From an optimization exercise on the open Yosys and OpenROAD flow, aimed at small area, a short achievable clock period and few clock cycles; shortcuts taken in it are not production practice. RTL that was checked went through simulation tests only; none was proved equivalent to the original. Not every run is shown, and edits may drop behaviour that the tests do not exercise. Only the layout flow was run in runs 2 to 12; the RTL was not checked for function there.

<file path="design/flow/config.mk">
export PLATFORM = sky130hd
export DESIGN_NAME = medianFilter
export DESIGN_NICKNAME = medianFilter
export VERILOG_FILES = /design/flow/design.v
export SDC_FILE = /design/flow/constraint.sdc
export NUM_CORES = 4
export LEC_CHECK = 0
export CAP_MARGIN = 20
export CORE_MARGIN = 2
export CORE_UTILIZATION = 40
export PLACE_DENSITY = 0.6
export SLEW_MARGIN = 20
</file>
<file path="design/flow/constraint.sdc">
create_clock -name core_clock -period 7.0 [get_ports {clk}]
set_input_delay 1.4000 -clock core_clock [delete_from_list [all_inputs] [get_ports {clk}]]
set_output_delay 1.4000 -clock core_clock [all_outputs]
set_load 0.01 [all_outputs]
</file>
<file path="design/flow/design.v">
module comparator_9(
	output	[7:0]		out, 
	input					clk, 
	input					ldFilter, 
	input		[1:0]		selFilter, 
	input		[7:0]		in1, 
	input		[7:0]		in2, 
	input		[7:0]		in3, 
	input		[7:0]		in4, 
	input		[7:0]		in5, 
	input		[7:0]		in6, 
	input		[7:0]		in7, 
	input		[7:0]		in8, 
	input		[7:0]		in9
); 
wire	[7:0] max11, max12, max13, max21, max22, max23, max3; 
wire 	[7:0] med11, med12, med13, med21, med22, med23, med3; 
wire	[7:0]	min11, min12, min13, min21, min22, min23, min3; 
wire			en1, en2, en3; 
assign en1 = (ldFilter == 1) && (selFilter == 1); 
assign en2 = (ldFilter == 1) && (selFilter == 2); 
assign en3 = (ldFilter == 1) && (selFilter == 3); 
comparator comp11(.max (max11), .med (med11), .min (min11), .clk (clk), .en (en1), .in_1 (in1), .in_2 (in2), .in_3 (in3)); 
comparator comp12(.max (max12), .med (med12), .min (min12), .clk (clk), .en (en1), .in_1 (in4), .in_2 (in5), .in_3 (in6));
comparator comp13(.max (max13), .med (med13), .min (min13), .clk (clk), .en (en1), .in_1 (in7), .in_2 (in8), .in_3 (in9));
comparator comp21(.max (max21), .med (med21), .min (min21), .clk (clk), .en (en2), .in_1 (max11), .in_2 (max12), .in_3 (max13));
comparator comp22(.max (max22), .med (med22), .min (min22), .clk (clk), .en (en2), .in_1 (med11), .in_2 (med12), .in_3 (med13));
comparator comp23(.max (max23), .med (med23), .min (min23), .clk (clk), .en (en2), .in_1 (min11), .in_2 (min12), .in_3 (min13));
comparator comp3(.max (max3), .med (med3), .min (min3), .clk (clk), .en (en3), .in_1 (min21), .in_2 (med22), .in_3 (max23));
assign out = med3; 
endmodule
module comparator(
	output reg	[7:0]	max, 
	output reg	[7:0]	med, 
	output reg	[7:0]	min,
	input					clk, 
	input					en, 
	input			[7:0]	in_1, 
	input			[7:0]	in_2, 
	input			[7:0]	in_3
);
always@(posedge clk)
begin
	if(en)
	begin
	  if((in_1 >= in_2) && (in_1 >= in_3) && (in_2 >= in_3)) begin max <= in_1; med <= in_2; min <= in_3; end 
	  else if((in_1 >= in_2) && (in_1 >= in_3) && (in_3 >= in_2)) begin max <= in_1; med <= in_3; min <= in_2; end
	  else if((in_2 >= in_1) && (in_2 >= in_3) && (in_1 >= in_3)) begin max <= in_2; med <= in_1; min <= in_3; end
	  else if((in_2 >= in_1) && (in_2 >= in_3) && (in_3 >= in_1)) begin max <= in_2; med <= in_3; min <= in_1; end
	  else if((in_3 >= in_1) && (in_3 >= in_2) && (in_1 >= in_2)) begin max <= in_3; med <= in_1; min <= in_2; end
	  else if((in_3 >= in_1) && (in_3 >= in_2) && (in_2 >= in_1)) begin max <= in_3; med <= in_2; min <= in_1; end
	end
end
endmodule
module CU(
	output reg				ldAddr, 
	output reg	[2:0]		selAddr, 
	output reg				ldImage, 
	output reg	[2:0]		selImage, 
	output reg				ldFilter, 
	output reg 	[1:0]		selFilter, 
	output reg				done,
	input						clk, 
	input						rst
); 
reg	[3:0]	state; 
parameter S0 = 4'b0000, S1 = 4'b0001, S2 = 4'b0010, S3 = 4'b0011, S4 = 4'b0100, 
  S5 = 4'b0101, S6 = 4'b0110, S7 = 4'b0111, S8 = 4'b1000; 
parameter LENGTH = 640, WIDTH = 480; 
always@(posedge clk or negedge rst)
begin 
	if(!rst)	begin 
	  state <= 0;
	  ldAddr <= 0;			selAddr <= 0; 
	  ldImage <= 0;		selImage <= 0; 
	  ldFilter <= 0;		selFilter <= 0;  
	  done <= 0;  
	end
	else
	begin
		  ldAddr <= 0;			selAddr <= 0; 
		  ldImage <= 0;		selImage <= 0; 
		  ldFilter <= 0;		selFilter <= 0;  
		  done <= 0; 
		  case(state)
		  S0: 	begin state <= S1; 	ldAddr <= 1; 	selAddr <= 1; 		end 
		  S1: 	begin state <= S2; 	ldAddr <= 1; 	selAddr <= 2;  ldImage <= 1; 	selImage <= 1; end
		  S2: 	begin state <= S3; 	ldAddr <= 1; 	selAddr <= 3;  ldImage <= 1; 	selImage <= 2; end
		  S3: 	begin state <= S4; 	ldAddr <= 1; 	selAddr <= 4;  ldImage <= 1; 	selImage <= 3; end
		  S4: 	begin state <= S5; 	ldAddr <= 1; 	selAddr <= 5;  ldImage <= 1; 	selImage <= 4; end
		  S5: 	begin state <= S6;   ldImage <= 1; 	selImage <= 5; end		  
		  S6: 	begin state <= S7; 	ldFilter <= 1; 	selFilter <= 1; 	end 
		  S7: 	begin state <= S8; 	ldFilter <= 1; 	selFilter <= 2; 	end
		  S8: 	begin state <= S0; 	ldFilter <= 1; 	selFilter <= 3;   done <= 1; 	end
        default: begin state <= S0; end
        endcase
	end
end
endmodule 
module DU(
	output 		[7:0]		out, 
	output reg	[18:0]	out_address, 
	output reg				out_valid, 
	output		[18:0]	address_a, 
	output		[18:0]	address_b, 
	input			[7:0]		q_a, 
	input			[7:0]		q_b, 
	input 					clk, 
	input						rst, 
	input						ldAddr, 
	input			[2:0]		selAddr, 
	input 					ldImage,  
	input 		[2:0] 	selImage, 
	input 					ldFilter, 
	input 		[1:0]		selFilter, 
	input                done 
); 
reg 	[18:0]	addr_a; 
reg	[18:0]	addr_b; 
reg 	[7:0] 	in1;  
reg 	[7:0] 	in2; 
reg 	[7:0] 	in3;
reg 	[7:0] 	in4;  
reg 	[7:0] 	in5;  
reg 	[7:0] 	in6;  
reg 	[7:0] 	in7;  
reg 	[7:0] 	in8;  
reg 	[7:0] 	in9;
reg [10:0] column;
reg [9:0] row;
reg [1:0] extra_bits;
reg				ldImage_d; 
reg	[2:0]		selImage_d; 
reg				ldFilter_d; 
reg	[1:0]		selFilter_d; 
parameter LENGTH = 480, WIDTH = 640; 
always@(posedge clk or negedge rst)
begin 
  if(!rst) begin 
    ldImage_d <= 0; selImage_d <= 0; 
    ldFilter_d <= 0; selFilter_d <= 0; 
    out_valid <= 0; 
  end 
  else begin 
    ldImage_d <= ldImage; selImage_d <= selImage; 
    ldFilter_d <= ldFilter; selFilter_d <= selFilter; 
    out_valid <= ldFilter_d && (selFilter_d == 3); 
  end 
end
always@(posedge clk or negedge rst)
begin 
  if(!rst) begin 
    column <= 0; row <= 0; 
  end 
  else if(done) begin 
    if(column == LENGTH - 1) 
	   begin column <= 0; row <= (row == WIDTH - 1) ? 10'd0 : row + 1; end 
	 else column <= column + 1; 
  end
end
always@(posedge clk)
begin 
  if(done) out_address <= LENGTH * row + column; 
end
always@(posedge clk or negedge rst) begin
  if(!rst) begin
    addr_a <= 0; addr_b <= 0;
  end
  else if(ldAddr) begin
  if(row > 0 && row < (WIDTH - 1) && column > 0 && column < (LENGTH - 1) ) begin
    case(selAddr)
    1: begin 	{extra_bits, addr_a} <= LENGTH * (row - 1) + column - 1 ; 	
	  			   {extra_bits, addr_b} <= LENGTH * (row - 1) + column; 	
		 end 
    2: begin 	{extra_bits, addr_a} <= LENGTH * (row - 1) + column + 1; 	
				   {extra_bits, addr_b} <= LENGTH * row + column - 1; 			
		 end
    3: begin 	{extra_bits, addr_a} <= LENGTH * row + column; 	
				   {extra_bits, addr_b} <= LENGTH * row + column + 1; 	
		 end
    4: begin 	{extra_bits, addr_a} <= LENGTH * (row + 1) + column - 1; 	
				   {extra_bits, addr_b} <= LENGTH * (row + 1) + column; 	
		 end
    5: begin 	{extra_bits, addr_a} <= LENGTH * (row + 1) + column + 1;
		 end
  endcase
  end
  else if ((row == 0) || (column == 0) || (column == (LENGTH-1)) || (row == (WIDTH-1) )) begin
    if(selAddr != 0)
    begin  {extra_bits, addr_a} <= LENGTH * row + column; 
			  {extra_bits, addr_b} <= LENGTH * row + column;
			  end
  end 
  end  
  end  
assign address_a = addr_a; 
assign address_b = addr_b; 
always@(posedge clk)
begin 
  if(ldImage_d) 
  begin 
    case(selImage_d)
	 1: begin in1 <= q_a; in2 <= q_b; end 
	 2: begin in3 <= q_a; in4 <= q_b; end
	 3: begin in5 <= q_a; in6 <= q_b; end
	 4: begin in7 <= q_a; in8 <= q_b; end
	 5: begin in9 <= q_a; end
    endcase 
  end 
end
comparator_9 comp(	
	.out				(out), 
	.clk				(clk), 
	.ldFilter		(ldFilter_d), 
	.selFilter		(selFilter_d), 
	.in1				(in1), 
	.in2				(in2), 
	.in3				(in3), 
	.in4				(in4), 
	.in5				(in5), 
	.in6				(in6), 
	.in7				(in7), 
	.in8				(in8), 
	.in9				(in9)
);
endmodule 
module medianFilter(
	output	[7:0]		out, 
	output 	[18:0]	out_address, 
	output				out_valid, 
	output	[18:0]	address_a, 
	output	[18:0]	address_b, 
	input		[7:0]		q_a, 
	input		[7:0]		q_b, 
	input					clk, 
	input 				rst
); 
wire 			ldAddr; 
wire			ldImage; 
wire 			ldFilter; 
wire 			done; 
wire	[2:0]	selAddr; 
wire 	[1:0]	selFilter; 
wire 	[2:0]	selImage; 
DU du(
	.out					(out), 
	.out_address		(out_address), 
	.out_valid			(out_valid), 
	.address_a			(address_a), 
	.address_b			(address_b), 
	.q_a					(q_a), 
	.q_b					(q_b), 
	.clk					(clk), 
	.rst					(rst), 
	.ldAddr				(ldAddr), 
	.selAddr				(selAddr), 
	.ldImage				(ldImage), 
	.selImage			(selImage), 
	.ldFilter			(ldFilter), 
	.selFilter			(selFilter), 
	.done             (done)
); 
CU	cu(
	.ldAddr				(ldAddr), 
	.selAddr				(selAddr), 
	.ldImage				(ldImage), 
	.selImage			(selImage), 
	.ldFilter			(ldFilter), 
	.selFilter			(selFilter), 
	.done					(done), 
	.clk					(clk), 
	.rst					(rst)
); 
endmodule 
</file>
<file path="design/flow/run.sh">
#!/bin/bash
# synth_recipe.tcl (not shown) runs the flow's synth.tcl, then flattens the netlist and writes it again
# the make line also repeats each setting of config.mk as NAME=value (left out here)
make -C /OpenROAD-flow-scripts/flow DESIGN_CONFIG=/design/flow/config.mk WORK_HOME=/design/flow/orfs CLKGATE_MAP_FILE= SYNTH_SCRIPT=/design/flow/synth_recipe.tcl finish
</file>
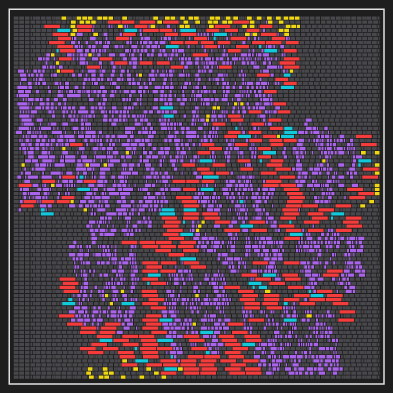
**Above:** run 1 (cell classes on the final placement).
(1.5 px per um) Fill, decap, tap and diode cells in gray.
Yellow stands for remaining buffers and delay cells, cells 115, share of their area 4.1%. Red stands for registers, cells 278, share of their area 30%. Purple stands for remaining logic cells, cells 2,272, share of their area 61%. Cyan stands for clock drivers and dummy loads, cells 64, share of their area 4.6%.
fraction of standard cell area that is sequential: 29.4%
standard-cell row count: 89
final non-filler cell area: 27,000 sq um
placeable core region: 59,100 sq um
core utilization of the finished layout: 45.7%

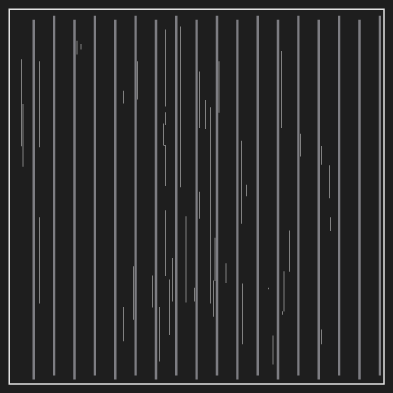
**Above:** run 1 (metal 4).
(1.5 px per um) Supply wires on this layer in gray.
The wires run mostly vertical. The layer holds 1.9% of the routed length.
routed wire length: 71,500 um
detailed-route via count: 20,500

==> flow_summary.rst, run 1 <==
.. list-table::
   :header-rows: 1

   * - Metric
     - Value
   * - Gp weighted congestion
     - 0.908
   * - Number of cells on the critical path
     - 22
   * - Global-route track usage on met1
     - 32.3%
   * - Post-synthesis simple-gate area fraction
     - 15.0%
   * - Number of cells after detailed placement
     - 3,438
   * - Signal buffers
     - 115
   * - Worst min-delay path startpoint
     - cu.selFilter[1]$_DFF_PN0_
   * - Ranking of synthesized cells by area
     - sky130_fd_sc_hd__edfxtp_1 24%, sky130_fd_sc_hd__ha_1 15%, sky130_fd_sc_hd__dfrtp_1 8.7%
   * - Clock transition at path regs
     - 0.07 ns
   * - Seq. cell area
     - 7930 sq um
   * - Width of the chip
     - 249 um
   * - Top library cells by usage in the layout, fill and taps aside
     - 295 x sky130_fd_sc_hd__ha_1, 264 x sky130_fd_sc_hd__inv_1, 205 x sky130_fd_sc_hd__nor2_1, 195 x sky130_fd_sc_hd__edfxtp_1, 184 x sky130_fd_sc_hd__a21oi_1
   * - Number of design rule violations left after detail routing
     - 0
   * - Crit-path leading delay family
     - adder cells
   * - Max-capacitance violation count
     - 0
   * - Beginning of the critical path
     - du.row[1]$_DFFE_PN0P_
   * - R2R depth
     - 22
   * - Minimum clock period
     - 6.55 ns
   * - Adder-Cell Fraction of Synth Area
     - 19.1%
   * - Slew at the pin with the worst max-slew slack
     - 1.11 ns
   * - Final #Nets
     - 3,058
   * - Number of DRC markers in iteration 0
     - 1,769
   * - I/O Pins
     - 84
   * - Combined buffer and inverter count along the critical path
     - 3
   * - Clk latency of the worst-skew pair
     - 0.58 ns
   * - Number of antenna violations at the first check in global routing
     - 1
   * - Layout Area Growth over Synthesis
     - 12.6%
   * - Layout cell share with drive strength beyond 1
     - 5.31%
   * - Stage delay of the slowest cell on the critical path
     - 0.65 ns
   * - Invs w/o clock
     - 264
   * - CP startpoint kind
     - register
   * - Most repeated cell in the gate-level netlist after synthesis
     - sky130_fd_sc_hd__ha_1
   * - Starting density of the core
     - 40.6%
   * - Vias in the first global route
     - 19,800
   * - R2R Path End
     - du.addr_a[18]$_DFFE_PN0P_
   * - Count of TritonRoute iterations in the first routing pass
     - 6
   * - Global routing met3 resource utilization
     - 3.42%
   * - Flop and latch count out of synthesis
     - 278
   * - Post-layout instance count excluding filler cells
     - 3,502
   * - Met2 Resource Use GR
     - 37.0%
   * - Status
     - finished clean
   * - Multi-input combinational cell area
     - 14,800 sq um
   * - Length of routed met2 wiring
     - 32,700 um
   * - Terminating pin of the worst hold path
     - du.selFilter_d[1]$_DFF_PN0_
   * - CTS H-tree depth
     - 2
   * - Post-synth EDFFs
     - 195
   * - CTS resizes
     - 0
   * - Synth Flop Type
     - sky130_fd_sc_hd__edfxtp_1
   * - Synth top cells by count
     - 295 x sky130_fd_sc_hd__ha_1, 264 x sky130_fd_sc_hd__inv_1, 208 x sky130_fd_sc_hd__nor2_1
   * - Final critical-path share of the clock period
     - 93.5%
   * - Most used cell, CP
     - sky130_fd_sc_hd__ha_1
   * - Drt wl/cell
     - 20.4 um
   * - Critical-path cell with the highest stage delay
     - sky130_fd_sc_hd__or4_1
   * - Worst hold margin
     - 0.348 ns
   * - Worst slew margin relative to its limit
     - 25.6%
   * - Mux cell area share after synthesis
     - 1.54%
   * - Sequential share of the synthesized area
     - 33.1%
   * - Number of nets produced by synthesis
     - 2,981
   * - Detail Route met3 WL
     - 4390 um
   * - Worst slack at placement
     - 0.389 ns
   * - Top cell type by total area after synthesis
     - sky130_fd_sc_hd__edfxtp_1
   * - Post-CTS setup repair buffer count
     - 0
   * - Count of clock-net buffers in the final layout
     - 40
   * - Antenna diode instance count
     - 0
   * - Largest cell class
     - multi-input gates
   * - Commonest non-fill, non-tap cell in the layout
     - sky130_fd_sc_hd__ha_1
   * - Clock tree from TritonCTS
     - built
   * - Number of tap instances
     - 773
   * - Number of cells on the worst hold path
     - 0
Testbench counts for the RTL of run 1, summed over its fixed seeds: cycles 11,059,212.
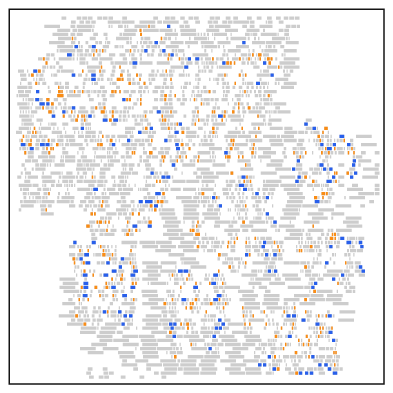
**Above:** run 1 (logic cells by family).
(1.5 px per um)
Orange stands for nor cells, cells 342, most used nor2_1, where spread over the die. Blue stands for non-inverting ao/oa cells, cells 171, most used a21o_1, where spread over the die.

--- run 2 (changed files replaced; the others as in run 1) ---
==> design/flow/design.v <==
module ge8(input [7:0] a, b, output y);
wire [7:0] g = a & ~b;
wire [7:0] e = ~(a ^ b);
assign y = g[7] | e[7] & (g[6] | e[6] & (g[5] | e[5] & (g[4] | e[4] & (g[3] | e[3] & (g[2] | e[2] & (g[1] | e[1] & (g[0] | e[0])))))));
endmodule
module comparator_9(
	input	[7:0]	l_lo, l_md, l_hi,
	input	[7:0]	c_lo, c_md, c_hi,
	input	[7:0]	r_lo, r_md, r_hi,
	output	[7:0]	x, y, z
);
max3 u_x(.a(l_lo), .b(c_lo), .c(r_lo), .y(x));
med3 u_y(.a(l_md), .b(c_md), .c(r_md), .y(y));
min3 u_z(.a(l_hi), .b(c_hi), .c(r_hi), .y(z));
endmodule
module max3(input [7:0] a, b, c, output [7:0] y);
wire ab, ac, bc;
ge8 g0(.a(a), .b(b), .y(ab));
ge8 g1(.a(a), .b(c), .y(ac));
ge8 g2(.a(b), .b(c), .y(bc));
assign y = (ab & ac) ? a : (!ab & bc) ? b : c;
endmodule
module min3(input [7:0] a, b, c, output [7:0] y);
wire ab, ac, bc;
ge8 g0(.a(a), .b(b), .y(ab));
ge8 g1(.a(a), .b(c), .y(ac));
ge8 g2(.a(b), .b(c), .y(bc));
assign y = (!ab & !ac) ? a : (ab & !bc) ? b : c;
endmodule
module med3(input [7:0] a, b, c, output [7:0] y);
wire ab, ac, bc;
ge8 g0(.a(a), .b(b), .y(ab));
ge8 g1(.a(a), .b(c), .y(ac));
ge8 g2(.a(b), .b(c), .y(bc));
assign y = (ab ^ ac) ? a : (ab ^ bc) ? c : b;
endmodule
module sort3(
	input	[7:0]	a, m, b,
	output	[7:0]	lo, md, hi,
	output			m_lo, m_hi
);
wire am, ab, mb;
ge8 g0(.a(a), .b(m), .y(am));
ge8 g1(.a(a), .b(b), .y(ab));
ge8 g2(.a(m), .b(b), .y(mb));
assign hi = (am & ab) ? a : (!am & mb) ? m : b;
assign lo = (!am & !ab) ? a : (am & !mb) ? m : b;
assign md = (am ^ ab) ? a : (am ^ mb) ? b : m;
assign m_hi = !am & mb;
assign m_lo = am & !mb;
endmodule
module CU(
	input						clk,
	input						rst,
	output reg	[1:0]		ph,
	output reg	[17:0]	rd_pair,		 
	output reg				border,		 
	output reg	[18:0]	out_address,
	output reg				out_valid
);
localparam NPAIR = 153600;            
localparam RD_START = 18'd261904;     
localparam RD_LAST  = 18'd153839;     
reg	[1:0]	warm;                       
reg	[7:0]	col_pair;                   
wire [17:0] opair = out_address[18:1];
wire row_border = (opair <= 18'd238) || (opair >= 18'd153359);
wire rd_wrap = &(rd_pair | ~RD_LAST);
wire op_wrap = &(opair | ~(NPAIR - 1));
always @(posedge clk or negedge rst) begin
	if (!rst) begin
		ph <= 2'd0;
		warm <= 2'd0;
		rd_pair <= RD_START;
		out_address[18:1] <= 18'd0;
		col_pair <= 8'd0;
		out_valid <= 1'b0;
	end else begin
		ph <= (ph == 2'd2) ? 2'd0 : ph + 2'd1;
		if (ph == 2'd2 && warm != 2'd3) warm <= warm + 2'd1;
		if (ph == 2'd2)
			rd_pair <= rd_wrap ? RD_START : rd_pair - 18'd479;
		else
			rd_pair <= rd_pair + 18'd240;
		if (ph == 2'd1 && warm == 2'd3) begin
			out_address[18:1] <= op_wrap ? 18'd0 : opair + 18'd1;
			col_pair <= (col_pair == 8'd239) ? 8'd0 : col_pair + 8'd1;
		end
		out_valid <= (ph == 2'd1 && warm[1]) || (ph == 2'd0 && warm == 2'd3);
	end
end
always @(posedge clk) begin
	out_address[0] <= (ph == 2'd0);
	border <= row_border || (ph == 2'd2 ? col_pair == 8'd239 : col_pair == 8'd238);
end
endmodule
module DU(
	input						clk,
	input			[1:0]		ph,
	input						border,
	input			[7:0]		q_a,
	input			[7:0]		q_b,
	output reg	[7:0]		out
);
reg [7:0] ra, a1, a2;
reg [7:0] rb, b1, b2, b3;
always @(posedge clk) begin
	ra <= q_a; a1 <= ra; a2 <= a1;
	rb <= q_b; b1 <= rb; b2 <= b1; b3 <= b2;
end
reg sel_b, shift;
always @(posedge clk) begin
	sel_b <= (ph == 2'd1);
	shift <= (ph != 2'd2);
end
wire [7:0] st = sel_b ? b3 : a2;
wire [7:0] sm = sel_b ? b2 : a1;
wire [7:0] sb = sel_b ? b1 : ra;
wire [7:0] s_lo, s_md, s_hi;
wire       s_tlo, s_thi;
sort3 srt(.a(st), .m(sm), .b(sb), .lo(s_lo), .md(s_md), .hi(s_hi), .m_lo(s_tlo), .m_hi(s_thi));
reg [7:0] l_lo, l_md, l_hi;
reg [7:0] c_lo, c_md, c_hi;
reg       c_tlo, c_thi;
reg [7:0] r_lo, r_md, r_hi;
reg       r_tlo, r_thi;
always @(posedge clk) begin
	if (shift) begin
		l_lo <= c_lo; l_md <= c_md; l_hi <= c_hi;
		c_lo <= r_lo; c_md <= r_md; c_hi <= r_hi; c_tlo <= r_tlo; c_thi <= r_thi;
		r_lo <= s_lo; r_md <= s_md; r_hi <= s_hi; r_tlo <= s_tlo; r_thi <= s_thi;
	end
end
wire [7:0] c_mid = c_tlo ? c_lo : c_thi ? c_hi : c_md;
wire [7:0] mx_lo, md_md, mn_hi;
comparator_9 cmp(
	.l_lo(l_lo), .l_md(l_md), .l_hi(l_hi),
	.c_lo(c_lo), .c_md(c_md), .c_hi(c_hi),
	.r_lo(r_lo), .r_md(r_md), .r_hi(r_hi),
	.x(mx_lo), .y(md_md), .z(mn_hi)
);
reg [7:0] x, y, z;
always @(posedge clk) begin
	x <= border ? c_mid : mx_lo;
	y <= border ? c_mid : md_md;
	z <= border ? c_mid : mn_hi;
end
wire [7:0] med;
med3 m3(.a(x), .b(y), .c(z), .y(med));
always @(posedge clk) out <= med;
endmodule
module medianFilter(
	output	[7:0]		out,
	output 	[18:0]	out_address,
	output				out_valid,
	output	[18:0]	address_a,
	output	[18:0]	address_b,
	input		[7:0]		q_a,
	input		[7:0]		q_b,
	input					clk,
	input 				rst
);
wire	[1:0]	ph;
wire			border;
wire	[17:0]	rd_pair;
CU cu(
	.clk				(clk),
	.rst				(rst),
	.ph				(ph),
	.rd_pair			(rd_pair),
	.border			(border),
	.out_address	(out_address),
	.out_valid		(out_valid)
);
assign address_a = {rd_pair, 1'b0};
assign address_b = {rd_pair, 1'b1};
DU du(
	.clk				(clk),
	.ph				(ph),
	.border			(border),
	.q_a				(q_a),
	.q_b				(q_b),
	.out				(out)
);
endmodule
==> design/flow/config.mk <==
export PLATFORM = sky130hd
export DESIGN_NAME = medianFilter
export DESIGN_NICKNAME = medianFilter
export VERILOG_FILES = /design/flow/design.v
export SDC_FILE = /design/flow/constraint.sdc
export NUM_CORES = 4
export LEC_CHECK = 0
export CAP_MARGIN = 20
export CORE_MARGIN = 2
export CORE_UTILIZATION = 40
export PLACE_DENSITY = 0.6
export SETUP_SLACK_MARGIN = 4.0
export SLEW_MARGIN = 20
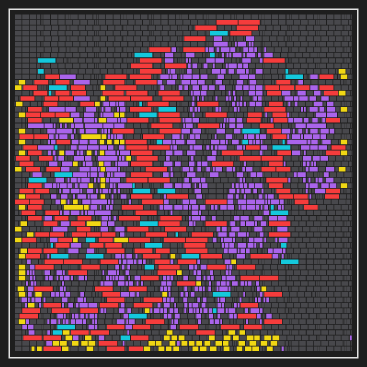
**Above:** run 2 (cell classes on the final placement).
(2 px per um) Fill, decap, tap and diode cells in gray.
Cyan stands for clock drivers and dummy loads, cells 42, share of their area 5.3%. Yellow stands for remaining buffers and delay cells, cells 120, share of their area 8.6%. Purple stands for remaining logic cells, cells 802, share of their area 46%. Red stands for registers, cells 217, share of their area 40%.

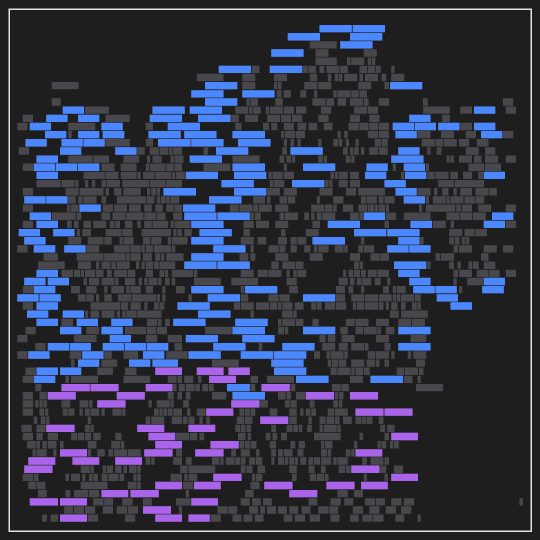
**Above:** run 2 (sequential cells colored by instance or generate block).
(3 px per um)
Blue stands for du, placed flops 166. Purple stands for cu, placed flops 51.

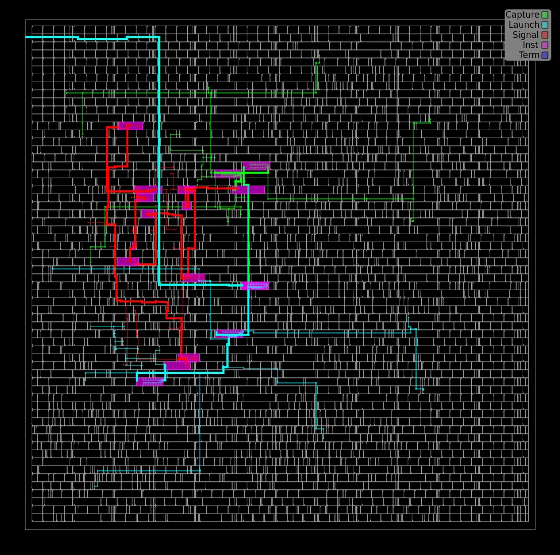
**Above:** run 2 (critical path on the layout).
Total Negative Setup Slacks: 0 ns
minimum clock period: 2.99 ns
Final WS setup: 4.01 ns
post-layout instance count excluding filler cells: 1,565
core utilization of the finished layout: 48.9%

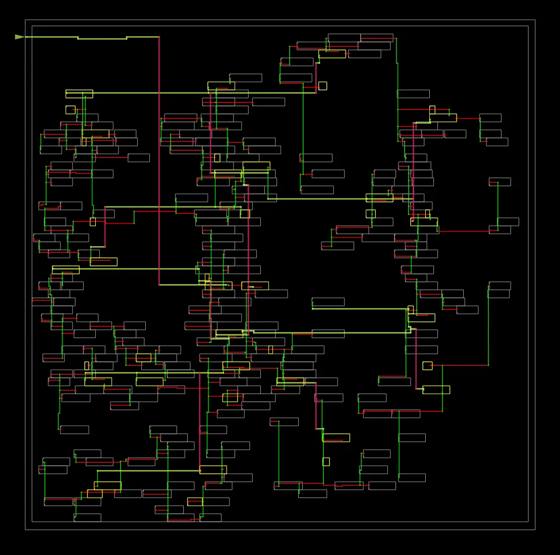
**Above:** run 2 (clock routing).
clk latency of the worst-skew pair: 0.52 ns
number of sinks on the clock net: 217
TritonCTS buffer count: 23
post-route clock skew: 0.0175 ns

==> run 2 against run 1 <==
Synthesized area is 52% lower. Clock skew decreased by 0.013 ns. Synthesized cell count is 60% lower. Wire length down 63%.
==> flow_summary.rst, run 2 <==
.. list-table::
   :header-rows: 1

   * - Metric
     - Value
   * - Seq. cell area
     - 5390 sq um
   * - Slew at the pin with the worst max-slew slack
     - 0.965 ns
   * - Critical-path cell with the highest stage delay
     - sky130_fd_sc_hd__or3_4
   * - Synth Flop Type
     - sky130_fd_sc_hd__dfxtp_1
   * - Signal buffers
     - 120
   * - Root cell of the clock tree
     - sky130_fd_sc_hd__clkbuf_16
   * - Antenna diode instance count
     - 0
   * - Number of nets produced by synthesis
     - 1,194
   * - Combined buffer and inverter count along the critical path
     - 1
   * - R2R Path End
     - du.r_md[5]$_DFFE_PP_
   * - CTS Buffer Depth
     - 3
   * - Number of design rule violations left after detail routing
     - 0
   * - Routed wire length
     - 26,200 um
   * - Max-capacitance violation count
     - 0
   * - Stage delay of the slowest cell on the critical path
     - 0.45 ns
   * - Final critical-path share of the clock period
     - 42.8%
   * - I/O Pins
     - 84
   * - Fraction of standard cell area that is sequential
     - 38.7%
   * - Post-CTS setup repair buffer count
     - 12
   * - Final #Nets
     - 1,295
   * - Terminating pin of the worst hold path
     - du.b1[7]$_DFF_P_
   * - Clock transition at path regs
     - 0.07 ns
   * - Top library cells by usage in the layout, fill and taps aside
     - 109 x sky130_fd_sc_hd__ha_1, 90 x sky130_fd_sc_hd__dfxtp_1, 87 x sky130_fd_sc_hd__inv_1, 78 x sky130_fd_sc_hd__nand2_1, 76 x sky130_fd_sc_hd__edfxtp_1
   * - Global routing met3 resource utilization
     - 2.41%
   * - Number of cells on the worst hold path
     - 0
   * - Detailed-route via count
     - 8,317
   * - Placeable core region
     - 28,500 sq um
   * - Clock tree from TritonCTS
     - built
   * - Worst slack at placement
     - 3.52 ns
   * - Worst hold path class
     - reg2reg
   * - Number of DRC markers in iteration 0
     - 483
   * - Top cell type by total area after synthesis
     - sky130_fd_sc_hd__edfxtp_1
   * - Starting density of the core
     - 40.3%
   * - Adder-Cell Fraction of Synth Area
     - 12.3%
   * - Number of tap instances
     - 384
   * - CTS resizes
     - 60
   * - Worst slew margin relative to its limit
     - 35.6%
   * - Detail Route met3 WL
     - 1260 um
   * - Final Hold Violating Endpoints
     - 0
   * - Ranking of synthesized cells by area
     - sky130_fd_sc_hd__edfxtp_1 20%, sky130_fd_sc_hd__dfxtp_1 16%, sky130_fd_sc_hd__ha_1 12%
   * - Drt wl/cell
     - 16.7 um
   * - Standard-cell row count
     - 62
   * - Count of TritonRoute iterations in the first routing pass
     - 5
   * - Number of cells after detailed placement
     - 1,487
   * - Vias in the first global route
     - 8,024
   * - Final non-filler cell area
     - 13,900 sq um
   * - Invs w/o clock
     - 90
   * - Global-route track usage on met1
     - 23.6%
   * - Layout cell share with drive strength beyond 1
     - 16.1%
   * - Largest cell class
     - multi-input gates
   * - Sequential share of the synthesized area
     - 46.7%
   * - Most repeated cell in the gate-level netlist after synthesis
     - sky130_fd_sc_hd__ha_1
   * - Count of clock-net buffers in the final layout
     - 31
   * - Synth top cells by count
     - 113 x sky130_fd_sc_hd__ha_1, 92 x sky130_fd_sc_hd__dfxtp_1, 89 x sky130_fd_sc_hd__inv_1
   * - Gp weighted congestion
     - 0.853
   * - CP startpoint kind
     - register
   * - Main combinational cell family by area after synthesis
     - compound AO/OA/AOI/OAI gates
   * - Width of the chip
     - 173 um
   * - Number of antenna violations at the first check in global routing
     - 0
   * - Post-synthesis simple-gate area fraction
     - 10.5%
   * - Area of placed instances
     - 12,500 sq um
   * - Worst min-delay path startpoint
     - du.rb[7]$_DFF_P_
   * - R2R depth
     - 10
   * - Met2 Resource Use GR
     - 26.9%
   * - Relative area of non-clock buffer cells in the final design
     - 8.28%
   * - End point of the critical path
     - du.r_md[5]$_DFFE_PP_
   * - Layout Area Growth over Synthesis
     - 21.1%
   * - Status
     - finished clean
   * - Length of routed met2 wiring
     - 12,100 um
   * - Peak fanout along the critical path
     - 8
   * - CTS H-tree depth
     - 1
   * - Worst hold margin
     - 0.320 ns
   * - Commonest non-fill, non-tap cell in the layout
     - sky130_fd_sc_hd__ha_1
   * - Crit-path leading delay family
     - multiplexers
==> inputs of run 3 (changes only) <==
--- a/design/flow/config.mk
+++ b/design/flow/config.mk
@@ -9,5 +9,4 @@
 export CORE_MARGIN = 2
 export CORE_UTILIZATION = 40
 export PLACE_DENSITY = 0.6
-export SETUP_SLACK_MARGIN = 4.0
 export SLEW_MARGIN = 20
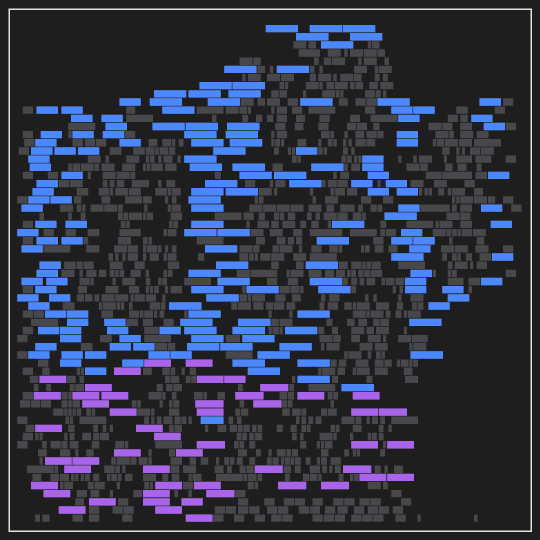
**Above:** run 3 (sequential cells colored by instance or generate block).
(3 px per um)
Purple stands for cu, placed flops 51. Blue stands for du, placed flops 166.
Die Outline Area: 30,100 sq um
core utilization of the finished layout: 46.7%
post-layout instance count excluding filler cells: 1,531

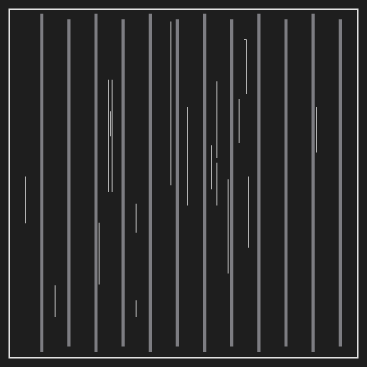
**Above:** run 3 (metal 4).
(2 px per um) Supply wires on this layer in gray.
The longest straight run is 81.6 um. The wires run mostly vertical. 12 nets have wire on it.

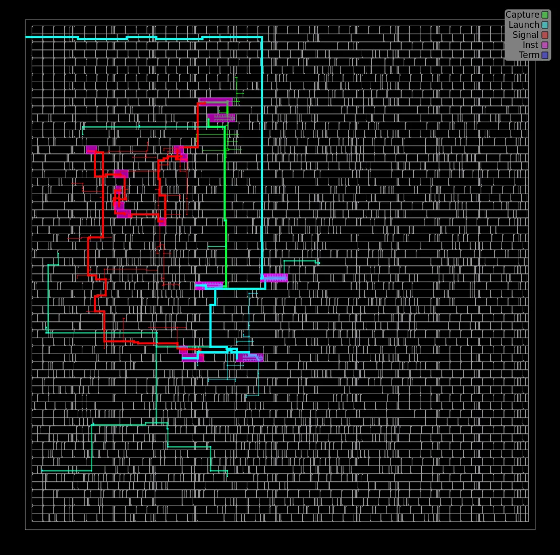
**Above:** run 3 (critical path on the layout).
Final WS setup: 3.48 ns
minimum clock period: 3.52 ns

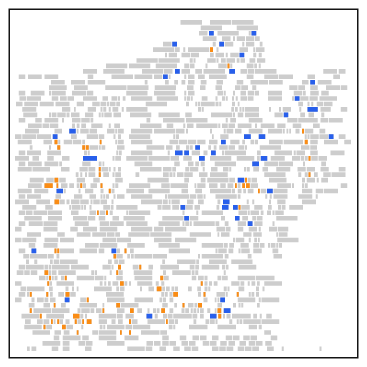
**Above:** run 3 (logic cells by family).
(2 px per um)
Orange stands for nor cells, cells 74, most used nor2_1. Blue stands for non-inverting ao/oa cells, cells 43, most used a21o_1.

==> run 3 against run 2 <==
Still clean. Sequential share of layout area is 1.6 points higher. Maximum frequency is 15% lower. Die area stayed put. Final cell count is 2.2% lower. Hold slack better by 0.0054 ns. Register-to-register slack worse by 0.53 ns. Non-clock buffer count is 35 lower. Largest cell class unchanged. Highest routed layer unchanged.
==> flow_summary.rst, run 3 <==
.. list-table::
   :header-rows: 1

   * - Metric
     - Value
   * - Antenna diode instance count
     - 0
   * - Max-capacitance violation count
     - 0
   * - Layout cell share with drive strength beyond 1
     - 9.15%
   * - Number of design rule violations left after detail routing
     - 0
   * - Number of cells after detailed placement
     - 1,487
   * - Final non-filler cell area
     - 13,300 sq um
   * - Number of cells on the worst hold path
     - 0
   * - Clock tree from TritonCTS
     - built
   * - Post-synthesis simple-gate area fraction
     - 10.5%
   * - Combined buffer and inverter count along the critical path
     - 1
   * - CTS resizes
     - 0
   * - Main combinational cell family by area after synthesis
     - compound AO/OA/AOI/OAI gates
   * - Layout Area Growth over Synthesis
     - 15.8%
   * - Post-synth EDFFs
     - 76
   * - Clk latency of the worst-skew pair
     - 0.53 ns
   * - Status
     - finished clean
   * - Worst hold margin
     - 0.325 ns
   * - Synth Flop Type
     - sky130_fd_sc_hd__dfxtp_1
   * - CP startpoint kind
     - register
   * - Starting density of the core
     - 40.3%
   * - Clock transition at path regs
     - 0.06 ns
   * - Worst slack at placement
     - 3.45 ns
   * - Number of sinks on the clock net
     - 217
   * - R2R Path End
     - du.r_lo[6]$_DFFE_PP_
   * - Drt wl/cell
     - 16.4 um
   * - Worst slew margin relative to its limit
     - 34.6%
   * - Number of DRC markers in iteration 0
     - 581
   * - Number of tap instances
     - 384
   * - Multi-input combinational cell area
     - 5530 sq um
   * - Signal buffers
     - 85
   * - Relative area of non-clock buffer cells in the final design
     - 6.28%
   * - Standard-cell row count
     - 62
   * - Fraction of standard cell area that is sequential
     - 40.3%
   * - Total Negative Setup Slacks
     - 0 ns
   * - Count of clock-net buffers in the final layout
     - 32
   * - Peak fanout along the critical path
     - 29
   * - Adder-Cell Fraction of Synth Area
     - 12.3%
   * - CTS H-tree depth
     - 1
   * - Mux cell area share after synthesis
     - 8.17%
   * - Detailed-route via count
     - 8,146
   * - Post-route clock skew
     - 0.0159 ns
   * - Area of placed instances
     - 12,500 sq um
   * - Top cell type by total area after synthesis
     - sky130_fd_sc_hd__edfxtp_1
   * - Number of cells on the critical path
     - 9
   * - Synth top cells by count
     - 113 x sky130_fd_sc_hd__ha_1, 92 x sky130_fd_sc_hd__dfxtp_1, 89 x sky130_fd_sc_hd__inv_1
   * - Crit-path leading delay family
     - compound AO/OA/AOI/OAI gates
   * - Invs w/o clock
     - 90
   * - Sequential share of the synthesized area
     - 46.7%
   * - Top library cells by usage in the layout, fill and taps aside
     - 113 x sky130_fd_sc_hd__ha_1, 91 x sky130_fd_sc_hd__dfxtp_1, 89 x sky130_fd_sc_hd__inv_1, 80 x sky130_fd_sc_hd__clkdlybuf4s50_1, 78 x sky130_fd_sc_hd__nand2_1
   * - Ranking of synthesized cells by area
     - sky130_fd_sc_hd__edfxtp_1 20%, sky130_fd_sc_hd__dfxtp_1 16%, sky130_fd_sc_hd__ha_1 12%
   * - Vias in the first global route
     - 7,980
   * - Terminating pin of the worst hold path
     - du.b1[2]$_DFF_P_
   * - I/O Pins
     - 84
   * - TritonCTS buffer count
     - 24
   * - Slew at the pin with the worst max-slew slack
     - 0.981 ns
   * - End point of the critical path
     - du.r_lo[6]$_DFFE_PP_
   * - Final critical-path share of the clock period
     - 50.3%
   * - Global routing met3 resource utilization
     - 2.52%
   * - R2R depth
     - 9
   * - Length of routed met2 wiring
     - 11,500 um
   * - Beginning of the critical path
     - du.sel_b$_DFF_P_
   * - Gp weighted congestion
     - 0.850
   * - Commonest non-fill, non-tap cell in the layout
     - sky130_fd_sc_hd__ha_1
   * - Largest cell class
     - multi-input gates
   * - Met2 Resource Use GR
     - 26.8%
   * - Final Hold Violating Endpoints
     - 0
   * - Flop and latch count out of synthesis
     - 217
==> inputs of run 4 (changes only) <==
--- a/design/flow/config.mk
+++ b/design/flow/config.mk
@@ -9,4 +9,5 @@
 export CORE_MARGIN = 2
 export CORE_UTILIZATION = 40
 export PLACE_DENSITY = 0.6
+export SETUP_SLACK_MARGIN = 5.0
 export SLEW_MARGIN = 20
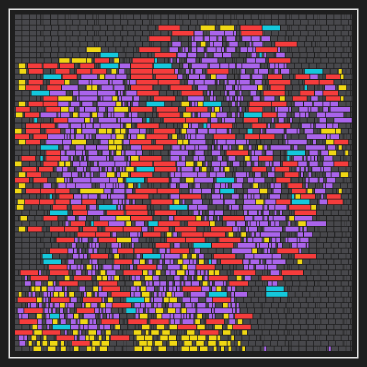
**Above:** run 4 (cell classes on the final placement).
(2 px per um) Fill, decap, tap and diode cells in gray.
Red stands for registers, cells 217, share of their area 34%. Yellow stands for remaining buffers and delay cells, cells 242, share of their area 14%. Purple stands for remaining logic cells, cells 802, share of their area 46%. Cyan stands for clock drivers and dummy loads, cells 46, share of their area 5.2%.

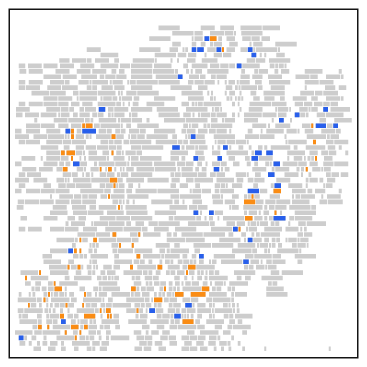
**Above:** run 4 (logic cells by family).
(2 px per um)
Blue stands for non-inverting ao/oa cells, cells 43, most used a21o_1. Orange stands for nor cells, cells 74, most used nor2_1.

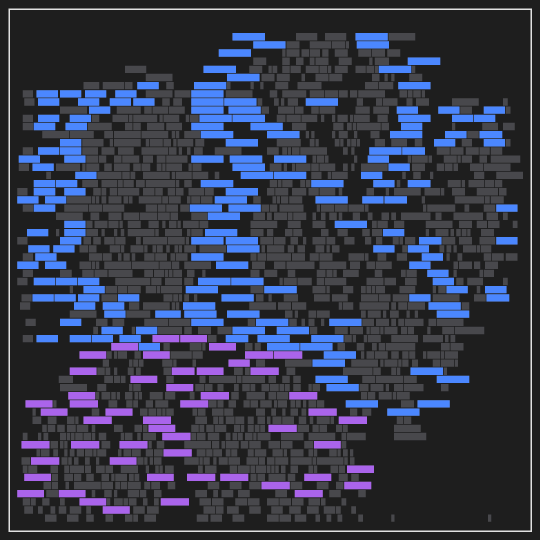
**Above:** run 4 (sequential cells colored by instance or generate block).
(3 px per um)
Purple stands for cu, placed flops 51. Blue stands for du, placed flops 166.
post-layout instance count excluding filler cells: 1,691
core utilization of the finished layout: 56.6%

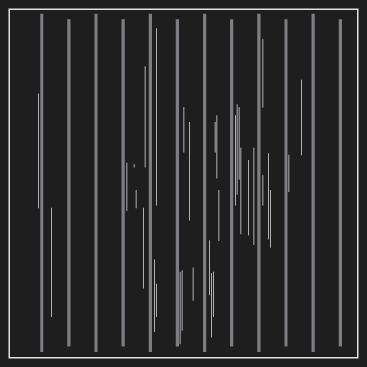
**Above:** run 4 (metal 4).
(2 px per um) Supply wires on this layer in gray.
24 nets have wire on it. The layer holds 3.8% of the routed length. The wires run mostly vertical.
routed wire length: 29,700 um
detailed-route via count: 8,948

==> run 4 against run 3 <==
Still clean. Maximum frequency grew 21%. Cell area grew 21%. Synthesized cell count is the same. Critical path type unchanged. Highest routed layer unchanged.
==> flow_summary.rst, run 4 <==
.. list-table::
   :header-rows: 1

   * - Metric
     - Value
   * - Layout Area Growth over Synthesis
     - 40.4%
   * - Most repeated cell in the gate-level netlist after synthesis
     - sky130_fd_sc_hd__ha_1
   * - Antenna diode instance count
     - 0
   * - Clock tree from TritonCTS
     - built
   * - Final #Nets
     - 1,419
   * - Post-route clock skew
     - 0.0111 ns
   * - Combined buffer and inverter count along the critical path
     - 2
   * - Clk latency of the worst-skew pair
     - 0.53 ns
   * - Placeable core region
     - 28,500 sq um
   * - Slew at the pin with the worst max-slew slack
     - 1.00 ns
   * - Final critical-path share of the clock period
     - 41.6%
   * - Invs w/o clock
     - 90
   * - Mux cell area share after synthesis
     - 8.17%
   * - Seq. cell area
     - 5390 sq um
   * - Ranking of synthesized cells by area
     - sky130_fd_sc_hd__edfxtp_1 20%, sky130_fd_sc_hd__dfxtp_1 16%, sky130_fd_sc_hd__ha_1 12%
   * - Max-capacitance violation count
     - 0
   * - Number of DRC markers in iteration 0
     - 450
   * - Fraction of standard cell area that is sequential
     - 33.4%
   * - Commonest non-fill, non-tap cell in the layout
     - sky130_fd_sc_hd__buf_4
   * - CP startpoint kind
     - register
   * - Post-synth EDFFs
     - 76
   * - Stage delay of the slowest cell on the critical path
     - 0.45 ns
   * - Multi-input combinational cell area
     - 6880 sq um
   * - Status
     - finished clean
   * - Relative area of non-clock buffer cells in the final design
     - 13.7%
   * - Peak fanout along the critical path
     - 8
   * - Standard-cell row count
     - 62
   * - Number of cells on the worst hold path
     - 0
   * - Clock transition at path regs
     - 0.06 ns
   * - Post-synthesis simple-gate area fraction
     - 10.5%
   * - Number of design rule violations left after detail routing
     - 0
   * - Final Hold Violating Endpoints
     - 0
   * - Sequential share of the synthesized area
     - 46.7%
   * - Worst min-delay path startpoint
     - du.rb[4]$_DFF_P_
   * - Length of routed met2 wiring
     - 14,400 um
   * - Worst slew margin relative to its limit
     - 33.2%
   * - Vias in the first global route
     - 8,810
   * - Beginning of the critical path
     - du.sel_b$_DFF_P_
   * - R2R depth
     - 11
   * - Final non-filler cell area
     - 16,100 sq um
   * - Count of clock-net buffers in the final layout
     - 37
   * - Drt wl/cell
     - 17.6 um
   * - Number of antenna violations at the first check in global routing
     - 0
   * - R2R Path End
     - du.r_hi[3]$_DFFE_PP_
   * - Largest cell class
     - multi-input gates
   * - Signal buffers
     - 242
   * - Top cell type by total area after synthesis
     - sky130_fd_sc_hd__edfxtp_1
   * - Die Outline Area
     - 30,100 sq um
   * - Crit-path leading delay family
     - simple AND/OR/NAND/NOR gates
   * - Number of sinks on the clock net
     - 217
   * - Worst hold path class
     - reg2reg
   * - Number of nets produced by synthesis
     - 1,194
   * - Count of TritonRoute iterations in the first routing pass
     - 5
==> inputs of run 5 (changes only) <==
--- a/design/flow/design.v
+++ b/design/flow/design.v
@@ -102,20 +102,23 @@
 	input			[7:0]		q_b,
 	output reg	[7:0]		out
 );
-reg [7:0] ra, a1, a2;
-reg [7:0] rb, b1, b2, b3;
+reg [7:0] ra, a1;
+reg [7:0] rb, b1, b2;
 always @(posedge clk) begin
-	ra <= q_a; a1 <= ra; a2 <= a1;
-	rb <= q_b; b1 <= rb; b2 <= b1; b3 <= b2;
+	ra <= q_a; a1 <= ra;
+	rb <= q_b; b1 <= rb; b2 <= b1;
 end
-reg sel_b, shift;
+reg sel_a, shift;
 always @(posedge clk) begin
-	sel_b <= (ph == 2'd1);
+	sel_a <= (ph == 2'd2);
 	shift <= (ph != 2'd2);
 end
-wire [7:0] st = sel_b ? b3 : a2;
-wire [7:0] sm = sel_b ? b2 : a1;
-wire [7:0] sb = sel_b ? b1 : ra;
+reg [7:0] st, sm, sb;
+always @(posedge clk) begin
+	st <= sel_a ? a1 : b2;
+	sm <= sel_a ? ra : b1;
+	sb <= sel_a ? q_a : rb;
+end
 wire [7:0] s_lo, s_md, s_hi;
 wire       s_tlo, s_thi;
 sort3 srt(.a(st), .m(sm), .b(sb), .lo(s_lo), .md(s_md), .hi(s_hi), .m_lo(s_tlo), .m_hi(s_thi));
--- a/design/flow/config.mk
+++ b/design/flow/config.mk
@@ -9,5 +9,5 @@
 export CORE_MARGIN = 2
 export CORE_UTILIZATION = 40
 export PLACE_DENSITY = 0.6
-export SETUP_SLACK_MARGIN = 5.0
+export SETUP_SLACK_MARGIN = 4.0
 export SLEW_MARGIN = 20
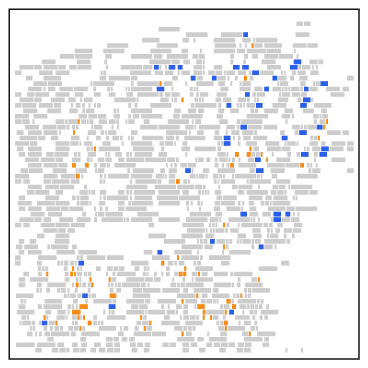
**Above:** run 5 (logic cells by family).
(2 px per um)
Blue stands for non-inverting ao/oa cells, cells 45. Orange stands for nor cells, cells 64, most used nor2_1.
multi-input logic portion of the cell area: 39.8%
commonest non-fill, non-tap cell in the layout: sky130_fd_sc_hd__ha_1

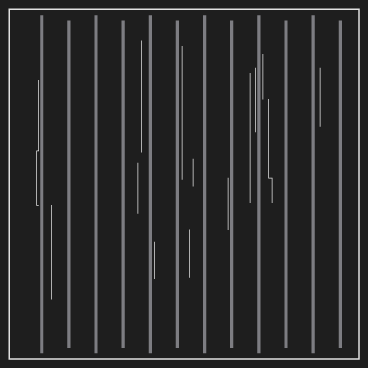
**Above:** run 5 (metal 4).
(2 px per um) Supply wires on this layer in gray.
The wires run mostly vertical. The layer holds 2.2% of the routed length. 7 nets have wire on it. The longest straight run is 66.6 um.

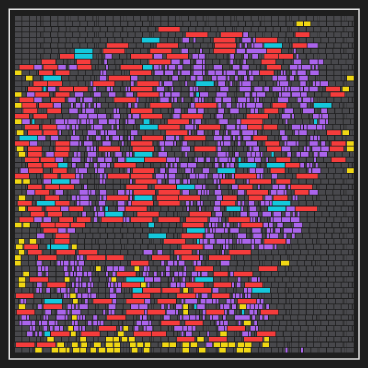
**Above:** run 5 (cell classes on the final placement).
(2 px per um) Fill, decap, tap and diode cells in gray.
Red stands for registers, cells 225, share of their area 42%. Cyan stands for clock drivers and dummy loads, cells 46, share of their area 6.4%. Purple stands for remaining logic cells, cells 812, share of their area 44%. Yellow stands for remaining buffers and delay cells, cells 96, share of their area 6.8%.

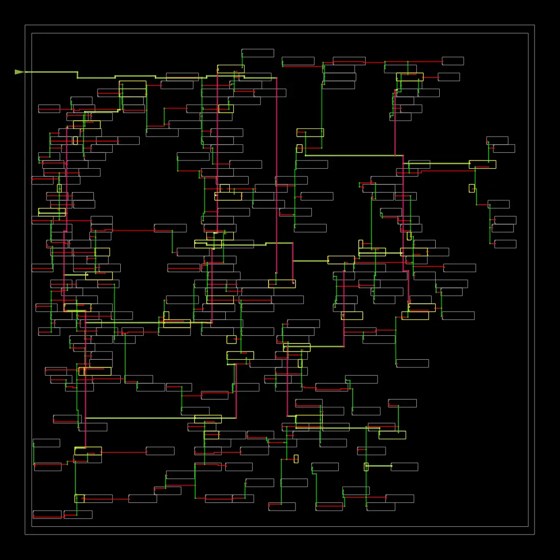
**Above:** run 5 (clock routing).
TritonCTS buffer count: 25
post-route clock skew: 0.0178 ns
count of clock-net buffers in the final layout: 37

==> run 5 against run 4 <==
Hold slack better by 0.023 ns. Cell area down 16%. Clock skew increased by 0.0067 ns. Via count is 9.3% lower. Global-route usage down 2.1 points. Critical path depth shrank 10. Maximum frequency fell by 0.76%. Critical path type is now reg2out. Critical endpoint is now out_address[6].
==> flow_summary.rst, run 5 <==
.. list-table::
   :header-rows: 1

   * - Metric
     - Value
   * - Status
     - finished clean
   * - Number of nets produced by synthesis
     - 1,218
   * - Worst slew margin relative to its limit
     - 32.1%
   * - Number of cells after detailed placement
     - 1,504
   * - Post-synthesis simple-gate area fraction
     - 10.5%
   * - Routed wire length
     - 25,100 um
   * - Synth Flop Type
     - sky130_fd_sc_hd__dfxtp_1
   * - Gp weighted congestion
     - 0.832
   * - CP startpoint kind
     - register
   * - Antenna diode instance count
     - 0
   * - Final critical-path share of the clock period
     - 41.9%
   * - Fraction of standard cell area that is sequential
     - 40.9%
   * - Final WS setup
     - 4.07 ns
   * - Terminating pin of the worst hold path
     - du.b1[1]$_DFF_P_
   * - Length of routed met2 wiring
     - 11,500 um
   * - Number of sinks on the clock net
     - 225
   * - Largest cell class
     - sequential cells
   * - Number of antenna violations at the first check in global routing
     - 0
   * - Number of design rule violations left after detail routing
     - 0
   * - Count of TritonRoute iterations in the first routing pass
     - 7
   * - Placeable core region
     - 28,600 sq um
   * - Post-CTS setup repair buffer count
     - 8
   * - Core utilization of the finished layout
     - 47.3%
   * - Die Outline Area
     - 30,300 sq um
   * - Number of cells on the critical path
     - 1
   * - Combined buffer and inverter count along the critical path
     - 1
   * - Relative area of non-clock buffer cells in the final design
     - 6.59%
   * - Final non-filler cell area
     - 13,600 sq um
   * - Flop and latch count out of synthesis
     - 225
   * - CTS H-tree depth
     - 1
   * - Sequential share of the synthesized area
     - 47.7%
   * - R2R depth
     - 11
   * - Clock transition at path regs
     - 0.06 ns
   * - Layout cell share with drive strength beyond 1
     - 11.8%
   * - Final #Nets
     - 1,295
   * - Clk latency of the worst-skew pair
     - 0.54 ns
   * - Max-capacitance violation count
     - 0
   * - Critical-path cell with the highest stage delay
     - sky130_fd_sc_hd__clkdlybuf4s50_1
   * - Width of the chip
     - 174 um
   * - Invs w/o clock
     - 107
   * - Global routing met3 resource utilization
     - 2.56%
   * - Peak fanout along the critical path
     - 6
   * - Vias in the first global route
     - 7,857
   * - Main combinational cell family by area after synthesis
     - compound AO/OA/AOI/OAI gates
   * - Worst hold path class
     - reg2reg
   * - I/O Pins
     - 84
   * - R2R Path End
     - du.r_hi[3]$_DFFE_PP_
   * - Clock tree from TritonCTS
     - built
   * - Beginning of the critical path
     - cu.out_address[6]$_DFFE_PN0P_
   * - Worst hold margin
     - 0.347 ns
   * - Worst min-delay path startpoint
     - du.rb[1]$_DFF_P_
   * - Total Negative Setup Slacks
     - 0 ns
   * - Synth top cells by count
     - 117 x sky130_fd_sc_hd__ha_1, 106 x sky130_fd_sc_hd__inv_1, 100 x sky130_fd_sc_hd__dfxtp_1
   * - Global-route track usage on met1
     - 23.5%
==> inputs of run 6 (changes only) <==
--- a/design/flow/design.v
+++ b/design/flow/design.v
@@ -62,18 +62,18 @@
 localparam RD_START = 18'd261904;     
 localparam RD_LAST  = 18'd153839;     
 reg	[1:0]	warm;                       
-reg	[7:0]	col_pair;                   
+reg	[3:0]	m15;                        
 wire [17:0] opair = out_address[18:1];
 wire row_border = (opair <= 18'd238) || (opair >= 18'd153359);
 wire rd_wrap = &(rd_pair | ~RD_LAST);
 wire op_wrap = &(opair | ~(NPAIR - 1));
 always @(posedge clk or negedge rst) begin
 	if (!rst) begin
-		ph <= 2'd0;
+		ph <= 2'd1;           
 		warm <= 2'd0;
-		rd_pair <= RD_START;
+		rd_pair <= 18'd0;
 		out_address[18:1] <= 18'd0;
-		col_pair <= 8'd0;
+		m15 <= 4'd0;
 		out_valid <= 1'b0;
 	end else begin
 		ph <= (ph == 2'd2) ? 2'd0 : ph + 2'd1;
@@ -84,14 +84,14 @@
 			rd_pair <= rd_pair + 18'd240;
 		if (ph == 2'd1 && warm == 2'd3) begin
 			out_address[18:1] <= op_wrap ? 18'd0 : opair + 18'd1;
-			col_pair <= (col_pair == 8'd239) ? 8'd0 : col_pair + 8'd1;
+			if (&opair[3:0]) m15 <= (m15 == 4'd14) ? 4'd0 : m15 + 4'd1;
 		end
 		out_valid <= (ph == 2'd1 && warm[1]) || (ph == 2'd0 && warm == 2'd3);
 	end
 end
 always @(posedge clk) begin
 	out_address[0] <= (ph == 2'd0);
-	border <= row_border || (ph == 2'd2 ? col_pair == 8'd239 : col_pair == 8'd238);
+	border <= row_border || (m15 == 4'd14 && opair[3:1] == 3'b111 && (opair[0] == (ph == 2'd2)));
 end
 endmodule
 module DU(
--- a/design/flow/config.mk
+++ b/design/flow/config.mk
@@ -7,7 +7,10 @@
 export LEC_CHECK = 0
 export CAP_MARGIN = 20
 export CORE_MARGIN = 2
-export CORE_UTILIZATION = 40
-export PLACE_DENSITY = 0.6
-export SETUP_SLACK_MARGIN = 4.0
+export CORE_UTILIZATION = 60
+export CTS_BUF_LIST = sky130_fd_sc_hd__clkbuf_16
+export CTS_CLUSTER_DIAMETER = 100
+export CTS_CLUSTER_SIZE = 30
+export PLACE_DENSITY = 0.75
+export SETUP_SLACK_MARGIN = 4.5
 export SLEW_MARGIN = 20
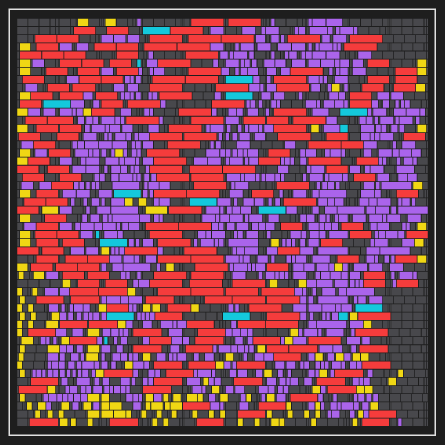
**Above:** run 6 (cell classes on the final placement).
(3 px per um) Fill, decap, tap and diode cells in gray.
Purple stands for remaining logic cells, cells 790, share of their area 46%. Yellow stands for remaining buffers and delay cells, cells 145, share of their area 8.5%. Cyan stands for clock drivers and dummy loads, cells 17, share of their area 2.6%. Red stands for registers, cells 221, share of their area 43%.
core utilization of the finished layout: 70.2%
fraction of standard cell area that is sequential: 41.7%
final non-filler cell area: 13,100 sq um
placeable core region: 18,600 sq um

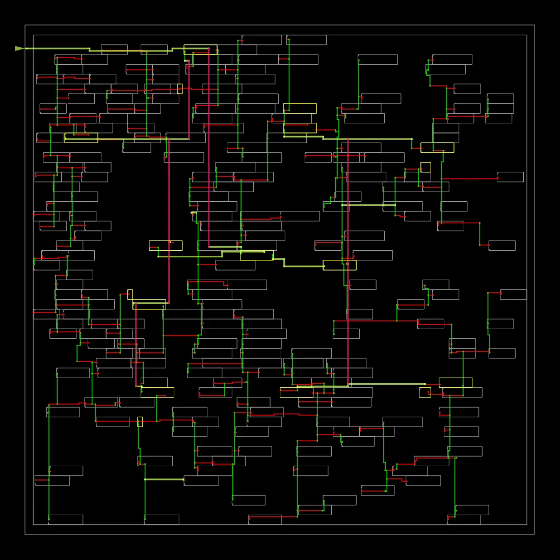
**Above:** run 6 (clock routing).
FFs & Latches: 221
clk latency of the worst-skew pair: 0.47 ns
post-route clock skew: 0.0101 ns
count of clock-net buffers in the final layout: 12

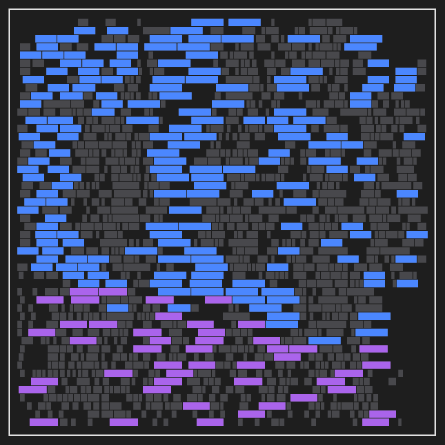
**Above:** run 6 (sequential cells colored by instance or generate block).
(3 px per um)
Blue stands for du, placed flops 174. Purple stands for cu, placed flops 47.

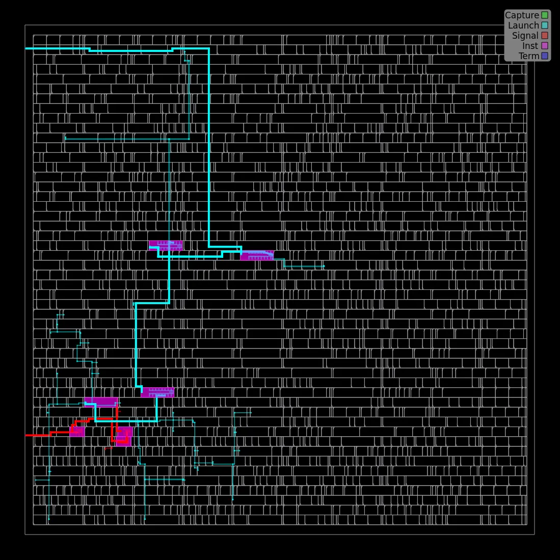
**Above:** run 6 (critical path on the layout).
Final WS setup: 4.37 ns
minimum clock period: 2.63 ns
post-layout instance count excluding filler cells: 1,407

==> run 6 against run 5 <==
Still clean. Synthesized cell count fell by 2.0%. Sequential share of layout area rose by 0.75 points. Core utilization rose by 23 points. Hold slack improved by 0.0043 ns. Maximum frequency rose by 12%. Highest routed layer unchanged.
==> flow_summary.rst, run 6 <==
.. list-table::
   :header-rows: 1

   * - Metric
     - Value
   * - Layout Area Growth over Synthesis
     - 15.3%
   * - Detailed-route via count
     - 8,330
   * - Global-route track usage on met1
     - 32.7%
   * - Number of cells on the critical path
     - 3
   * - Total Negative Setup Slacks
     - 0 ns
   * - Peak fanout along the critical path
     - 3
   * - Main combinational cell family by area after synthesis
     - compound AO/OA/AOI/OAI gates
   * - Final critical-path share of the clock period
     - 37.5%
   * - Clock tree from TritonCTS
     - built
   * - CP startpoint kind
     - register
   * - TritonCTS buffer count
     - 11
   * - Detail Route met3 WL
     - 1120 um
   * - Mux cell area share after synthesis
     - 7.08%
   * - Stage delay of the slowest cell on the critical path
     - 0.42 ns
   * - Count of TritonRoute iterations in the first routing pass
     - 5
   * - Area of placed instances
     - 12,200 sq um
   * - Crit-path leading delay family
     - flip-flops
   * - Synth top cells by count
     - 115 x sky130_fd_sc_hd__ha_1, 101 x sky130_fd_sc_hd__inv_1, 100 x sky130_fd_sc_hd__dfxtp_1
   * - Vias in the first global route
     - 7,927
   * - Number of design rule violations left after detail routing
     - 0
   * - I/O Pins
     - 84
   * - Clock transition at path regs
     - 0.11 ns
   * - CTS Buffer Depth
     - 3
   * - Status
     - finished clean
   * - R2R depth
     - 9
   * - End point of the critical path
     - address_a[18]
   * - Number of sinks on the clock net
     - 221
   * - Invs w/o clock
     - 102
   * - Gp weighted congestion
     - 0.888
   * - Adder-Cell Fraction of Synth Area
     - 12.7%
   * - Post-synthesis simple-gate area fraction
     - 10.1%
   * - Width of the chip
     - 142 um
   * - Multi-input combinational cell area
     - 5540 sq um
   * - Die Outline Area
     - 20,000 sq um
   * - Seq. cell area
     - 5450 sq um
   * - Worst hold margin
     - 0.351 ns
   * - Worst min-delay path startpoint
     - du.ra[3]$_DFF_P_
   * - CTS H-tree depth
     - 1
   * - Top cell type by total area after synthesis
     - sky130_fd_sc_hd__edfxtp_1
   * - CTS resizes
     - 264
   * - Synth Flop Type
     - sky130_fd_sc_hd__dfxtp_1
   * - Max-capacitance violation count
     - 0
   * - Drt wl/cell
     - 17.7 um
==> inputs of run 7 (changes only) <==
--- a/design/flow/config.mk
+++ b/design/flow/config.mk
@@ -8,9 +8,6 @@
 export CAP_MARGIN = 20
 export CORE_MARGIN = 2
 export CORE_UTILIZATION = 60
-export CTS_BUF_LIST = sky130_fd_sc_hd__clkbuf_16
-export CTS_CLUSTER_DIAMETER = 100
-export CTS_CLUSTER_SIZE = 30
 export PLACE_DENSITY = 0.75
 export SETUP_SLACK_MARGIN = 4.5
 export SLEW_MARGIN = 20
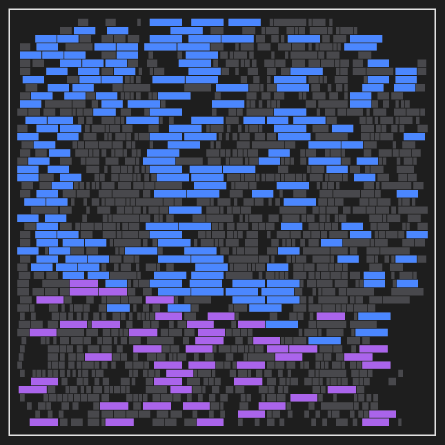
**Above:** run 7 (sequential cells colored by instance or generate block).
(3 px per um)
Blue stands for du, placed flops 174. Purple stands for cu, placed flops 47, where a band across the bottom.
core utilization of the finished layout: 73.4%
post-layout instance count excluding filler cells: 1,432

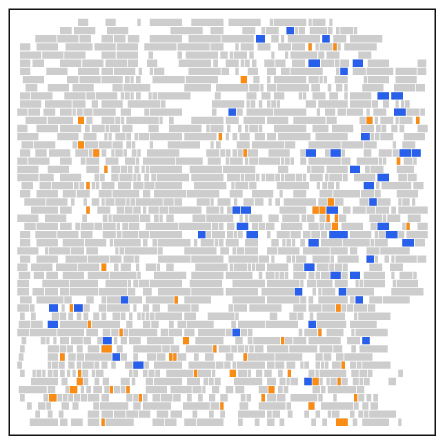
**Above:** run 7 (logic cells by family).
(3 px per um)
Blue stands for non-inverting ao/oa cells, cells 48, most used o21a_1, where spread over the die. Orange stands for nor cells, cells 56, most used nor2_1, where spread over the die.

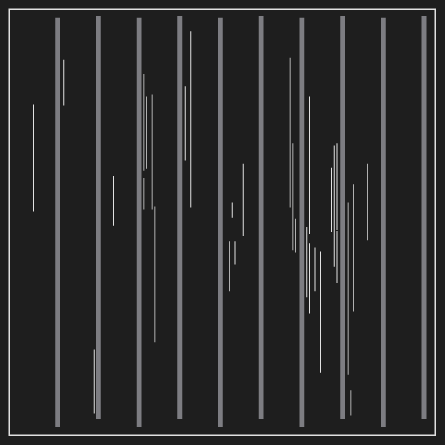
**Above:** run 7 (metal 4).
(3 px per um) Supply wires on this layer in gray.
The layer holds 3.3% of the routed length. 23 nets have wire on it. The layer carries 853 um of wire. The longest straight run is 58.5 um.

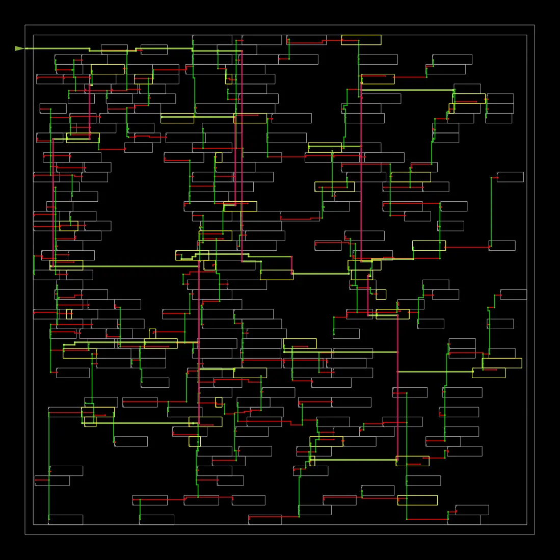
**Above:** run 7 (clock routing).
count of clock-net buffers in the final layout: 27
number of sinks on the clock net: 221

==> run 7 against run 6 <==
First-iteration DRC count increased by 10%. Sequential share of layout area decreased by 1.8 points. Flip-flop and latch count unchanged. Clock skew increased by 0.0025 ns. Highest routed layer unchanged. Final cell count increased by 1.8%. Cell area increased by 4.6%. Still clean on timing, DRC and antenna. Worst setup slack got worse by 0.024 ns. Synthesized cell count unchanged. Core utilization increased by 3.2 points. Largest cell class unchanged.
==> flow_summary.rst, run 7 <==
.. list-table::
   :header-rows: 1

   * - Metric
     - Value
   * - Adder-Cell Fraction of Synth Area
     - 12.7%
   * - Drt wl/cell
     - 18.0 um
   * - Final non-filler cell area
     - 13,700 sq um
   * - CP startpoint kind
     - register
   * - Antenna diode instance count
     - 0
   * - CTS resizes
     - 268
   * - Slew at the pin with the worst max-slew slack
     - 0.963 ns
   * - Final critical-path share of the clock period
     - 37.9%
   * - Top library cells by usage in the layout, fill and taps aside
     - 108 x sky130_fd_sc_hd__ha_1, 99 x sky130_fd_sc_hd__inv_1, 96 x sky130_fd_sc_hd__dfxtp_1, 80 x sky130_fd_sc_hd__nand2_1, 77 x sky130_fd_sc_hd__o21ai_0
   * - Layout Area Growth over Synthesis
     - 20.5%
   * - Global routing met3 resource utilization
     - 4.08%
   * - Routed wire length
     - 25,800 um
   * - Stage delay of the slowest cell on the critical path
     - 0.40 ns
   * - Most repeated cell in the gate-level netlist after synthesis
     - sky130_fd_sc_hd__ha_1
   * - Number of cells on the critical path
     - 3
   * - Number of tap instances
     - 234
   * - Post-synthesis simple-gate area fraction
     - 10.1%
   * - Multi-input combinational cell area
     - 5520 sq um
   * - Max-capacitance violation count
     - 0
   * - CTS Buffer Depth
     - 3
   * - Count of TritonRoute iterations in the first routing pass
     - 5
   * - Combined buffer and inverter count along the critical path
     - 3
   * - Number of antenna violations at the first check in global routing
     - 0
   * - Seq. cell area
     - 5450 sq um
   * - Detailed-route via count
     - 8,441
   * - Clock transition at path regs
     - 0.06 ns
   * - Critical-path cell with the highest stage delay
     - sky130_fd_sc_hd__dfrtp_1
   * - Largest cell class
     - multi-input gates
   * - Number of DRC markers in iteration 0
     - 517
   * - Die Outline Area
     - 20,000 sq um
   * - Vias in the first global route
     - 8,236
   * - Synth Flop Type
     - sky130_fd_sc_hd__dfxtp_1
   * - Status
     - finished clean
   * - Flop and latch count out of synthesis
     - 221
   * - Relative area of non-clock buffer cells in the final design
     - 8.56%
   * - Length of routed met2 wiring
     - 12,600 um
   * - Main combinational cell family by area after synthesis
     - compound AO/OA/AOI/OAI gates
   * - Mux cell area share after synthesis
     - 7.08%
   * - Top cell type by total area after synthesis
     - sky130_fd_sc_hd__edfxtp_1
==> inputs of run 8 (changes only) <==
--- a/design/flow/design.v
+++ b/design/flow/design.v
@@ -102,22 +102,19 @@
 	input			[7:0]		q_b,
 	output reg	[7:0]		out
 );
-reg [7:0] ra, a1;
+reg [7:0] ra;
 reg [7:0] rb, b1, b2;
+reg [7:0] st, sm, sb;
+reg p1, p2, shift;    
 always @(posedge clk) begin
-	ra <= q_a; a1 <= ra;
+	p1 <= (ph == 2'd0);
+	p2 <= (ph == 2'd1);
+	shift <= (ph != 2'd2);
+	ra <= q_a;
 	rb <= q_b; b1 <= rb; b2 <= b1;
-end
-reg sel_a, shift;
-always @(posedge clk) begin
-	sel_a <= (ph == 2'd2);
-	shift <= (ph != 2'd2);
-end
-reg [7:0] st, sm, sb;
-always @(posedge clk) begin
-	st <= sel_a ? a1 : b2;
-	sm <= sel_a ? ra : b1;
-	sb <= sel_a ? q_a : rb;
+	st <= p1 ? b2 : sm;
+	sm <= p1 ? b1 : p2 ? ra : sb;
+	sb <= p1 ? rb : q_a;
 end
 wire [7:0] s_lo, s_md, s_hi;
 wire       s_tlo, s_thi;
--- a/design/flow/config.mk
+++ b/design/flow/config.mk
@@ -8,6 +8,9 @@
 export CAP_MARGIN = 20
 export CORE_MARGIN = 2
 export CORE_UTILIZATION = 60
+export CTS_BUF_LIST = sky130_fd_sc_hd__clkbuf_16
+export CTS_CLUSTER_DIAMETER = 100
+export CTS_CLUSTER_SIZE = 30
 export PLACE_DENSITY = 0.75
 export SETUP_SLACK_MARGIN = 4.5
 export SLEW_MARGIN = 20
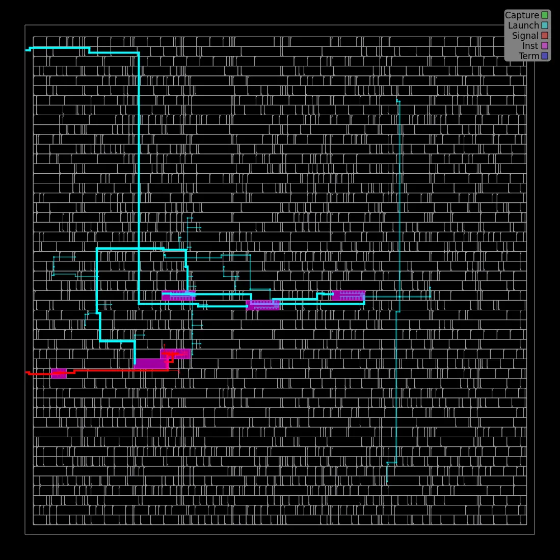
**Above:** run 8 (critical path on the layout).
post-layout instance count excluding filler cells: 1,462
core utilization of the finished layout: 70.8%
Final WS setup: 4.36 ns
minimum clock period: 2.64 ns

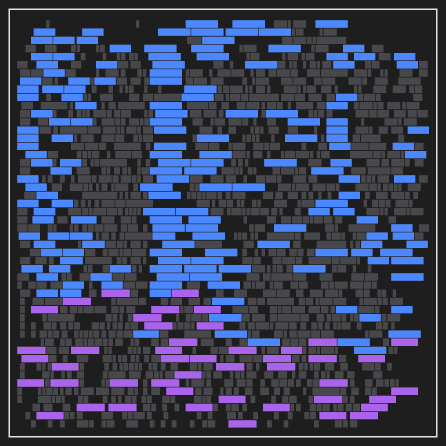
**Above:** run 8 (sequential cells colored by instance or generate block).
(3 px per um)
Blue stands for du, placed flops 167. Purple stands for cu, placed flops 46, where a band across the bottom.
Die Outline Area: 20,200 sq um

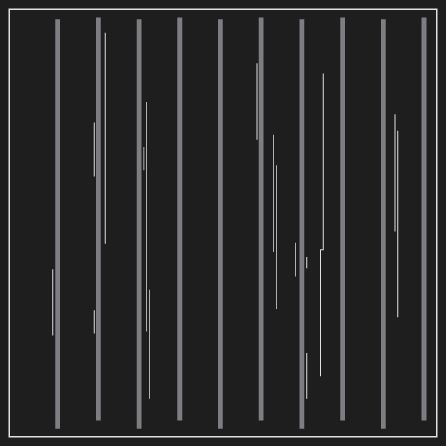
**Above:** run 8 (metal 4).
(3 px per um) Supply wires on this layer in gray.
The layer carries 580 um of wire. The longest straight run is 76.2 um. The wires run mostly vertical.
routed wire length: 26,000 um
detailed-route via count: 8,781

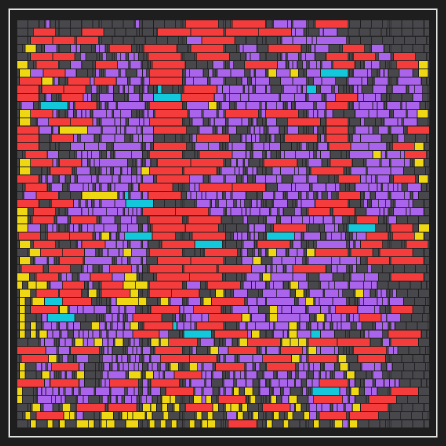
**Above:** run 8 (cell classes on the final placement).
(3 px per um) Fill, decap, tap and diode cells in gray.
Red stands for registers, cells 213, share of their area 41%. Purple stands for remaining logic cells, cells 842, share of their area 47%. Cyan stands for clock drivers and dummy loads, cells 17, share of their area 2.5%. Yellow stands for remaining buffers and delay cells, cells 156, share of their area 9.2%.

==> run 8 against run 7 <==
Still clean on timing, DRC and antenna. Clock-buffer cell count fell by 16. Synthesized cell count rose by 5.0%. Flip-flop and latch count fell by 8. Non-clock buffer count rose by 12. Clock skew rose by 0.0094 ns. Die area rose by 0.74%. Via count rose by 4.0%. Final cell count rose by 2.1%. First-iteration DRC count rose by 32%. Wire length rose by 0.81%.
==> flow_summary.rst, run 8 <==
.. list-table::
   :header-rows: 1

   * - Metric
     - Value
   * - Status
     - finished clean
   * - Main combinational cell family by area after synthesis
     - compound AO/OA/AOI/OAI gates
   * - Combined buffer and inverter count along the critical path
     - 3
   * - Post-route clock skew
     - 0.0219 ns
   * - Area of placed instances
     - 12,200 sq um
   * - Count of clock-net buffers in the final layout
     - 11
   * - Global routing met3 resource utilization
     - 3.03%
   * - I/O Pins
     - 84
   * - Commonest non-fill, non-tap cell in the layout
     - sky130_fd_sc_hd__ha_1
   * - Worst hold path class
     - reg2reg
   * - CP startpoint kind
     - register
   * - Regs by FF count
     - cu.out_address: 18 flops, cu.rd_pair: 18 flops
   * - Number of DRC markers in iteration 0
     - 683
   * - Number of design rule violations left after detail routing
     - 0
   * - Post-synthesis simple-gate area fraction
     - 12.4%
   * - FFs & Latches
     - 213
   * - Multi-input combinational cell area
     - 5770 sq um
   * - Clock transition at path regs
     - 0.10 ns
   * - Standard-cell row count
     - 50
   * - Relative area of non-clock buffer cells in the final design
     - 8.97%
   * - Number of instances in the synthesized netlist
     - 1,114
   * - Starting density of the core
     - 61.1%
   * - Top cell type by total area after synthesis
     - sky130_fd_sc_hd__edfxtp_1
   * - Maximum number of pins on one net before global-route repair
     - 77
   * - First-pass GRT wire length
     - 41,500 um
   * - Worst slew margin relative to its limit
     - 27.8%
   * - Final #Nets
     - 1,357
   * - Top library cells by usage in the layout, fill and taps aside
     - 109 x sky130_fd_sc_hd__ha_1, 100 x sky130_fd_sc_hd__nand2_1, 99 x sky130_fd_sc_hd__inv_1, 98 x sky130_fd_sc_hd__o21ai_0, 86 x sky130_fd_sc_hd__dfxtp_1
   * - End point of the critical path
     - address_b[13]
   * - Seq. cell area
     - 5290 sq um
   * - Most repeated cell in the gate-level netlist after synthesis
     - sky130_fd_sc_hd__ha_1
   * - Synthesized cell area
     - 11,400 sq um
   * - Number of antenna violations at the first check in global routing
     - 0
   * - Width of the chip
     - 142 um
   * - Signal buffers
     - 156
   * - Flop and latch count out of synthesis
     - 213
   * - Worst slack at placement
     - 4.15 ns
   * - Final non-filler cell area
     - 13,200 sq um
   * - R2R depth
     - 10
   * - Total Negative Setup Slacks
     - 0 ns
   * - Clk latency of the worst-skew pair
     - 0.48 ns
   * - Root cell of the clock tree
     - sky130_fd_sc_hd__clkbuf_16
   * - Ranking of synthesized cells by area
     - sky130_fd_sc_hd__edfxtp_1 20%, sky130_fd_sc_hd__dfxtp_1 16%, sky130_fd_sc_hd__ha_1 13%
   * - Placeable core region
     - 18,700 sq um
   * - Met2 Resource Use GR
     - 43.9%
   * - Number of nets produced by synthesis
     - 1,247
   * - Number of cells on the critical path
     - 3
   * - Post-synth EDFFs
     - 76
   * - Multi-input logic portion of the cell area
     - 43.6%
   * - Worst min-delay path startpoint
     - du.b1[0]$_DFF_P_
   * - Final Hold Violating Endpoints
     - 0
   * - Drt wl/cell
     - 17.8 um
   * - Clock tree from TritonCTS
     - built
   * - CTS resizes
     - 284
   * - TritonCTS buffer count
     - 11
   * - Beginning of the critical path
     - cu.rd_pair[12]$_DFF_PN0_
   * - Terminating pin of the worst hold path
     - du.b2[0]$_DFF_P_
   * - Synth top cells by count
     - 115 x sky130_fd_sc_hd__ha_1, 101 x sky130_fd_sc_hd__nand2_1, 101 x sky130_fd_sc_hd__o21ai_0
   * - Synth Flop Type
     - sky130_fd_sc_hd__dfxtp_1
   * - Vias in the first global route
     - 8,296
   * - Most used cell, CP
     - sky130_fd_sc_hd__buf_6
   * - Stage delay of the slowest cell on the critical path
     - 0.43 ns
   * - Grt total ovfl
     - 0
   * - Worst hold margin
     - 0.340 ns
   * - Antenna diode instance count
     - 0
   * - Layout cell share with drive strength beyond 1
     - 20.8%
   * - Max-capacitance violation count
     - 0
   * - Adder-Cell Fraction of Synth Area
     - 12.6%
   * - CTS Buffer Depth
     - 3
   * - Gp weighted congestion
     - 0.886
   * - Layout Area Growth over Synthesis
     - 15.9%
   * - Die span in y
     - 142 um
   * - Final critical-path share of the clock period
     - 37.7%
   * - Count of TritonRoute iterations in the first routing pass
     - 6
   * - Peak fanout along the critical path
     - 2
   * - Number of cells on the worst hold path
     - 0
   * - Number of sinks on the clock net
     - 213
   * - CTS H-tree depth
     - 1
   * - Mux cell area share after synthesis
     - 6.26%
   * - Post-CTS setup repair buffer count
     - 46
   * - Number of tap instances
     - 234
   * - Fraction of standard cell area that is sequential
     - 40.0%
   * - Number of cells after detailed placement
     - 1,375
   * - Global-route track usage on met1
     - 34.1%
   * - Detail Route met3 WL
     - 1160 um
   * - Critical-path cell with the highest stage delay
     - sky130_fd_sc_hd__dfrtp_2
   * - R2R Path End
     - du.y[0]$_DFF_P_
   * - Invs w/o clock
     - 101
   * - Largest cell class
     - multi-input gates
   * - Capturing element type of the critical path
     - output port
   * - Length of routed met2 wiring
     - 12,700 um
   * - Slew at the pin with the worst max-slew slack
     - 1.07 ns
   * - Crit-path leading delay family
     - flip-flops
   * - Sequential share of the synthesized area
     - 45.9%
==> inputs of run 9 (changes only) <==
--- a/design/flow/design.v
+++ b/design/flow/design.v
@@ -7,25 +7,20 @@
 	input	[7:0]	l_lo, l_md, l_hi,
 	input	[7:0]	c_lo, c_md, c_hi,
 	input	[7:0]	r_lo, r_md, r_hi,
+	input			lc_lo, lc_md, lc_hi,
+	output			cr_lo, cr_md, cr_hi,
 	output	[7:0]	x, y, z
 );
-max3 u_x(.a(l_lo), .b(c_lo), .c(r_lo), .y(x));
-med3 u_y(.a(l_md), .b(c_md), .c(r_md), .y(y));
-min3 u_z(.a(l_hi), .b(c_hi), .c(r_hi), .y(z));
-endmodule
-module max3(input [7:0] a, b, c, output [7:0] y);
-wire ab, ac, bc;
-ge8 g0(.a(a), .b(b), .y(ab));
-ge8 g1(.a(a), .b(c), .y(ac));
-ge8 g2(.a(b), .b(c), .y(bc));
-assign y = (ab & ac) ? a : (!ab & bc) ? b : c;
-endmodule
-module min3(input [7:0] a, b, c, output [7:0] y);
-wire ab, ac, bc;
-ge8 g0(.a(a), .b(b), .y(ab));
-ge8 g1(.a(a), .b(c), .y(ac));
-ge8 g2(.a(b), .b(c), .y(bc));
-assign y = (!ab & !ac) ? a : (ab & !bc) ? b : c;
+wire lr_lo, lr_md, lr_hi;
+ge8 g0(.a(c_lo), .b(r_lo), .y(cr_lo));
+ge8 g1(.a(c_md), .b(r_md), .y(cr_md));
+ge8 g2(.a(c_hi), .b(r_hi), .y(cr_hi));
+ge8 g3(.a(l_lo), .b(r_lo), .y(lr_lo));
+ge8 g4(.a(l_md), .b(r_md), .y(lr_md));
+ge8 g5(.a(l_hi), .b(r_hi), .y(lr_hi));
+assign x = (lc_lo & lr_lo) ? l_lo : (!lc_lo & cr_lo) ? c_lo : r_lo;
+assign y = (lc_md ^ lr_md) ? l_md : (lc_md ^ cr_md) ? r_md : c_md;
+assign z = (!lc_hi & !lr_hi) ? l_hi : (lc_hi & !cr_hi) ? c_hi : r_hi;
 endmodule
 module med3(input [7:0] a, b, c, output [7:0] y);
 wire ab, ac, bc;
@@ -120,6 +115,8 @@
 wire       s_tlo, s_thi;
 sort3 srt(.a(st), .m(sm), .b(sb), .lo(s_lo), .md(s_md), .hi(s_hi), .m_lo(s_tlo), .m_hi(s_thi));
 reg [7:0] l_lo, l_md, l_hi;
+reg       lc_lo, lc_md, lc_hi;    
+wire      cr_lo, cr_md, cr_hi;    
 reg [7:0] c_lo, c_md, c_hi;
 reg       c_tlo, c_thi;
 reg [7:0] r_lo, r_md, r_hi;
@@ -127,6 +124,7 @@
 always @(posedge clk) begin
 	if (shift) begin
 		l_lo <= c_lo; l_md <= c_md; l_hi <= c_hi;
+		lc_lo <= cr_lo; lc_md <= cr_md; lc_hi <= cr_hi;
 		c_lo <= r_lo; c_md <= r_md; c_hi <= r_hi; c_tlo <= r_tlo; c_thi <= r_thi;
 		r_lo <= s_lo; r_md <= s_md; r_hi <= s_hi; r_tlo <= s_tlo; r_thi <= s_thi;
 	end
@@ -137,6 +135,8 @@
 	.l_lo(l_lo), .l_md(l_md), .l_hi(l_hi),
 	.c_lo(c_lo), .c_md(c_md), .c_hi(c_hi),
 	.r_lo(r_lo), .r_md(r_md), .r_hi(r_hi),
+	.lc_lo(lc_lo), .lc_md(lc_md), .lc_hi(lc_hi),
+	.cr_lo(cr_lo), .cr_md(cr_md), .cr_hi(cr_hi),
 	.x(mx_lo), .y(md_md), .z(mn_hi)
 );
 reg [7:0] x, y, z;
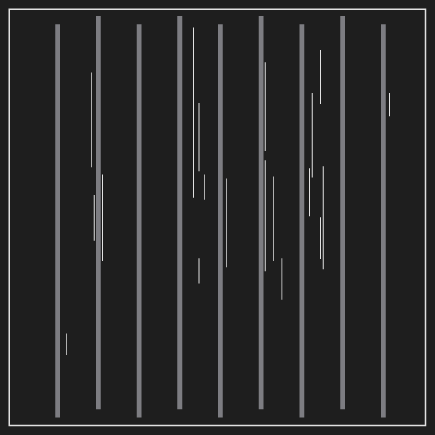
**Above:** run 9 (metal 4).
(3 px per um) Supply wires on this layer in gray.
The layer carries 430 um of wire. 15 nets have wire on it. The wires run mostly vertical. The longest straight run is 56.4 um. The layer holds 1.8% of the routed length.

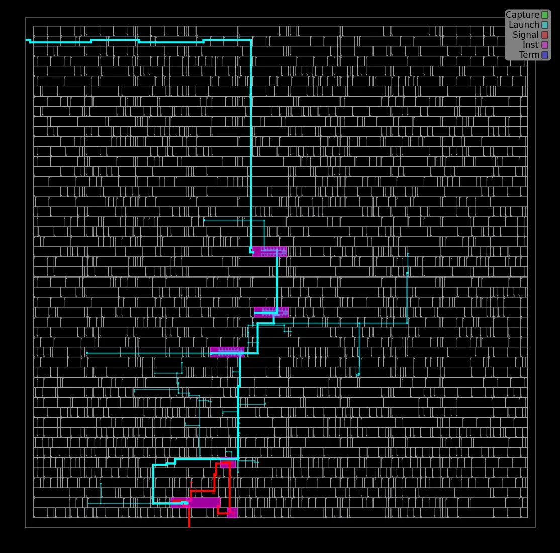
**Above:** run 9 (critical path on the layout).
post-layout instance count excluding filler cells: 1,362
minimum clock period: 2.61 ns

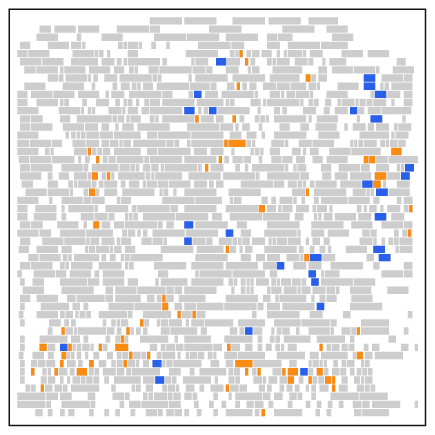
**Above:** run 9 (logic cells by family).
(3 px per um)
Blue stands for non-inverting ao/oa cells, cells 29, most used o221a_1. Orange stands for nor cells, cells 66, most used nor2_1.

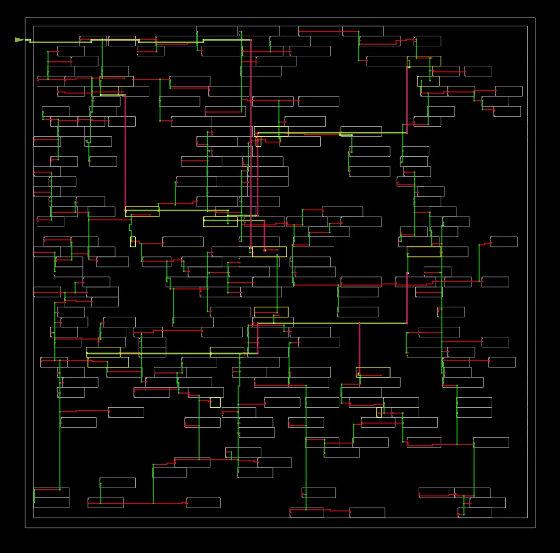
**Above:** run 9 (clock routing).
post-route clock skew: 0.0170 ns
FFs & Latches: 216
number of sinks on the clock net: 216

==> run 9 against run 8 <==
Wire length shrank 9.9%. Die area decreased by 5.2%. Via count decreased by 9.6%. First-iteration DRC count shrank 20%. Register-to-register slack barely moved. Still clean. Critical path type unchanged. Worst setup slack improved by 0.032 ns.
==> flow_summary.rst, run 9 <==
.. list-table::
   :header-rows: 1

   * - Metric
     - Value
   * - Status
     - finished clean
   * - Maximum number of pins on one net before global-route repair
     - 80
   * - Grt total ovfl
     - 0
   * - Synth top cells by count
     - 105 x sky130_fd_sc_hd__nand2_1, 94 x sky130_fd_sc_hd__ha_1, 94 x sky130_fd_sc_hd__o21ai_0
   * - Invs w/o clock
     - 81
   * - Most repeated cell in the gate-level netlist after synthesis
     - sky130_fd_sc_hd__nand2_1
   * - Commonest non-fill, non-tap cell in the layout
     - sky130_fd_sc_hd__nand2_1
   * - Top cell type by total area after synthesis
     - sky130_fd_sc_hd__edfxtp_1
   * - Clock tree from TritonCTS
     - built
   * - Post-synth EDFFs
     - 79
   * - Slew at the pin with the worst max-slew slack
     - 1.06 ns
   * - Crit-path leading delay family
     - flip-flops
   * - Gp weighted congestion
     - 0.865
   * - Critical-path cell with the highest stage delay
     - sky130_fd_sc_hd__dfrtp_1
   * - Met2 Resource Use GR
     - 38.8%
   * - Drt wl/cell
     - 17.2 um
   * - Layout cell share with drive strength beyond 1
     - 20.4%
   * - Beginning of the critical path
     - cu.rd_pair[0]$_DFFE_PN0P_
   * - Final Hold Violating Endpoints
     - 0
   * - Clk latency of the worst-skew pair
     - 0.47 ns
   * - CTS Buffer Depth
     - 3
   * - Synthesized cell area
     - 10,800 sq um
   * - Area of placed instances
     - 11,600 sq um
   * - Final critical-path share of the clock period
     - 37.3%
   * - Terminating pin of the worst hold path
     - du.b1[5]$_DFF_P_
   * - Relative area of non-clock buffer cells in the final design
     - 8.74%
   * - I/O Pins
     - 84
   * - Global-route track usage on met1
     - 33.6%
   * - Total Negative Setup Slacks
     - 0 ns
   * - Die span in y
     - 138 um
   * - Max-capacitance violation count
     - 0
   * - Adder-Cell Fraction of Synth Area
     - 10.9%
   * - Mux cell area share after synthesis
     - 6.41%
   * - Worst min-delay path startpoint
     - du.rb[5]$_DFF_P_
   * - Standard-cell row count
     - 49
   * - R2R depth
     - 11
   * - Sequential share of the synthesized area
     - 49.4%
   * - Stage delay of the slowest cell on the critical path
     - 0.39 ns
   * - Worst hold path class
     - reg2reg
   * - Core utilization of the finished layout
     - 70.1%
   * - Vias in the first global route
     - 7,455
   * - Multi-input logic portion of the cell area
     - 40.6%
   * - Placeable core region
     - 17,800 sq um
   * - Antenna diode instance count
     - 0
   * - Main combinational cell family by area after synthesis
     - compound AO/OA/AOI/OAI gates
   * - Detailed-route via count
     - 7,941
   * - Starting density of the core
     - 60.6%
   * - Number of cells on the critical path
     - 3
   * - Post-CTS setup repair buffer count
     - 41
   * - CP startpoint kind
     - register
   * - Signal buffers
     - 144
   * - Synth Flop Type
     - sky130_fd_sc_hd__dfxtp_1
   * - Worst slack at placement
     - 4.26 ns
   * - CTS resizes
     - 265
   * - CTS H-tree depth
     - 1
   * - Number of cells on the worst hold path
     - 0
   * - Multi-input combinational cell area
     - 5080 sq um
   * - First-pass GRT wire length
     - 37,500 um
   * - Number of instances in the synthesized netlist
     - 1,023
   * - Number of design rule violations left after detail routing
     - 0
   * - Seq. cell area
     - 5400 sq um
   * - Length of routed met2 wiring
     - 11,600 um
   * - Number of nets produced by synthesis
     - 1,135
   * - Peak fanout along the critical path
     - 4
==> inputs of run 10 (changes only) <==
--- a/design/flow/config.mk
+++ b/design/flow/config.mk
@@ -5,6 +5,7 @@
 export SDC_FILE = /design/flow/constraint.sdc
 export NUM_CORES = 4
 export LEC_CHECK = 0
+export ABC_AREA = 1
 export CAP_MARGIN = 20
 export CORE_MARGIN = 2
 export CORE_UTILIZATION = 60
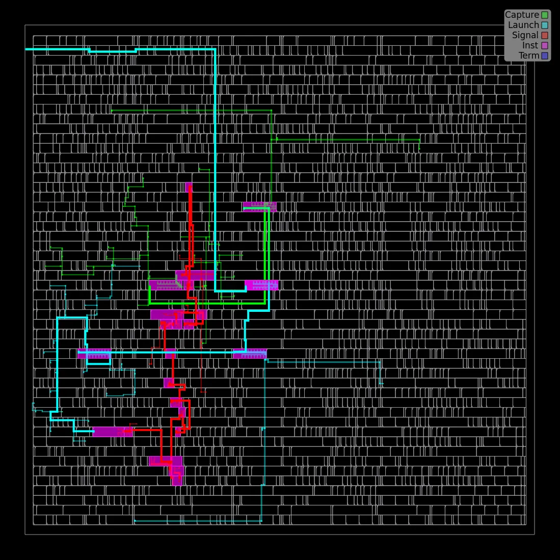
**Above:** run 10 (critical path on the layout).
post-layout instance count excluding filler cells: 1,715
minimum clock period: 2.81 ns

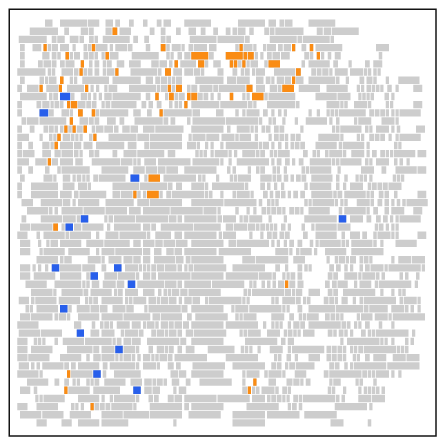
**Above:** run 10 (logic cells by family).
(3 px per um)
Blue stands for non-inverting ao/oa cells, cells 15, most used o21a_1. Orange stands for nor cells, cells 64, most used nor2_1.

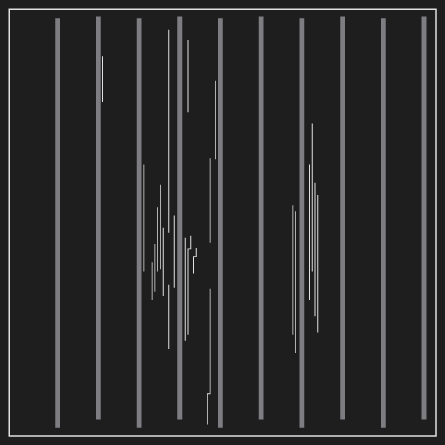
**Above:** run 10 (metal 4).
(3 px per um) Supply wires on this layer in gray.
22 nets have wire on it. The longest straight run is 67.3 um. The layer holds 2.9% of the routed length.

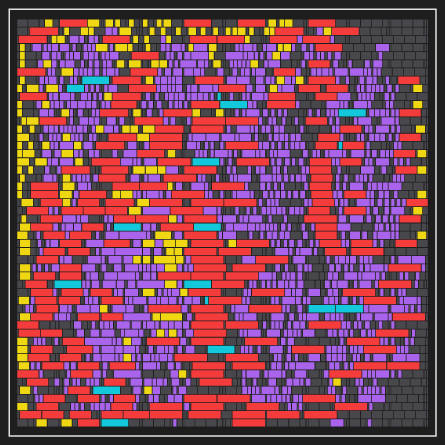
**Above:** run 10 (cell classes on the final placement).
(3 px per um) Fill, decap, tap and diode cells in gray.
Red stands for registers, cells 216, share of their area 41%. Cyan stands for clock drivers and dummy loads, cells 17, share of their area 2.7%. Purple stands for remaining logic cells, cells 1,086, share of their area 46%. Yellow stands for remaining buffers and delay cells, cells 162, share of their area 9.9%.

==> run 10 against run 9 <==
Non-clock buffer count is 18 higher. Largest cell class unchanged. Critical path depth increased by 13. Wire length is 8.4% higher. Highest routed layer unchanged. Clock-buffer cell count up 2. Worst setup slack worse by 0.20 ns.
==> flow_summary.rst, run 10 <==
.. list-table::
   :header-rows: 1

   * - Metric
     - Value
   * - Status
     - finished clean
   * - Number of tap instances
     - 234
   * - Multi-input logic portion of the cell area
     - 38.4%
   * - Core utilization of the finished layout
     - 71.8%
   * - Number of instances in the synthesized netlist
     - 1,348
   * - Stage delay of the slowest cell on the critical path
     - 0.38 ns
   * - End point of the critical path
     - du.r_lo[5]$_DFFE_PP_
   * - Regs by FF count
     - cu.out_address: 18 flops, cu.rd_pair: 18 flops
   * - Detailed-route via count
     - 9,132
   * - Ranking of synthesized cells by area
     - sky130_fd_sc_hd__edfxtp_1 21%, sky130_fd_sc_hd__dfxtp_1 16%, sky130_fd_sc_hd__nand2_1 11%
   * - I/O Pins
     - 84
   * - Worst hold margin
     - 0.352 ns
   * - Number of cells after detailed placement
     - 1,617
   * - Adder-Cell Fraction of Synth Area
     - 10.3%
   * - Number of antenna violations at the first check in global routing
     - 0
   * - Met2 Resource Use GR
     - 42.5%
   * - Root cell of the clock tree
     - sky130_fd_sc_hd__clkbuf_16
   * - Final critical-path share of the clock period
     - 40.1%
   * - Most repeated cell in the gate-level netlist after synthesis
     - sky130_fd_sc_hd__nand2_1
   * - Synth Flop Type
     - sky130_fd_sc_hd__dfxtp_1
   * - Layout Area Growth over Synthesis
     - 17.6%
   * - Total Negative Setup Slacks
     - 0 ns
   * - Drt wl/cell
     - 14.8 um
   * - Top cell type by total area after synthesis
     - sky130_fd_sc_hd__edfxtp_1
   * - Invs w/o clock
     - 240
   * - Clock transition at path regs
     - 0.11 ns
   * - Post-CTS setup repair buffer count
     - 64
   * - Worst hold path class
     - reg2reg
   * - Seq. cell area
     - 5380 sq um
   * - Routed wire length
     - 25,400 um
   * - Number of nets produced by synthesis
     - 1,460
   * - Die span in y
     - 142 um
   * - Sequential share of the synthesized area
     - 46.9%
   * - Commonest non-fill, non-tap cell in the layout
     - sky130_fd_sc_hd__nand2_1
   * - Largest cell class
     - sequential cells
   * - Slew at the pin with the worst max-slew slack
     - 1.05 ns
   * - CTS Buffer Depth
     - 3
   * - Number of cells on the critical path
     - 16
   * - Beginning of the critical path
     - du.sm[1]$_DFF_P_
   * - Placeable core region
     - 18,600 sq um
   * - Worst slack at placement
     - 3.99 ns
   * - Worst slew margin relative to its limit
     - 29.8%
   * - R2R Path End
     - du.r_lo[5]$_DFFE_PP_
   * - Main combinational cell family by area after synthesis
     - simple AND/OR/NAND/NOR gates
   * - Length of routed met2 wiring
     - 12,500 um
   * - Top library cells by usage in the layout, fill and taps aside
     - 311 x sky130_fd_sc_hd__nand2_1, 229 x sky130_fd_sc_hd__inv_1, 100 x sky130_fd_sc_hd__nand3_1, 87 x sky130_fd_sc_hd__ha_1, 87 x sky130_fd_sc_hd__dfxtp_1
   * - Gp weighted congestion
     - 0.903
   * - Final #Nets
     - 1,589
   * - Multi-input combinational cell area
     - 5140 sq um
   * - Number of cells on the worst hold path
     - 0
   * - Final Hold Violating Endpoints
     - 0
   * - Number of design rule violations left after detail routing
     - 0
   * - CTS H-tree depth
     - 1
   * - Flop and latch count out of synthesis
     - 216
   * - Combined buffer and inverter count along the critical path
     - 4
   * - Global routing met3 resource utilization
     - 2.70%
   * - Maximum number of pins on one net before global-route repair
     - 80
   * - Detail Route met3 WL
     - 1140 um
   * - Critical-path cell with the highest stage delay
     - sky130_fd_sc_hd__dfxtp_4
   * - Mux cell area share after synthesis
     - 0.792%
   * - Signal buffers
     - 162
   * - Max-capacitance violation count
     - 0
==> inputs of run 11 (changes only) <==
--- a/design/flow/design.v
+++ b/design/flow/design.v
@@ -1,7 +1,5 @@
 module ge8(input [7:0] a, b, output y);
-wire [7:0] g = a & ~b;
-wire [7:0] e = ~(a ^ b);
-assign y = g[7] | e[7] & (g[6] | e[6] & (g[5] | e[5] & (g[4] | e[4] & (g[3] | e[3] & (g[2] | e[2] & (g[1] | e[1] & (g[0] | e[0])))))));
+assign y = a >= b;
 endmodule
 module comparator_9(
 	input	[7:0]	l_lo, l_md, l_hi,
--- a/design/flow/config.mk
+++ b/design/flow/config.mk
@@ -5,7 +5,6 @@
 export SDC_FILE = /design/flow/constraint.sdc
 export NUM_CORES = 4
 export LEC_CHECK = 0
-export ABC_AREA = 1
 export CAP_MARGIN = 20
 export CORE_MARGIN = 2
 export CORE_UTILIZATION = 60
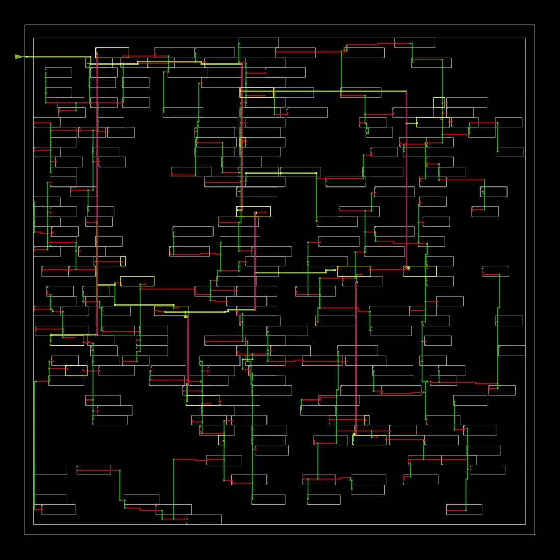
**Above:** run 11 (clock routing).
post-route clock skew: 0.0199 ns

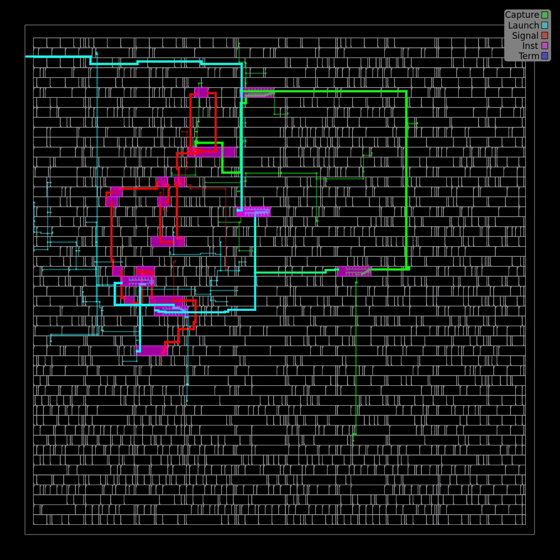
**Above:** run 11 (critical path on the layout).
core utilization of the finished layout: 71.2%
post-layout instance count excluding filler cells: 1,399

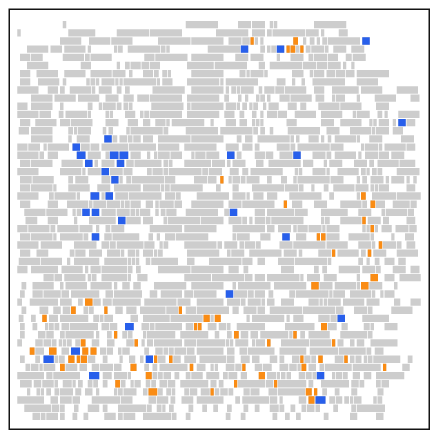
**Above:** run 11 (logic cells by family).
(3 px per um)
Blue stands for non-inverting ao/oa cells, cells 32, most used a21o_1. Orange stands for nor cells, cells 64, most used nor2_1.

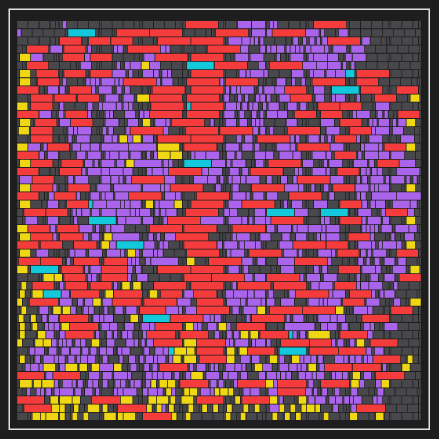
**Above:** run 11 (cell classes on the final placement).
(3 px per um) Fill, decap, tap and diode cells in gray.
Cyan stands for clock drivers and dummy loads, cells 17, share of their area 2.5%. Red stands for registers, cells 216, share of their area 43%. Yellow stands for remaining buffers and delay cells, cells 157, share of their area 9.7%. Purple stands for remaining logic cells, cells 780, share of their area 45%.

==> run 11 against run 10 <==
Still clean on timing, DRC and antenna. Sequential share of layout area grew 2.0 points. Hold slack worse by 0.017 ns. Maximum frequency increased by 5.5%. Via count down 10%. Cell area down 4.5%. Synthesized area down 3.2%. Critical path type unchanged.
==> flow_summary.rst, run 11 <==
.. list-table::
   :header-rows: 1

   * - Metric
     - Value
   * - CTS Buffer Depth
     - 3
   * - Antenna diode instance count
     - 0
   * - Total Negative Setup Slacks
     - 0 ns
   * - Length of routed met2 wiring
     - 11,800 um
   * - End point of the critical path
     - du.r_hi[5]$_DFFE_PP_
   * - Synthesized cell area
     - 11,000 sq um
   * - Gp weighted congestion
     - 0.868
   * - Final critical-path share of the clock period
     - 38.0%
   * - Signal buffers
     - 157
   * - R2R depth
     - 12
   * - Main combinational cell family by area after synthesis
     - compound AO/OA/AOI/OAI gates
   * - Seq. cell area
     - 5390 sq um
   * - Number of cells on the worst hold path
     - 0
   * - Starting density of the core
     - 61.4%
   * - CP startpoint kind
     - register
   * - Final Hold Violating Endpoints
     - 0
   * - Stage delay of the slowest cell on the critical path
     - 0.39 ns
   * - Flop and latch count out of synthesis
     - 216
   * - Worst slack at placement
     - 4.06 ns
   * - Ranking of synthesized cells by area
     - sky130_fd_sc_hd__edfxtp_1 22%, sky130_fd_sc_hd__dfxtp_1 17%, sky130_fd_sc_hd__ha_1 12%
   * - Commonest non-fill, non-tap cell in the layout
     - sky130_fd_sc_hd__nand2_1
   * - Multi-input logic portion of the cell area
     - 41.3%
   * - Combined buffer and inverter count along the critical path
     - 2
   * - Maximum number of pins on one net before global-route repair
     - 80
   * - FFs & Latches
     - 216
   * - Post-CTS setup repair buffer count
     - 65
   * - First-pass GRT wire length
     - 39,900 um
   * - Relative area of non-clock buffer cells in the final design
     - 9.44%
   * - Clock tree from TritonCTS
     - built
   * - Crit-path leading delay family
     - compound AO/OA/AOI/OAI gates
   * - I/O Pins
     - 84
   * - Status
     - finished clean
   * - Clock transition at path regs
     - 0.11 ns
   * - Sequential share of the synthesized area
     - 48.5%
   * - Post-synthesis simple-gate area fraction
     - 10.4%
   * - CTS H-tree depth
     - 1
   * - Most repeated cell in the gate-level netlist after synthesis
     - sky130_fd_sc_hd__nand2_1
   * - CTS resizes
     - 286
   * - Top library cells by usage in the layout, fill and taps aside
     - 115 x sky130_fd_sc_hd__nand2_1, 100 x sky130_fd_sc_hd__ha_1, 84 x sky130_fd_sc_hd__dfxtp_1, 83 x sky130_fd_sc_hd__inv_1, 79 x sky130_fd_sc_hd__edfxtp_1
   * - Met2 Resource Use GR
     - 43.0%
   * - Count of TritonRoute iterations in the first routing pass
     - 5
   * - Clk latency of the worst-skew pair
     - 0.47 ns
   * - Detail Route met3 WL
     - 992 um
   * - Synth Flop Type
     - sky130_fd_sc_hd__dfxtp_1
   * - Grt total ovfl
     - 0
   * - Max-capacitance violation count
     - 0
   * - Area of placed instances
     - 11,900 sq um
==> inputs of run 12 (changes only) <==
--- a/design/flow/design.v
+++ b/design/flow/design.v
@@ -1,5 +1,8 @@
 module ge8(input [7:0] a, b, output y);
-assign y = a >= b;
+wire [7:0] g = a & ~b;    
+wire [7:0] l = ~a & b;    
+assign y = g[7] | ~l[7] & (g[6] | ~l[6] & (g[5] | ~l[5] & (g[4] | ~l[4] &
+          (g[3] | ~l[3] & (g[2] | ~l[2] & (g[1] | ~l[1] & (g[0] | ~l[0])))))));
 endmodule
 module comparator_9(
 	input	[7:0]	l_lo, l_md, l_hi,
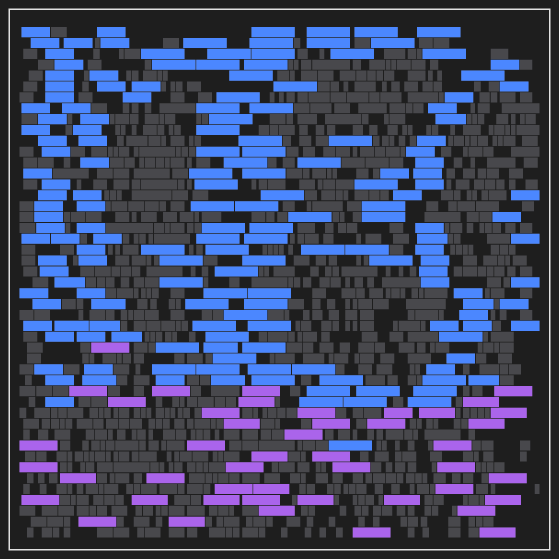
**Above:** run 12 (sequential cells colored by instance or generate block).
(4 px per um)
Blue stands for du, placed flops 170. Purple stands for cu, placed flops 46, where a band across the bottom.

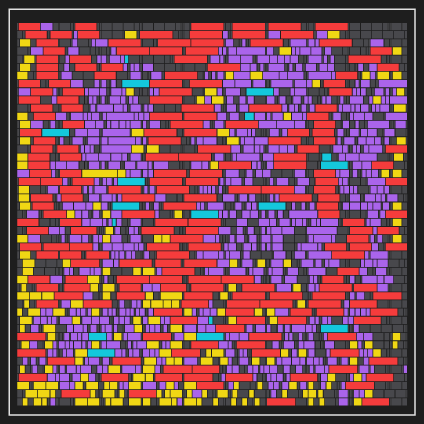
**Above:** run 12 (cell classes on the final placement).
(3 px per um) Fill, decap, tap and diode cells in gray.
Red stands for registers, cells 216, share of their area 43%. Cyan stands for clock drivers and dummy loads, cells 17, share of their area 2.6%. Yellow stands for remaining buffers and delay cells, cells 194, share of their area 13%. Purple stands for remaining logic cells, cells 738, share of their area 41%.

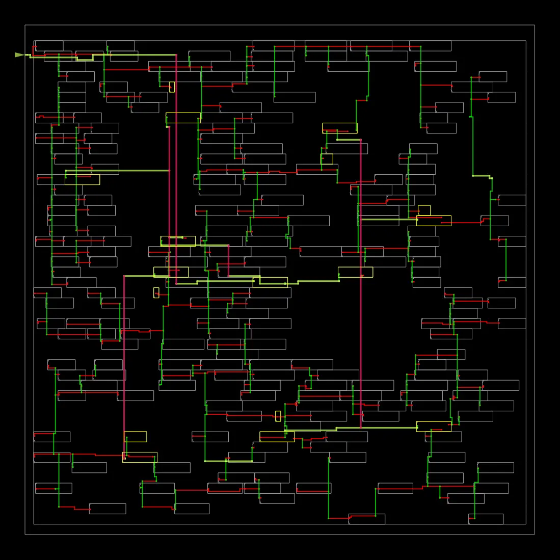
**Above:** run 12 (clock routing).
TritonCTS buffer count: 11
post-route clock skew: 0.0160 ns

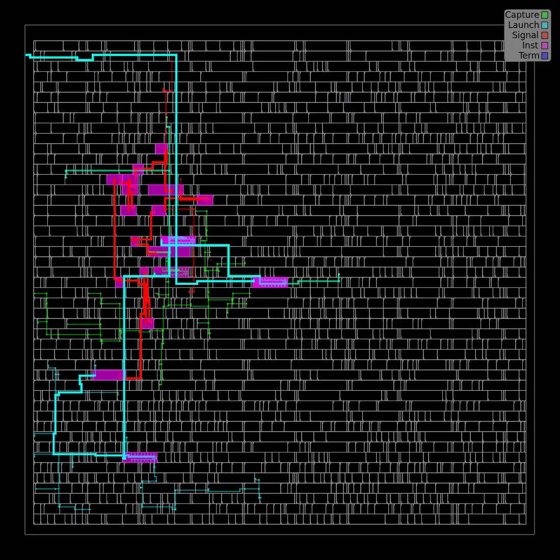
**Above:** run 12 (critical path on the layout).
Final WS setup: 4.00 ns
minimum clock period: 3.00 ns
post-layout instance count excluding filler cells: 1,385
core utilization of the finished layout: 77.0%

==> run 12 against run 11 <==
Largest cell class unchanged. Critical path type unchanged. Still clean on timing, DRC and antenna. Non-clock buffer count grew 37. Synthesized area shrank 7.0%. Synthesized cell count shrank 4.0%. Die area shrank 6.8%. Sequential share of layout area is essentially flat. Clock skew shrank 0.0040 ns.
==> flow_summary.rst, run 12 <==
.. list-table::
   :header-rows: 1

   * - Metric
     - Value
   * - CTS resizes
     - 355
   * - Stage delay of the slowest cell on the critical path
     - 0.38 ns
   * - Synth top cells by count
     - 96 x sky130_fd_sc_hd__nand2_1, 92 x sky130_fd_sc_hd__dfxtp_1, 80 x sky130_fd_sc_hd__o21ai_0
   * - Number of nets produced by synthesis
     - 1,035
   * - Global routing met3 resource utilization
     - 2.89%
   * - Post-CTS setup repair buffer count
     - 97
   * - Area of placed instances
     - 11,200 sq um
   * - CTS H-tree depth
     - 1
   * - End point of the critical path
     - du.r_lo[2]$_DFFE_PP_
   * - Relative area of non-clock buffer cells in the final design
     - 13.0%
   * - Drt wl/cell
     - 17.8 um
   * - Clk latency of the worst-skew pair
     - 0.47 ns
   * - Worst slack at placement
     - 3.65 ns
   * - Most repeated cell in the gate-level netlist after synthesis
     - sky130_fd_sc_hd__nand2_1
   * - Antenna diode instance count
     - 0
   * - Capturing element type of the critical path
     - register
   * - Die span in y
     - 135 um
   * - Detailed-route via count
     - 8,214
   * - Synthesized cell area
     - 10,300 sq um
   * - Die Outline Area
     - 18,200 sq um
   * - Main combinational cell family by area after synthesis
     - compound AO/OA/AOI/OAI gates
   * - Final Hold Violating Endpoints
     - 0
   * - Max-capacitance violation count
     - 0
   * - Count of TritonRoute iterations in the first routing pass
     - 6
   * - Status
     - finished clean
   * - Root cell of the clock tree
     - sky130_fd_sc_hd__clkbuf_16
   * - Total Negative Setup Slacks
     - 0 ns
   * - Global-route track usage on met1
     - 37.0%
   * - Number of DRC markers in iteration 0
     - 626
   * - Terminating pin of the worst hold path
     - du.b1[3]$_DFF_P_
   * - Number of design rule violations left after detail routing
     - 0
   * - Regs by FF count
     - cu.out_address: 18 flops, cu.rd_pair: 18 flops
   * - Synth Flop Type
     - sky130_fd_sc_hd__dfxtp_1
   * - Routed wire length
     - 24,600 um
   * - Post-synthesis simple-gate area fraction
     - 13.3%
   * - Combined buffer and inverter count along the critical path
     - 1
   * - Met2 Resource Use GR
     - 44.0%
   * - Number of antenna violations at the first check in global routing
     - 0
   * - Maximum number of pins on one net before global-route repair
     - 80
   * - Top library cells by usage in the layout, fill and taps aside
     - 93 x sky130_fd_sc_hd__nand2_1, 80 x sky130_fd_sc_hd__dfxtp_1, 79 x sky130_fd_sc_hd__edfxtp_1, 77 x sky130_fd_sc_hd__buf_4, 68 x sky130_fd_sc_hd__inv_1
   * - Multi-input logic portion of the cell area
     - 38.2%
   * - Number of tap instances
     - 220
   * - Placeable core region
     - 16,600 sq um
   * - Layout cell share with drive strength beyond 1
     - 29.5%
   * - Slew at the pin with the worst max-slew slack
     - 0.993 ns
   * - R2R Path End
     - du.r_lo[2]$_DFFE_PP_
   * - Number of sinks on the clock net
     - 216
   * - Worst slew margin relative to its limit
     - 33.8%
==> inputs of run 13 (changes only) <==
--- a/design/flow/design.v
+++ b/design/flow/design.v
@@ -1,8 +1,17 @@
 module ge8(input [7:0] a, b, output y);
-wire [7:0] g = a & ~b;    
-wire [7:0] l = ~a & b;    
-assign y = g[7] | ~l[7] & (g[6] | ~l[6] & (g[5] | ~l[5] & (g[4] | ~l[4] &
-          (g[3] | ~l[3] & (g[2] | ~l[2] & (g[1] | ~l[1] & (g[0] | ~l[0])))))));
+wire [7:0] g0 = a & ~b, l0 = ~a & b;
+wire [3:0] g1, l1;
+wire [1:0] g2, l2;
+genvar i;
+generate for (i = 0; i < 4; i = i + 1) begin : m1
+	assign g1[i] = g0[2*i+1] | ~l0[2*i+1] & g0[2*i];
+	assign l1[i] = l0[2*i+1] | ~g0[2*i+1] & l0[2*i];
+end endgenerate
+generate for (i = 0; i < 2; i = i + 1) begin : m2
+	assign g2[i] = g1[2*i+1] | ~l1[2*i+1] & g1[2*i];
+	assign l2[i] = l1[2*i+1] | ~g1[2*i+1] & l1[2*i];
+end endgenerate
+assign y = ~(l2[1] | ~g2[1] & l2[0]);
 endmodule
 module comparator_9(
 	input	[7:0]	l_lo, l_md, l_hi,
--- a/design/flow/config.mk
+++ b/design/flow/config.mk
@@ -5,6 +5,7 @@
 export SDC_FILE = /design/flow/constraint.sdc
 export NUM_CORES = 4
 export LEC_CHECK = 0
+export ABC_AREA = 1
 export CAP_MARGIN = 20
 export CORE_MARGIN = 2
 export CORE_UTILIZATION = 60
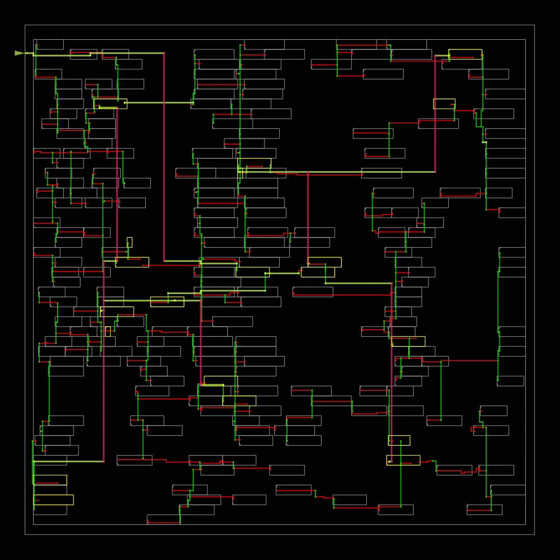
**Above:** run 13 (clock routing).
clk latency of the worst-skew pair: 0.48 ns

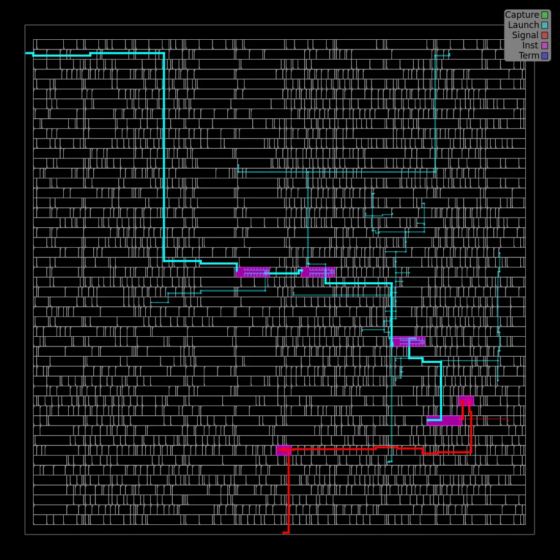
**Above:** run 13 (critical path on the layout).
core utilization of the finished layout: 69.7%
Final WS setup: 4.45 ns

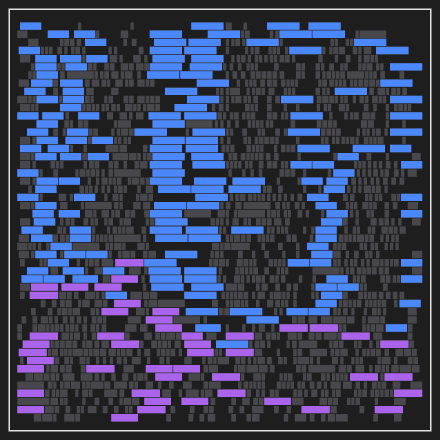
**Above:** run 13 (sequential cells colored by instance or generate block).
(3 px per um)
Blue stands for du, placed flops 170. Purple stands for cu, placed flops 46.

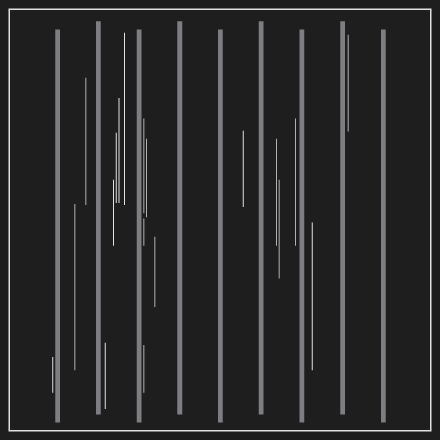
**Above:** run 13 (metal 4).
(3 px per um) Supply wires on this layer in gray.
The longest straight run is 57.1 um. The wires run mostly vertical. The layer carries 588 um of wire.
routed wire length: 25,100 um
detailed-route via count: 9,631

==> run 13 against run 12 <==
First-iteration DRC count increased by 31%. Clock skew increased by 0.015 ns. Die area increased by 8.0%. Final cell count increased by 28%. Maximum frequency increased by 18%. Clock-buffer cell count increased by 3. Critical path type is now reg2out.
==> flow_summary.rst, run 13 <==
.. list-table::
   :header-rows: 1

   * - Metric
     - Value
   * - Commonest non-fill, non-tap cell in the layout
     - sky130_fd_sc_hd__nand2_1
   * - Placeable core region
     - 18,000 sq um
   * - Count of clock-net buffers in the final layout
     - 14
   * - Flop and latch count out of synthesis
     - 216
   * - Adder-Cell Fraction of Synth Area
     - 1.13%
   * - Grt total ovfl
     - 0
   * - Minimum clock period
     - 2.55 ns
   * - Worst hold margin
     - 0.357 ns
   * - Width of the chip
     - 140 um
   * - Stage delay of the slowest cell on the critical path
     - 0.43 ns
   * - Global routing met3 resource utilization
     - 2.74%
   * - Capturing element type of the critical path
     - output port
   * - Total Negative Setup Slacks
     - 0 ns
   * - Signal buffers
     - 129
   * - TritonCTS buffer count
     - 12
   * - Clock transition at path regs
     - 0.11 ns
   * - Fraction of standard cell area that is sequential
     - 42.8%
   * - Regs by FF count
     - cu.out_address: 18 flops, cu.rd_pair: 18 flops
   * - Gp weighted congestion
     - 0.919
   * - Max-capacitance violation count
     - 0
   * - Post-CTS setup repair buffer count
     - 45
   * - Routed length on met1
     - 11,300 um
   * - Global-route track usage on met1
     - 35.5%
   * - Post-synth EDFFs
     - 79
   * - Root cell of the clock tree
     - sky130_fd_sc_hd__clkbuf_16
   * - Synthesized cell area
     - 11,100 sq um
   * - Number of DRC markers in iteration 0
     - 820
   * - First-pass GRT wire length
     - 41,300 um
   * - Crit-path leading delay family
     - flip-flops
   * - Worst hold path class
     - reg2reg
   * - Most used cell, CP
     - sky130_fd_sc_hd__buf_6
   * - Count of TritonRoute iterations in the first routing pass
     - 5
   * - R2R depth
     - 10
   * - Seq. cell area
     - 5380 sq um
   * - Largest cell class
     - sequential cells
   * - Detail Route met3 WL
     - 1480 um
   * - Maximum number of pins on one net before global-route repair
     - 80
   * - Die span in y
     - 140 um
   * - End point of the critical path
     - address_a[5]
   * - Number of design rule violations left after detail routing
     - 0
   * - Starting density of the core
     - 61.6%
   * - Sequential share of the synthesized area
     - 48.1%
   * - CTS H-tree depth
     - 1
   * - Slew at the pin with the worst max-slew slack
     - 0.980 ns
   * - I/O Pins
     - 84
   * - Top cell type by total area after synthesis
     - sky130_fd_sc_hd__edfxtp_1
   * - Synth top cells by count
     - 374 x sky130_fd_sc_hd__nand2_1, 212 x sky130_fd_sc_hd__inv_1, 158 x sky130_fd_sc_hd__nand3_1
   * - Number of nets produced by synthesis
     - 1,471
   * - CTS Buffer Depth
     - 3
   * - Met2 Resource Use GR
     - 42.4%
   * - Terminating pin of the worst hold path
     - du.b1[6]$_DFF_P_
   * - Post-layout instance count excluding filler cells
     - 1,774
   * - Antenna diode instance count
     - 0
   * - Worst slack at placement
     - 3.88 ns
   * - Standard-cell row count
     - 49
   * - Status
     - finished clean
   * - Invs w/o clock
     - 224
   * - Mux cell area share after synthesis
     - 0.101%
   * - Multi-input logic portion of the cell area
     - 37.1%
   * - Main combinational cell family by area after synthesis
     - simple AND/OR/NAND/NOR gates
   * - Number of tap instances
     - 229
   * - Arrival time worst endpoint
     - 1.15 ns
   * - Most repeated cell in the gate-level netlist after synthesis
     - sky130_fd_sc_hd__nand2_1
   * - Number of antenna violations at the first check in global routing
     - 0
   * - Uppermost layer routed
     - met4
   * - CTS resizes
     - 256
   * - Post-synthesis simple-gate area fraction
     - 27.7%
   * - Number of sinks on the clock net
     - 216
   * - Layout Area Growth over Synthesis
     - 13.3%
   * - Critical-path cell with the highest stage delay
     - sky130_fd_sc_hd__dfrtp_2
   * - Multi-input combinational cell area
     - 4670 sq um
   * - Worst slew margin relative to its limit
     - 34.7%
   * - Worst min-delay path startpoint
     - du.rb[6]$_DFF_P_
   * - Final #Nets
     - 1,567
   * - Layout cell share with drive strength beyond 1
     - 12.4%
   * - Final critical-path share of the clock period
     - 36.4%
   * - CP startpoint kind
     - register
   * - Number of cells on the worst hold path
     - 0
   * - Vias in the first global route
     - 8,624
   * - Final non-filler cell area
     - 12,600 sq um
   * - Area of placed instances
     - 11,900 sq um
   * - R2R Path End
     - du.r_md[4]$_DFFE_PP_
   * - Synth Flop Type
     - sky130_fd_sc_hd__dfxtp_1
   * - Relative area of non-clock buffer cells in the final design
     - 7.71%
   * - Die Outline Area
     - 19,600 sq um
   * - Combined buffer and inverter count along the critical path
     - 2
Testbench counts for the RTL of run 13, summed over its fixed seeds: cycles 1,843,228.

==> separate check: timing with driven ports <==
Ports are ideal in the flow. The routed layouts listed here were re-timed in OpenROAD. Step 1, drivers: a clkbuf_16 drives clk and a buf_2 each remaining input, both assumed. Step 2 moves the port delays by t, midway between the first and last clock arrival at a register: inputs arrive t later, outputs are due t later. That takes back most of the time a late clock gives input paths. a / b / c = no drivers / after step 1 / after step 2; a / b = the first two.
run | t, ns | setup slack, ns | worst register clock-pin slew, ns
run 1 | 0.625 | 0.455 / 0.455 / 0.455 | 0.07 / 0.07
run 2 | 0.565 | 4.007 / 3.998 / 4.007 | 0.07 / 0.07
run 3 | 0.564 | 3.482 / 3.482 / 3.482 | 0.06 / 0.06
run 4 | 0.579 | 4.090 / 4.090 / 4.090 | 0.06 / 0.06
run 5 | 0.577 | 4.067 / 4.018 / 4.287 | 0.06 / 0.06
run 6 | 0.503 | 4.373 / 4.333 / 4.561 | 0.11 / 0.11
run 7 | 0.554 | 4.350 / 4.307 / 4.551 | 0.07 / 0.07
run 8 | 0.515 | 4.359 / 4.312 / 4.547 | 0.12 / 0.12
run 9 | 0.502 | 4.391 / 4.347 / 4.537 | 0.11 / 0.11
run 10 | 0.512 | 4.191 / 4.191 / 4.191 | 0.12 / 0.12
run 11 | 0.504 | 4.339 / 4.331 / 4.339 | 0.12 / 0.12
run 12 | 0.506 | 4.003 / 4.003 / 4.003 | 0.11 / 0.11
run 13 | 0.506 | 4.450 / 4.408 / 4.626 | 0.11 / 0.11
After both steps every run listed still meets setup and hold.
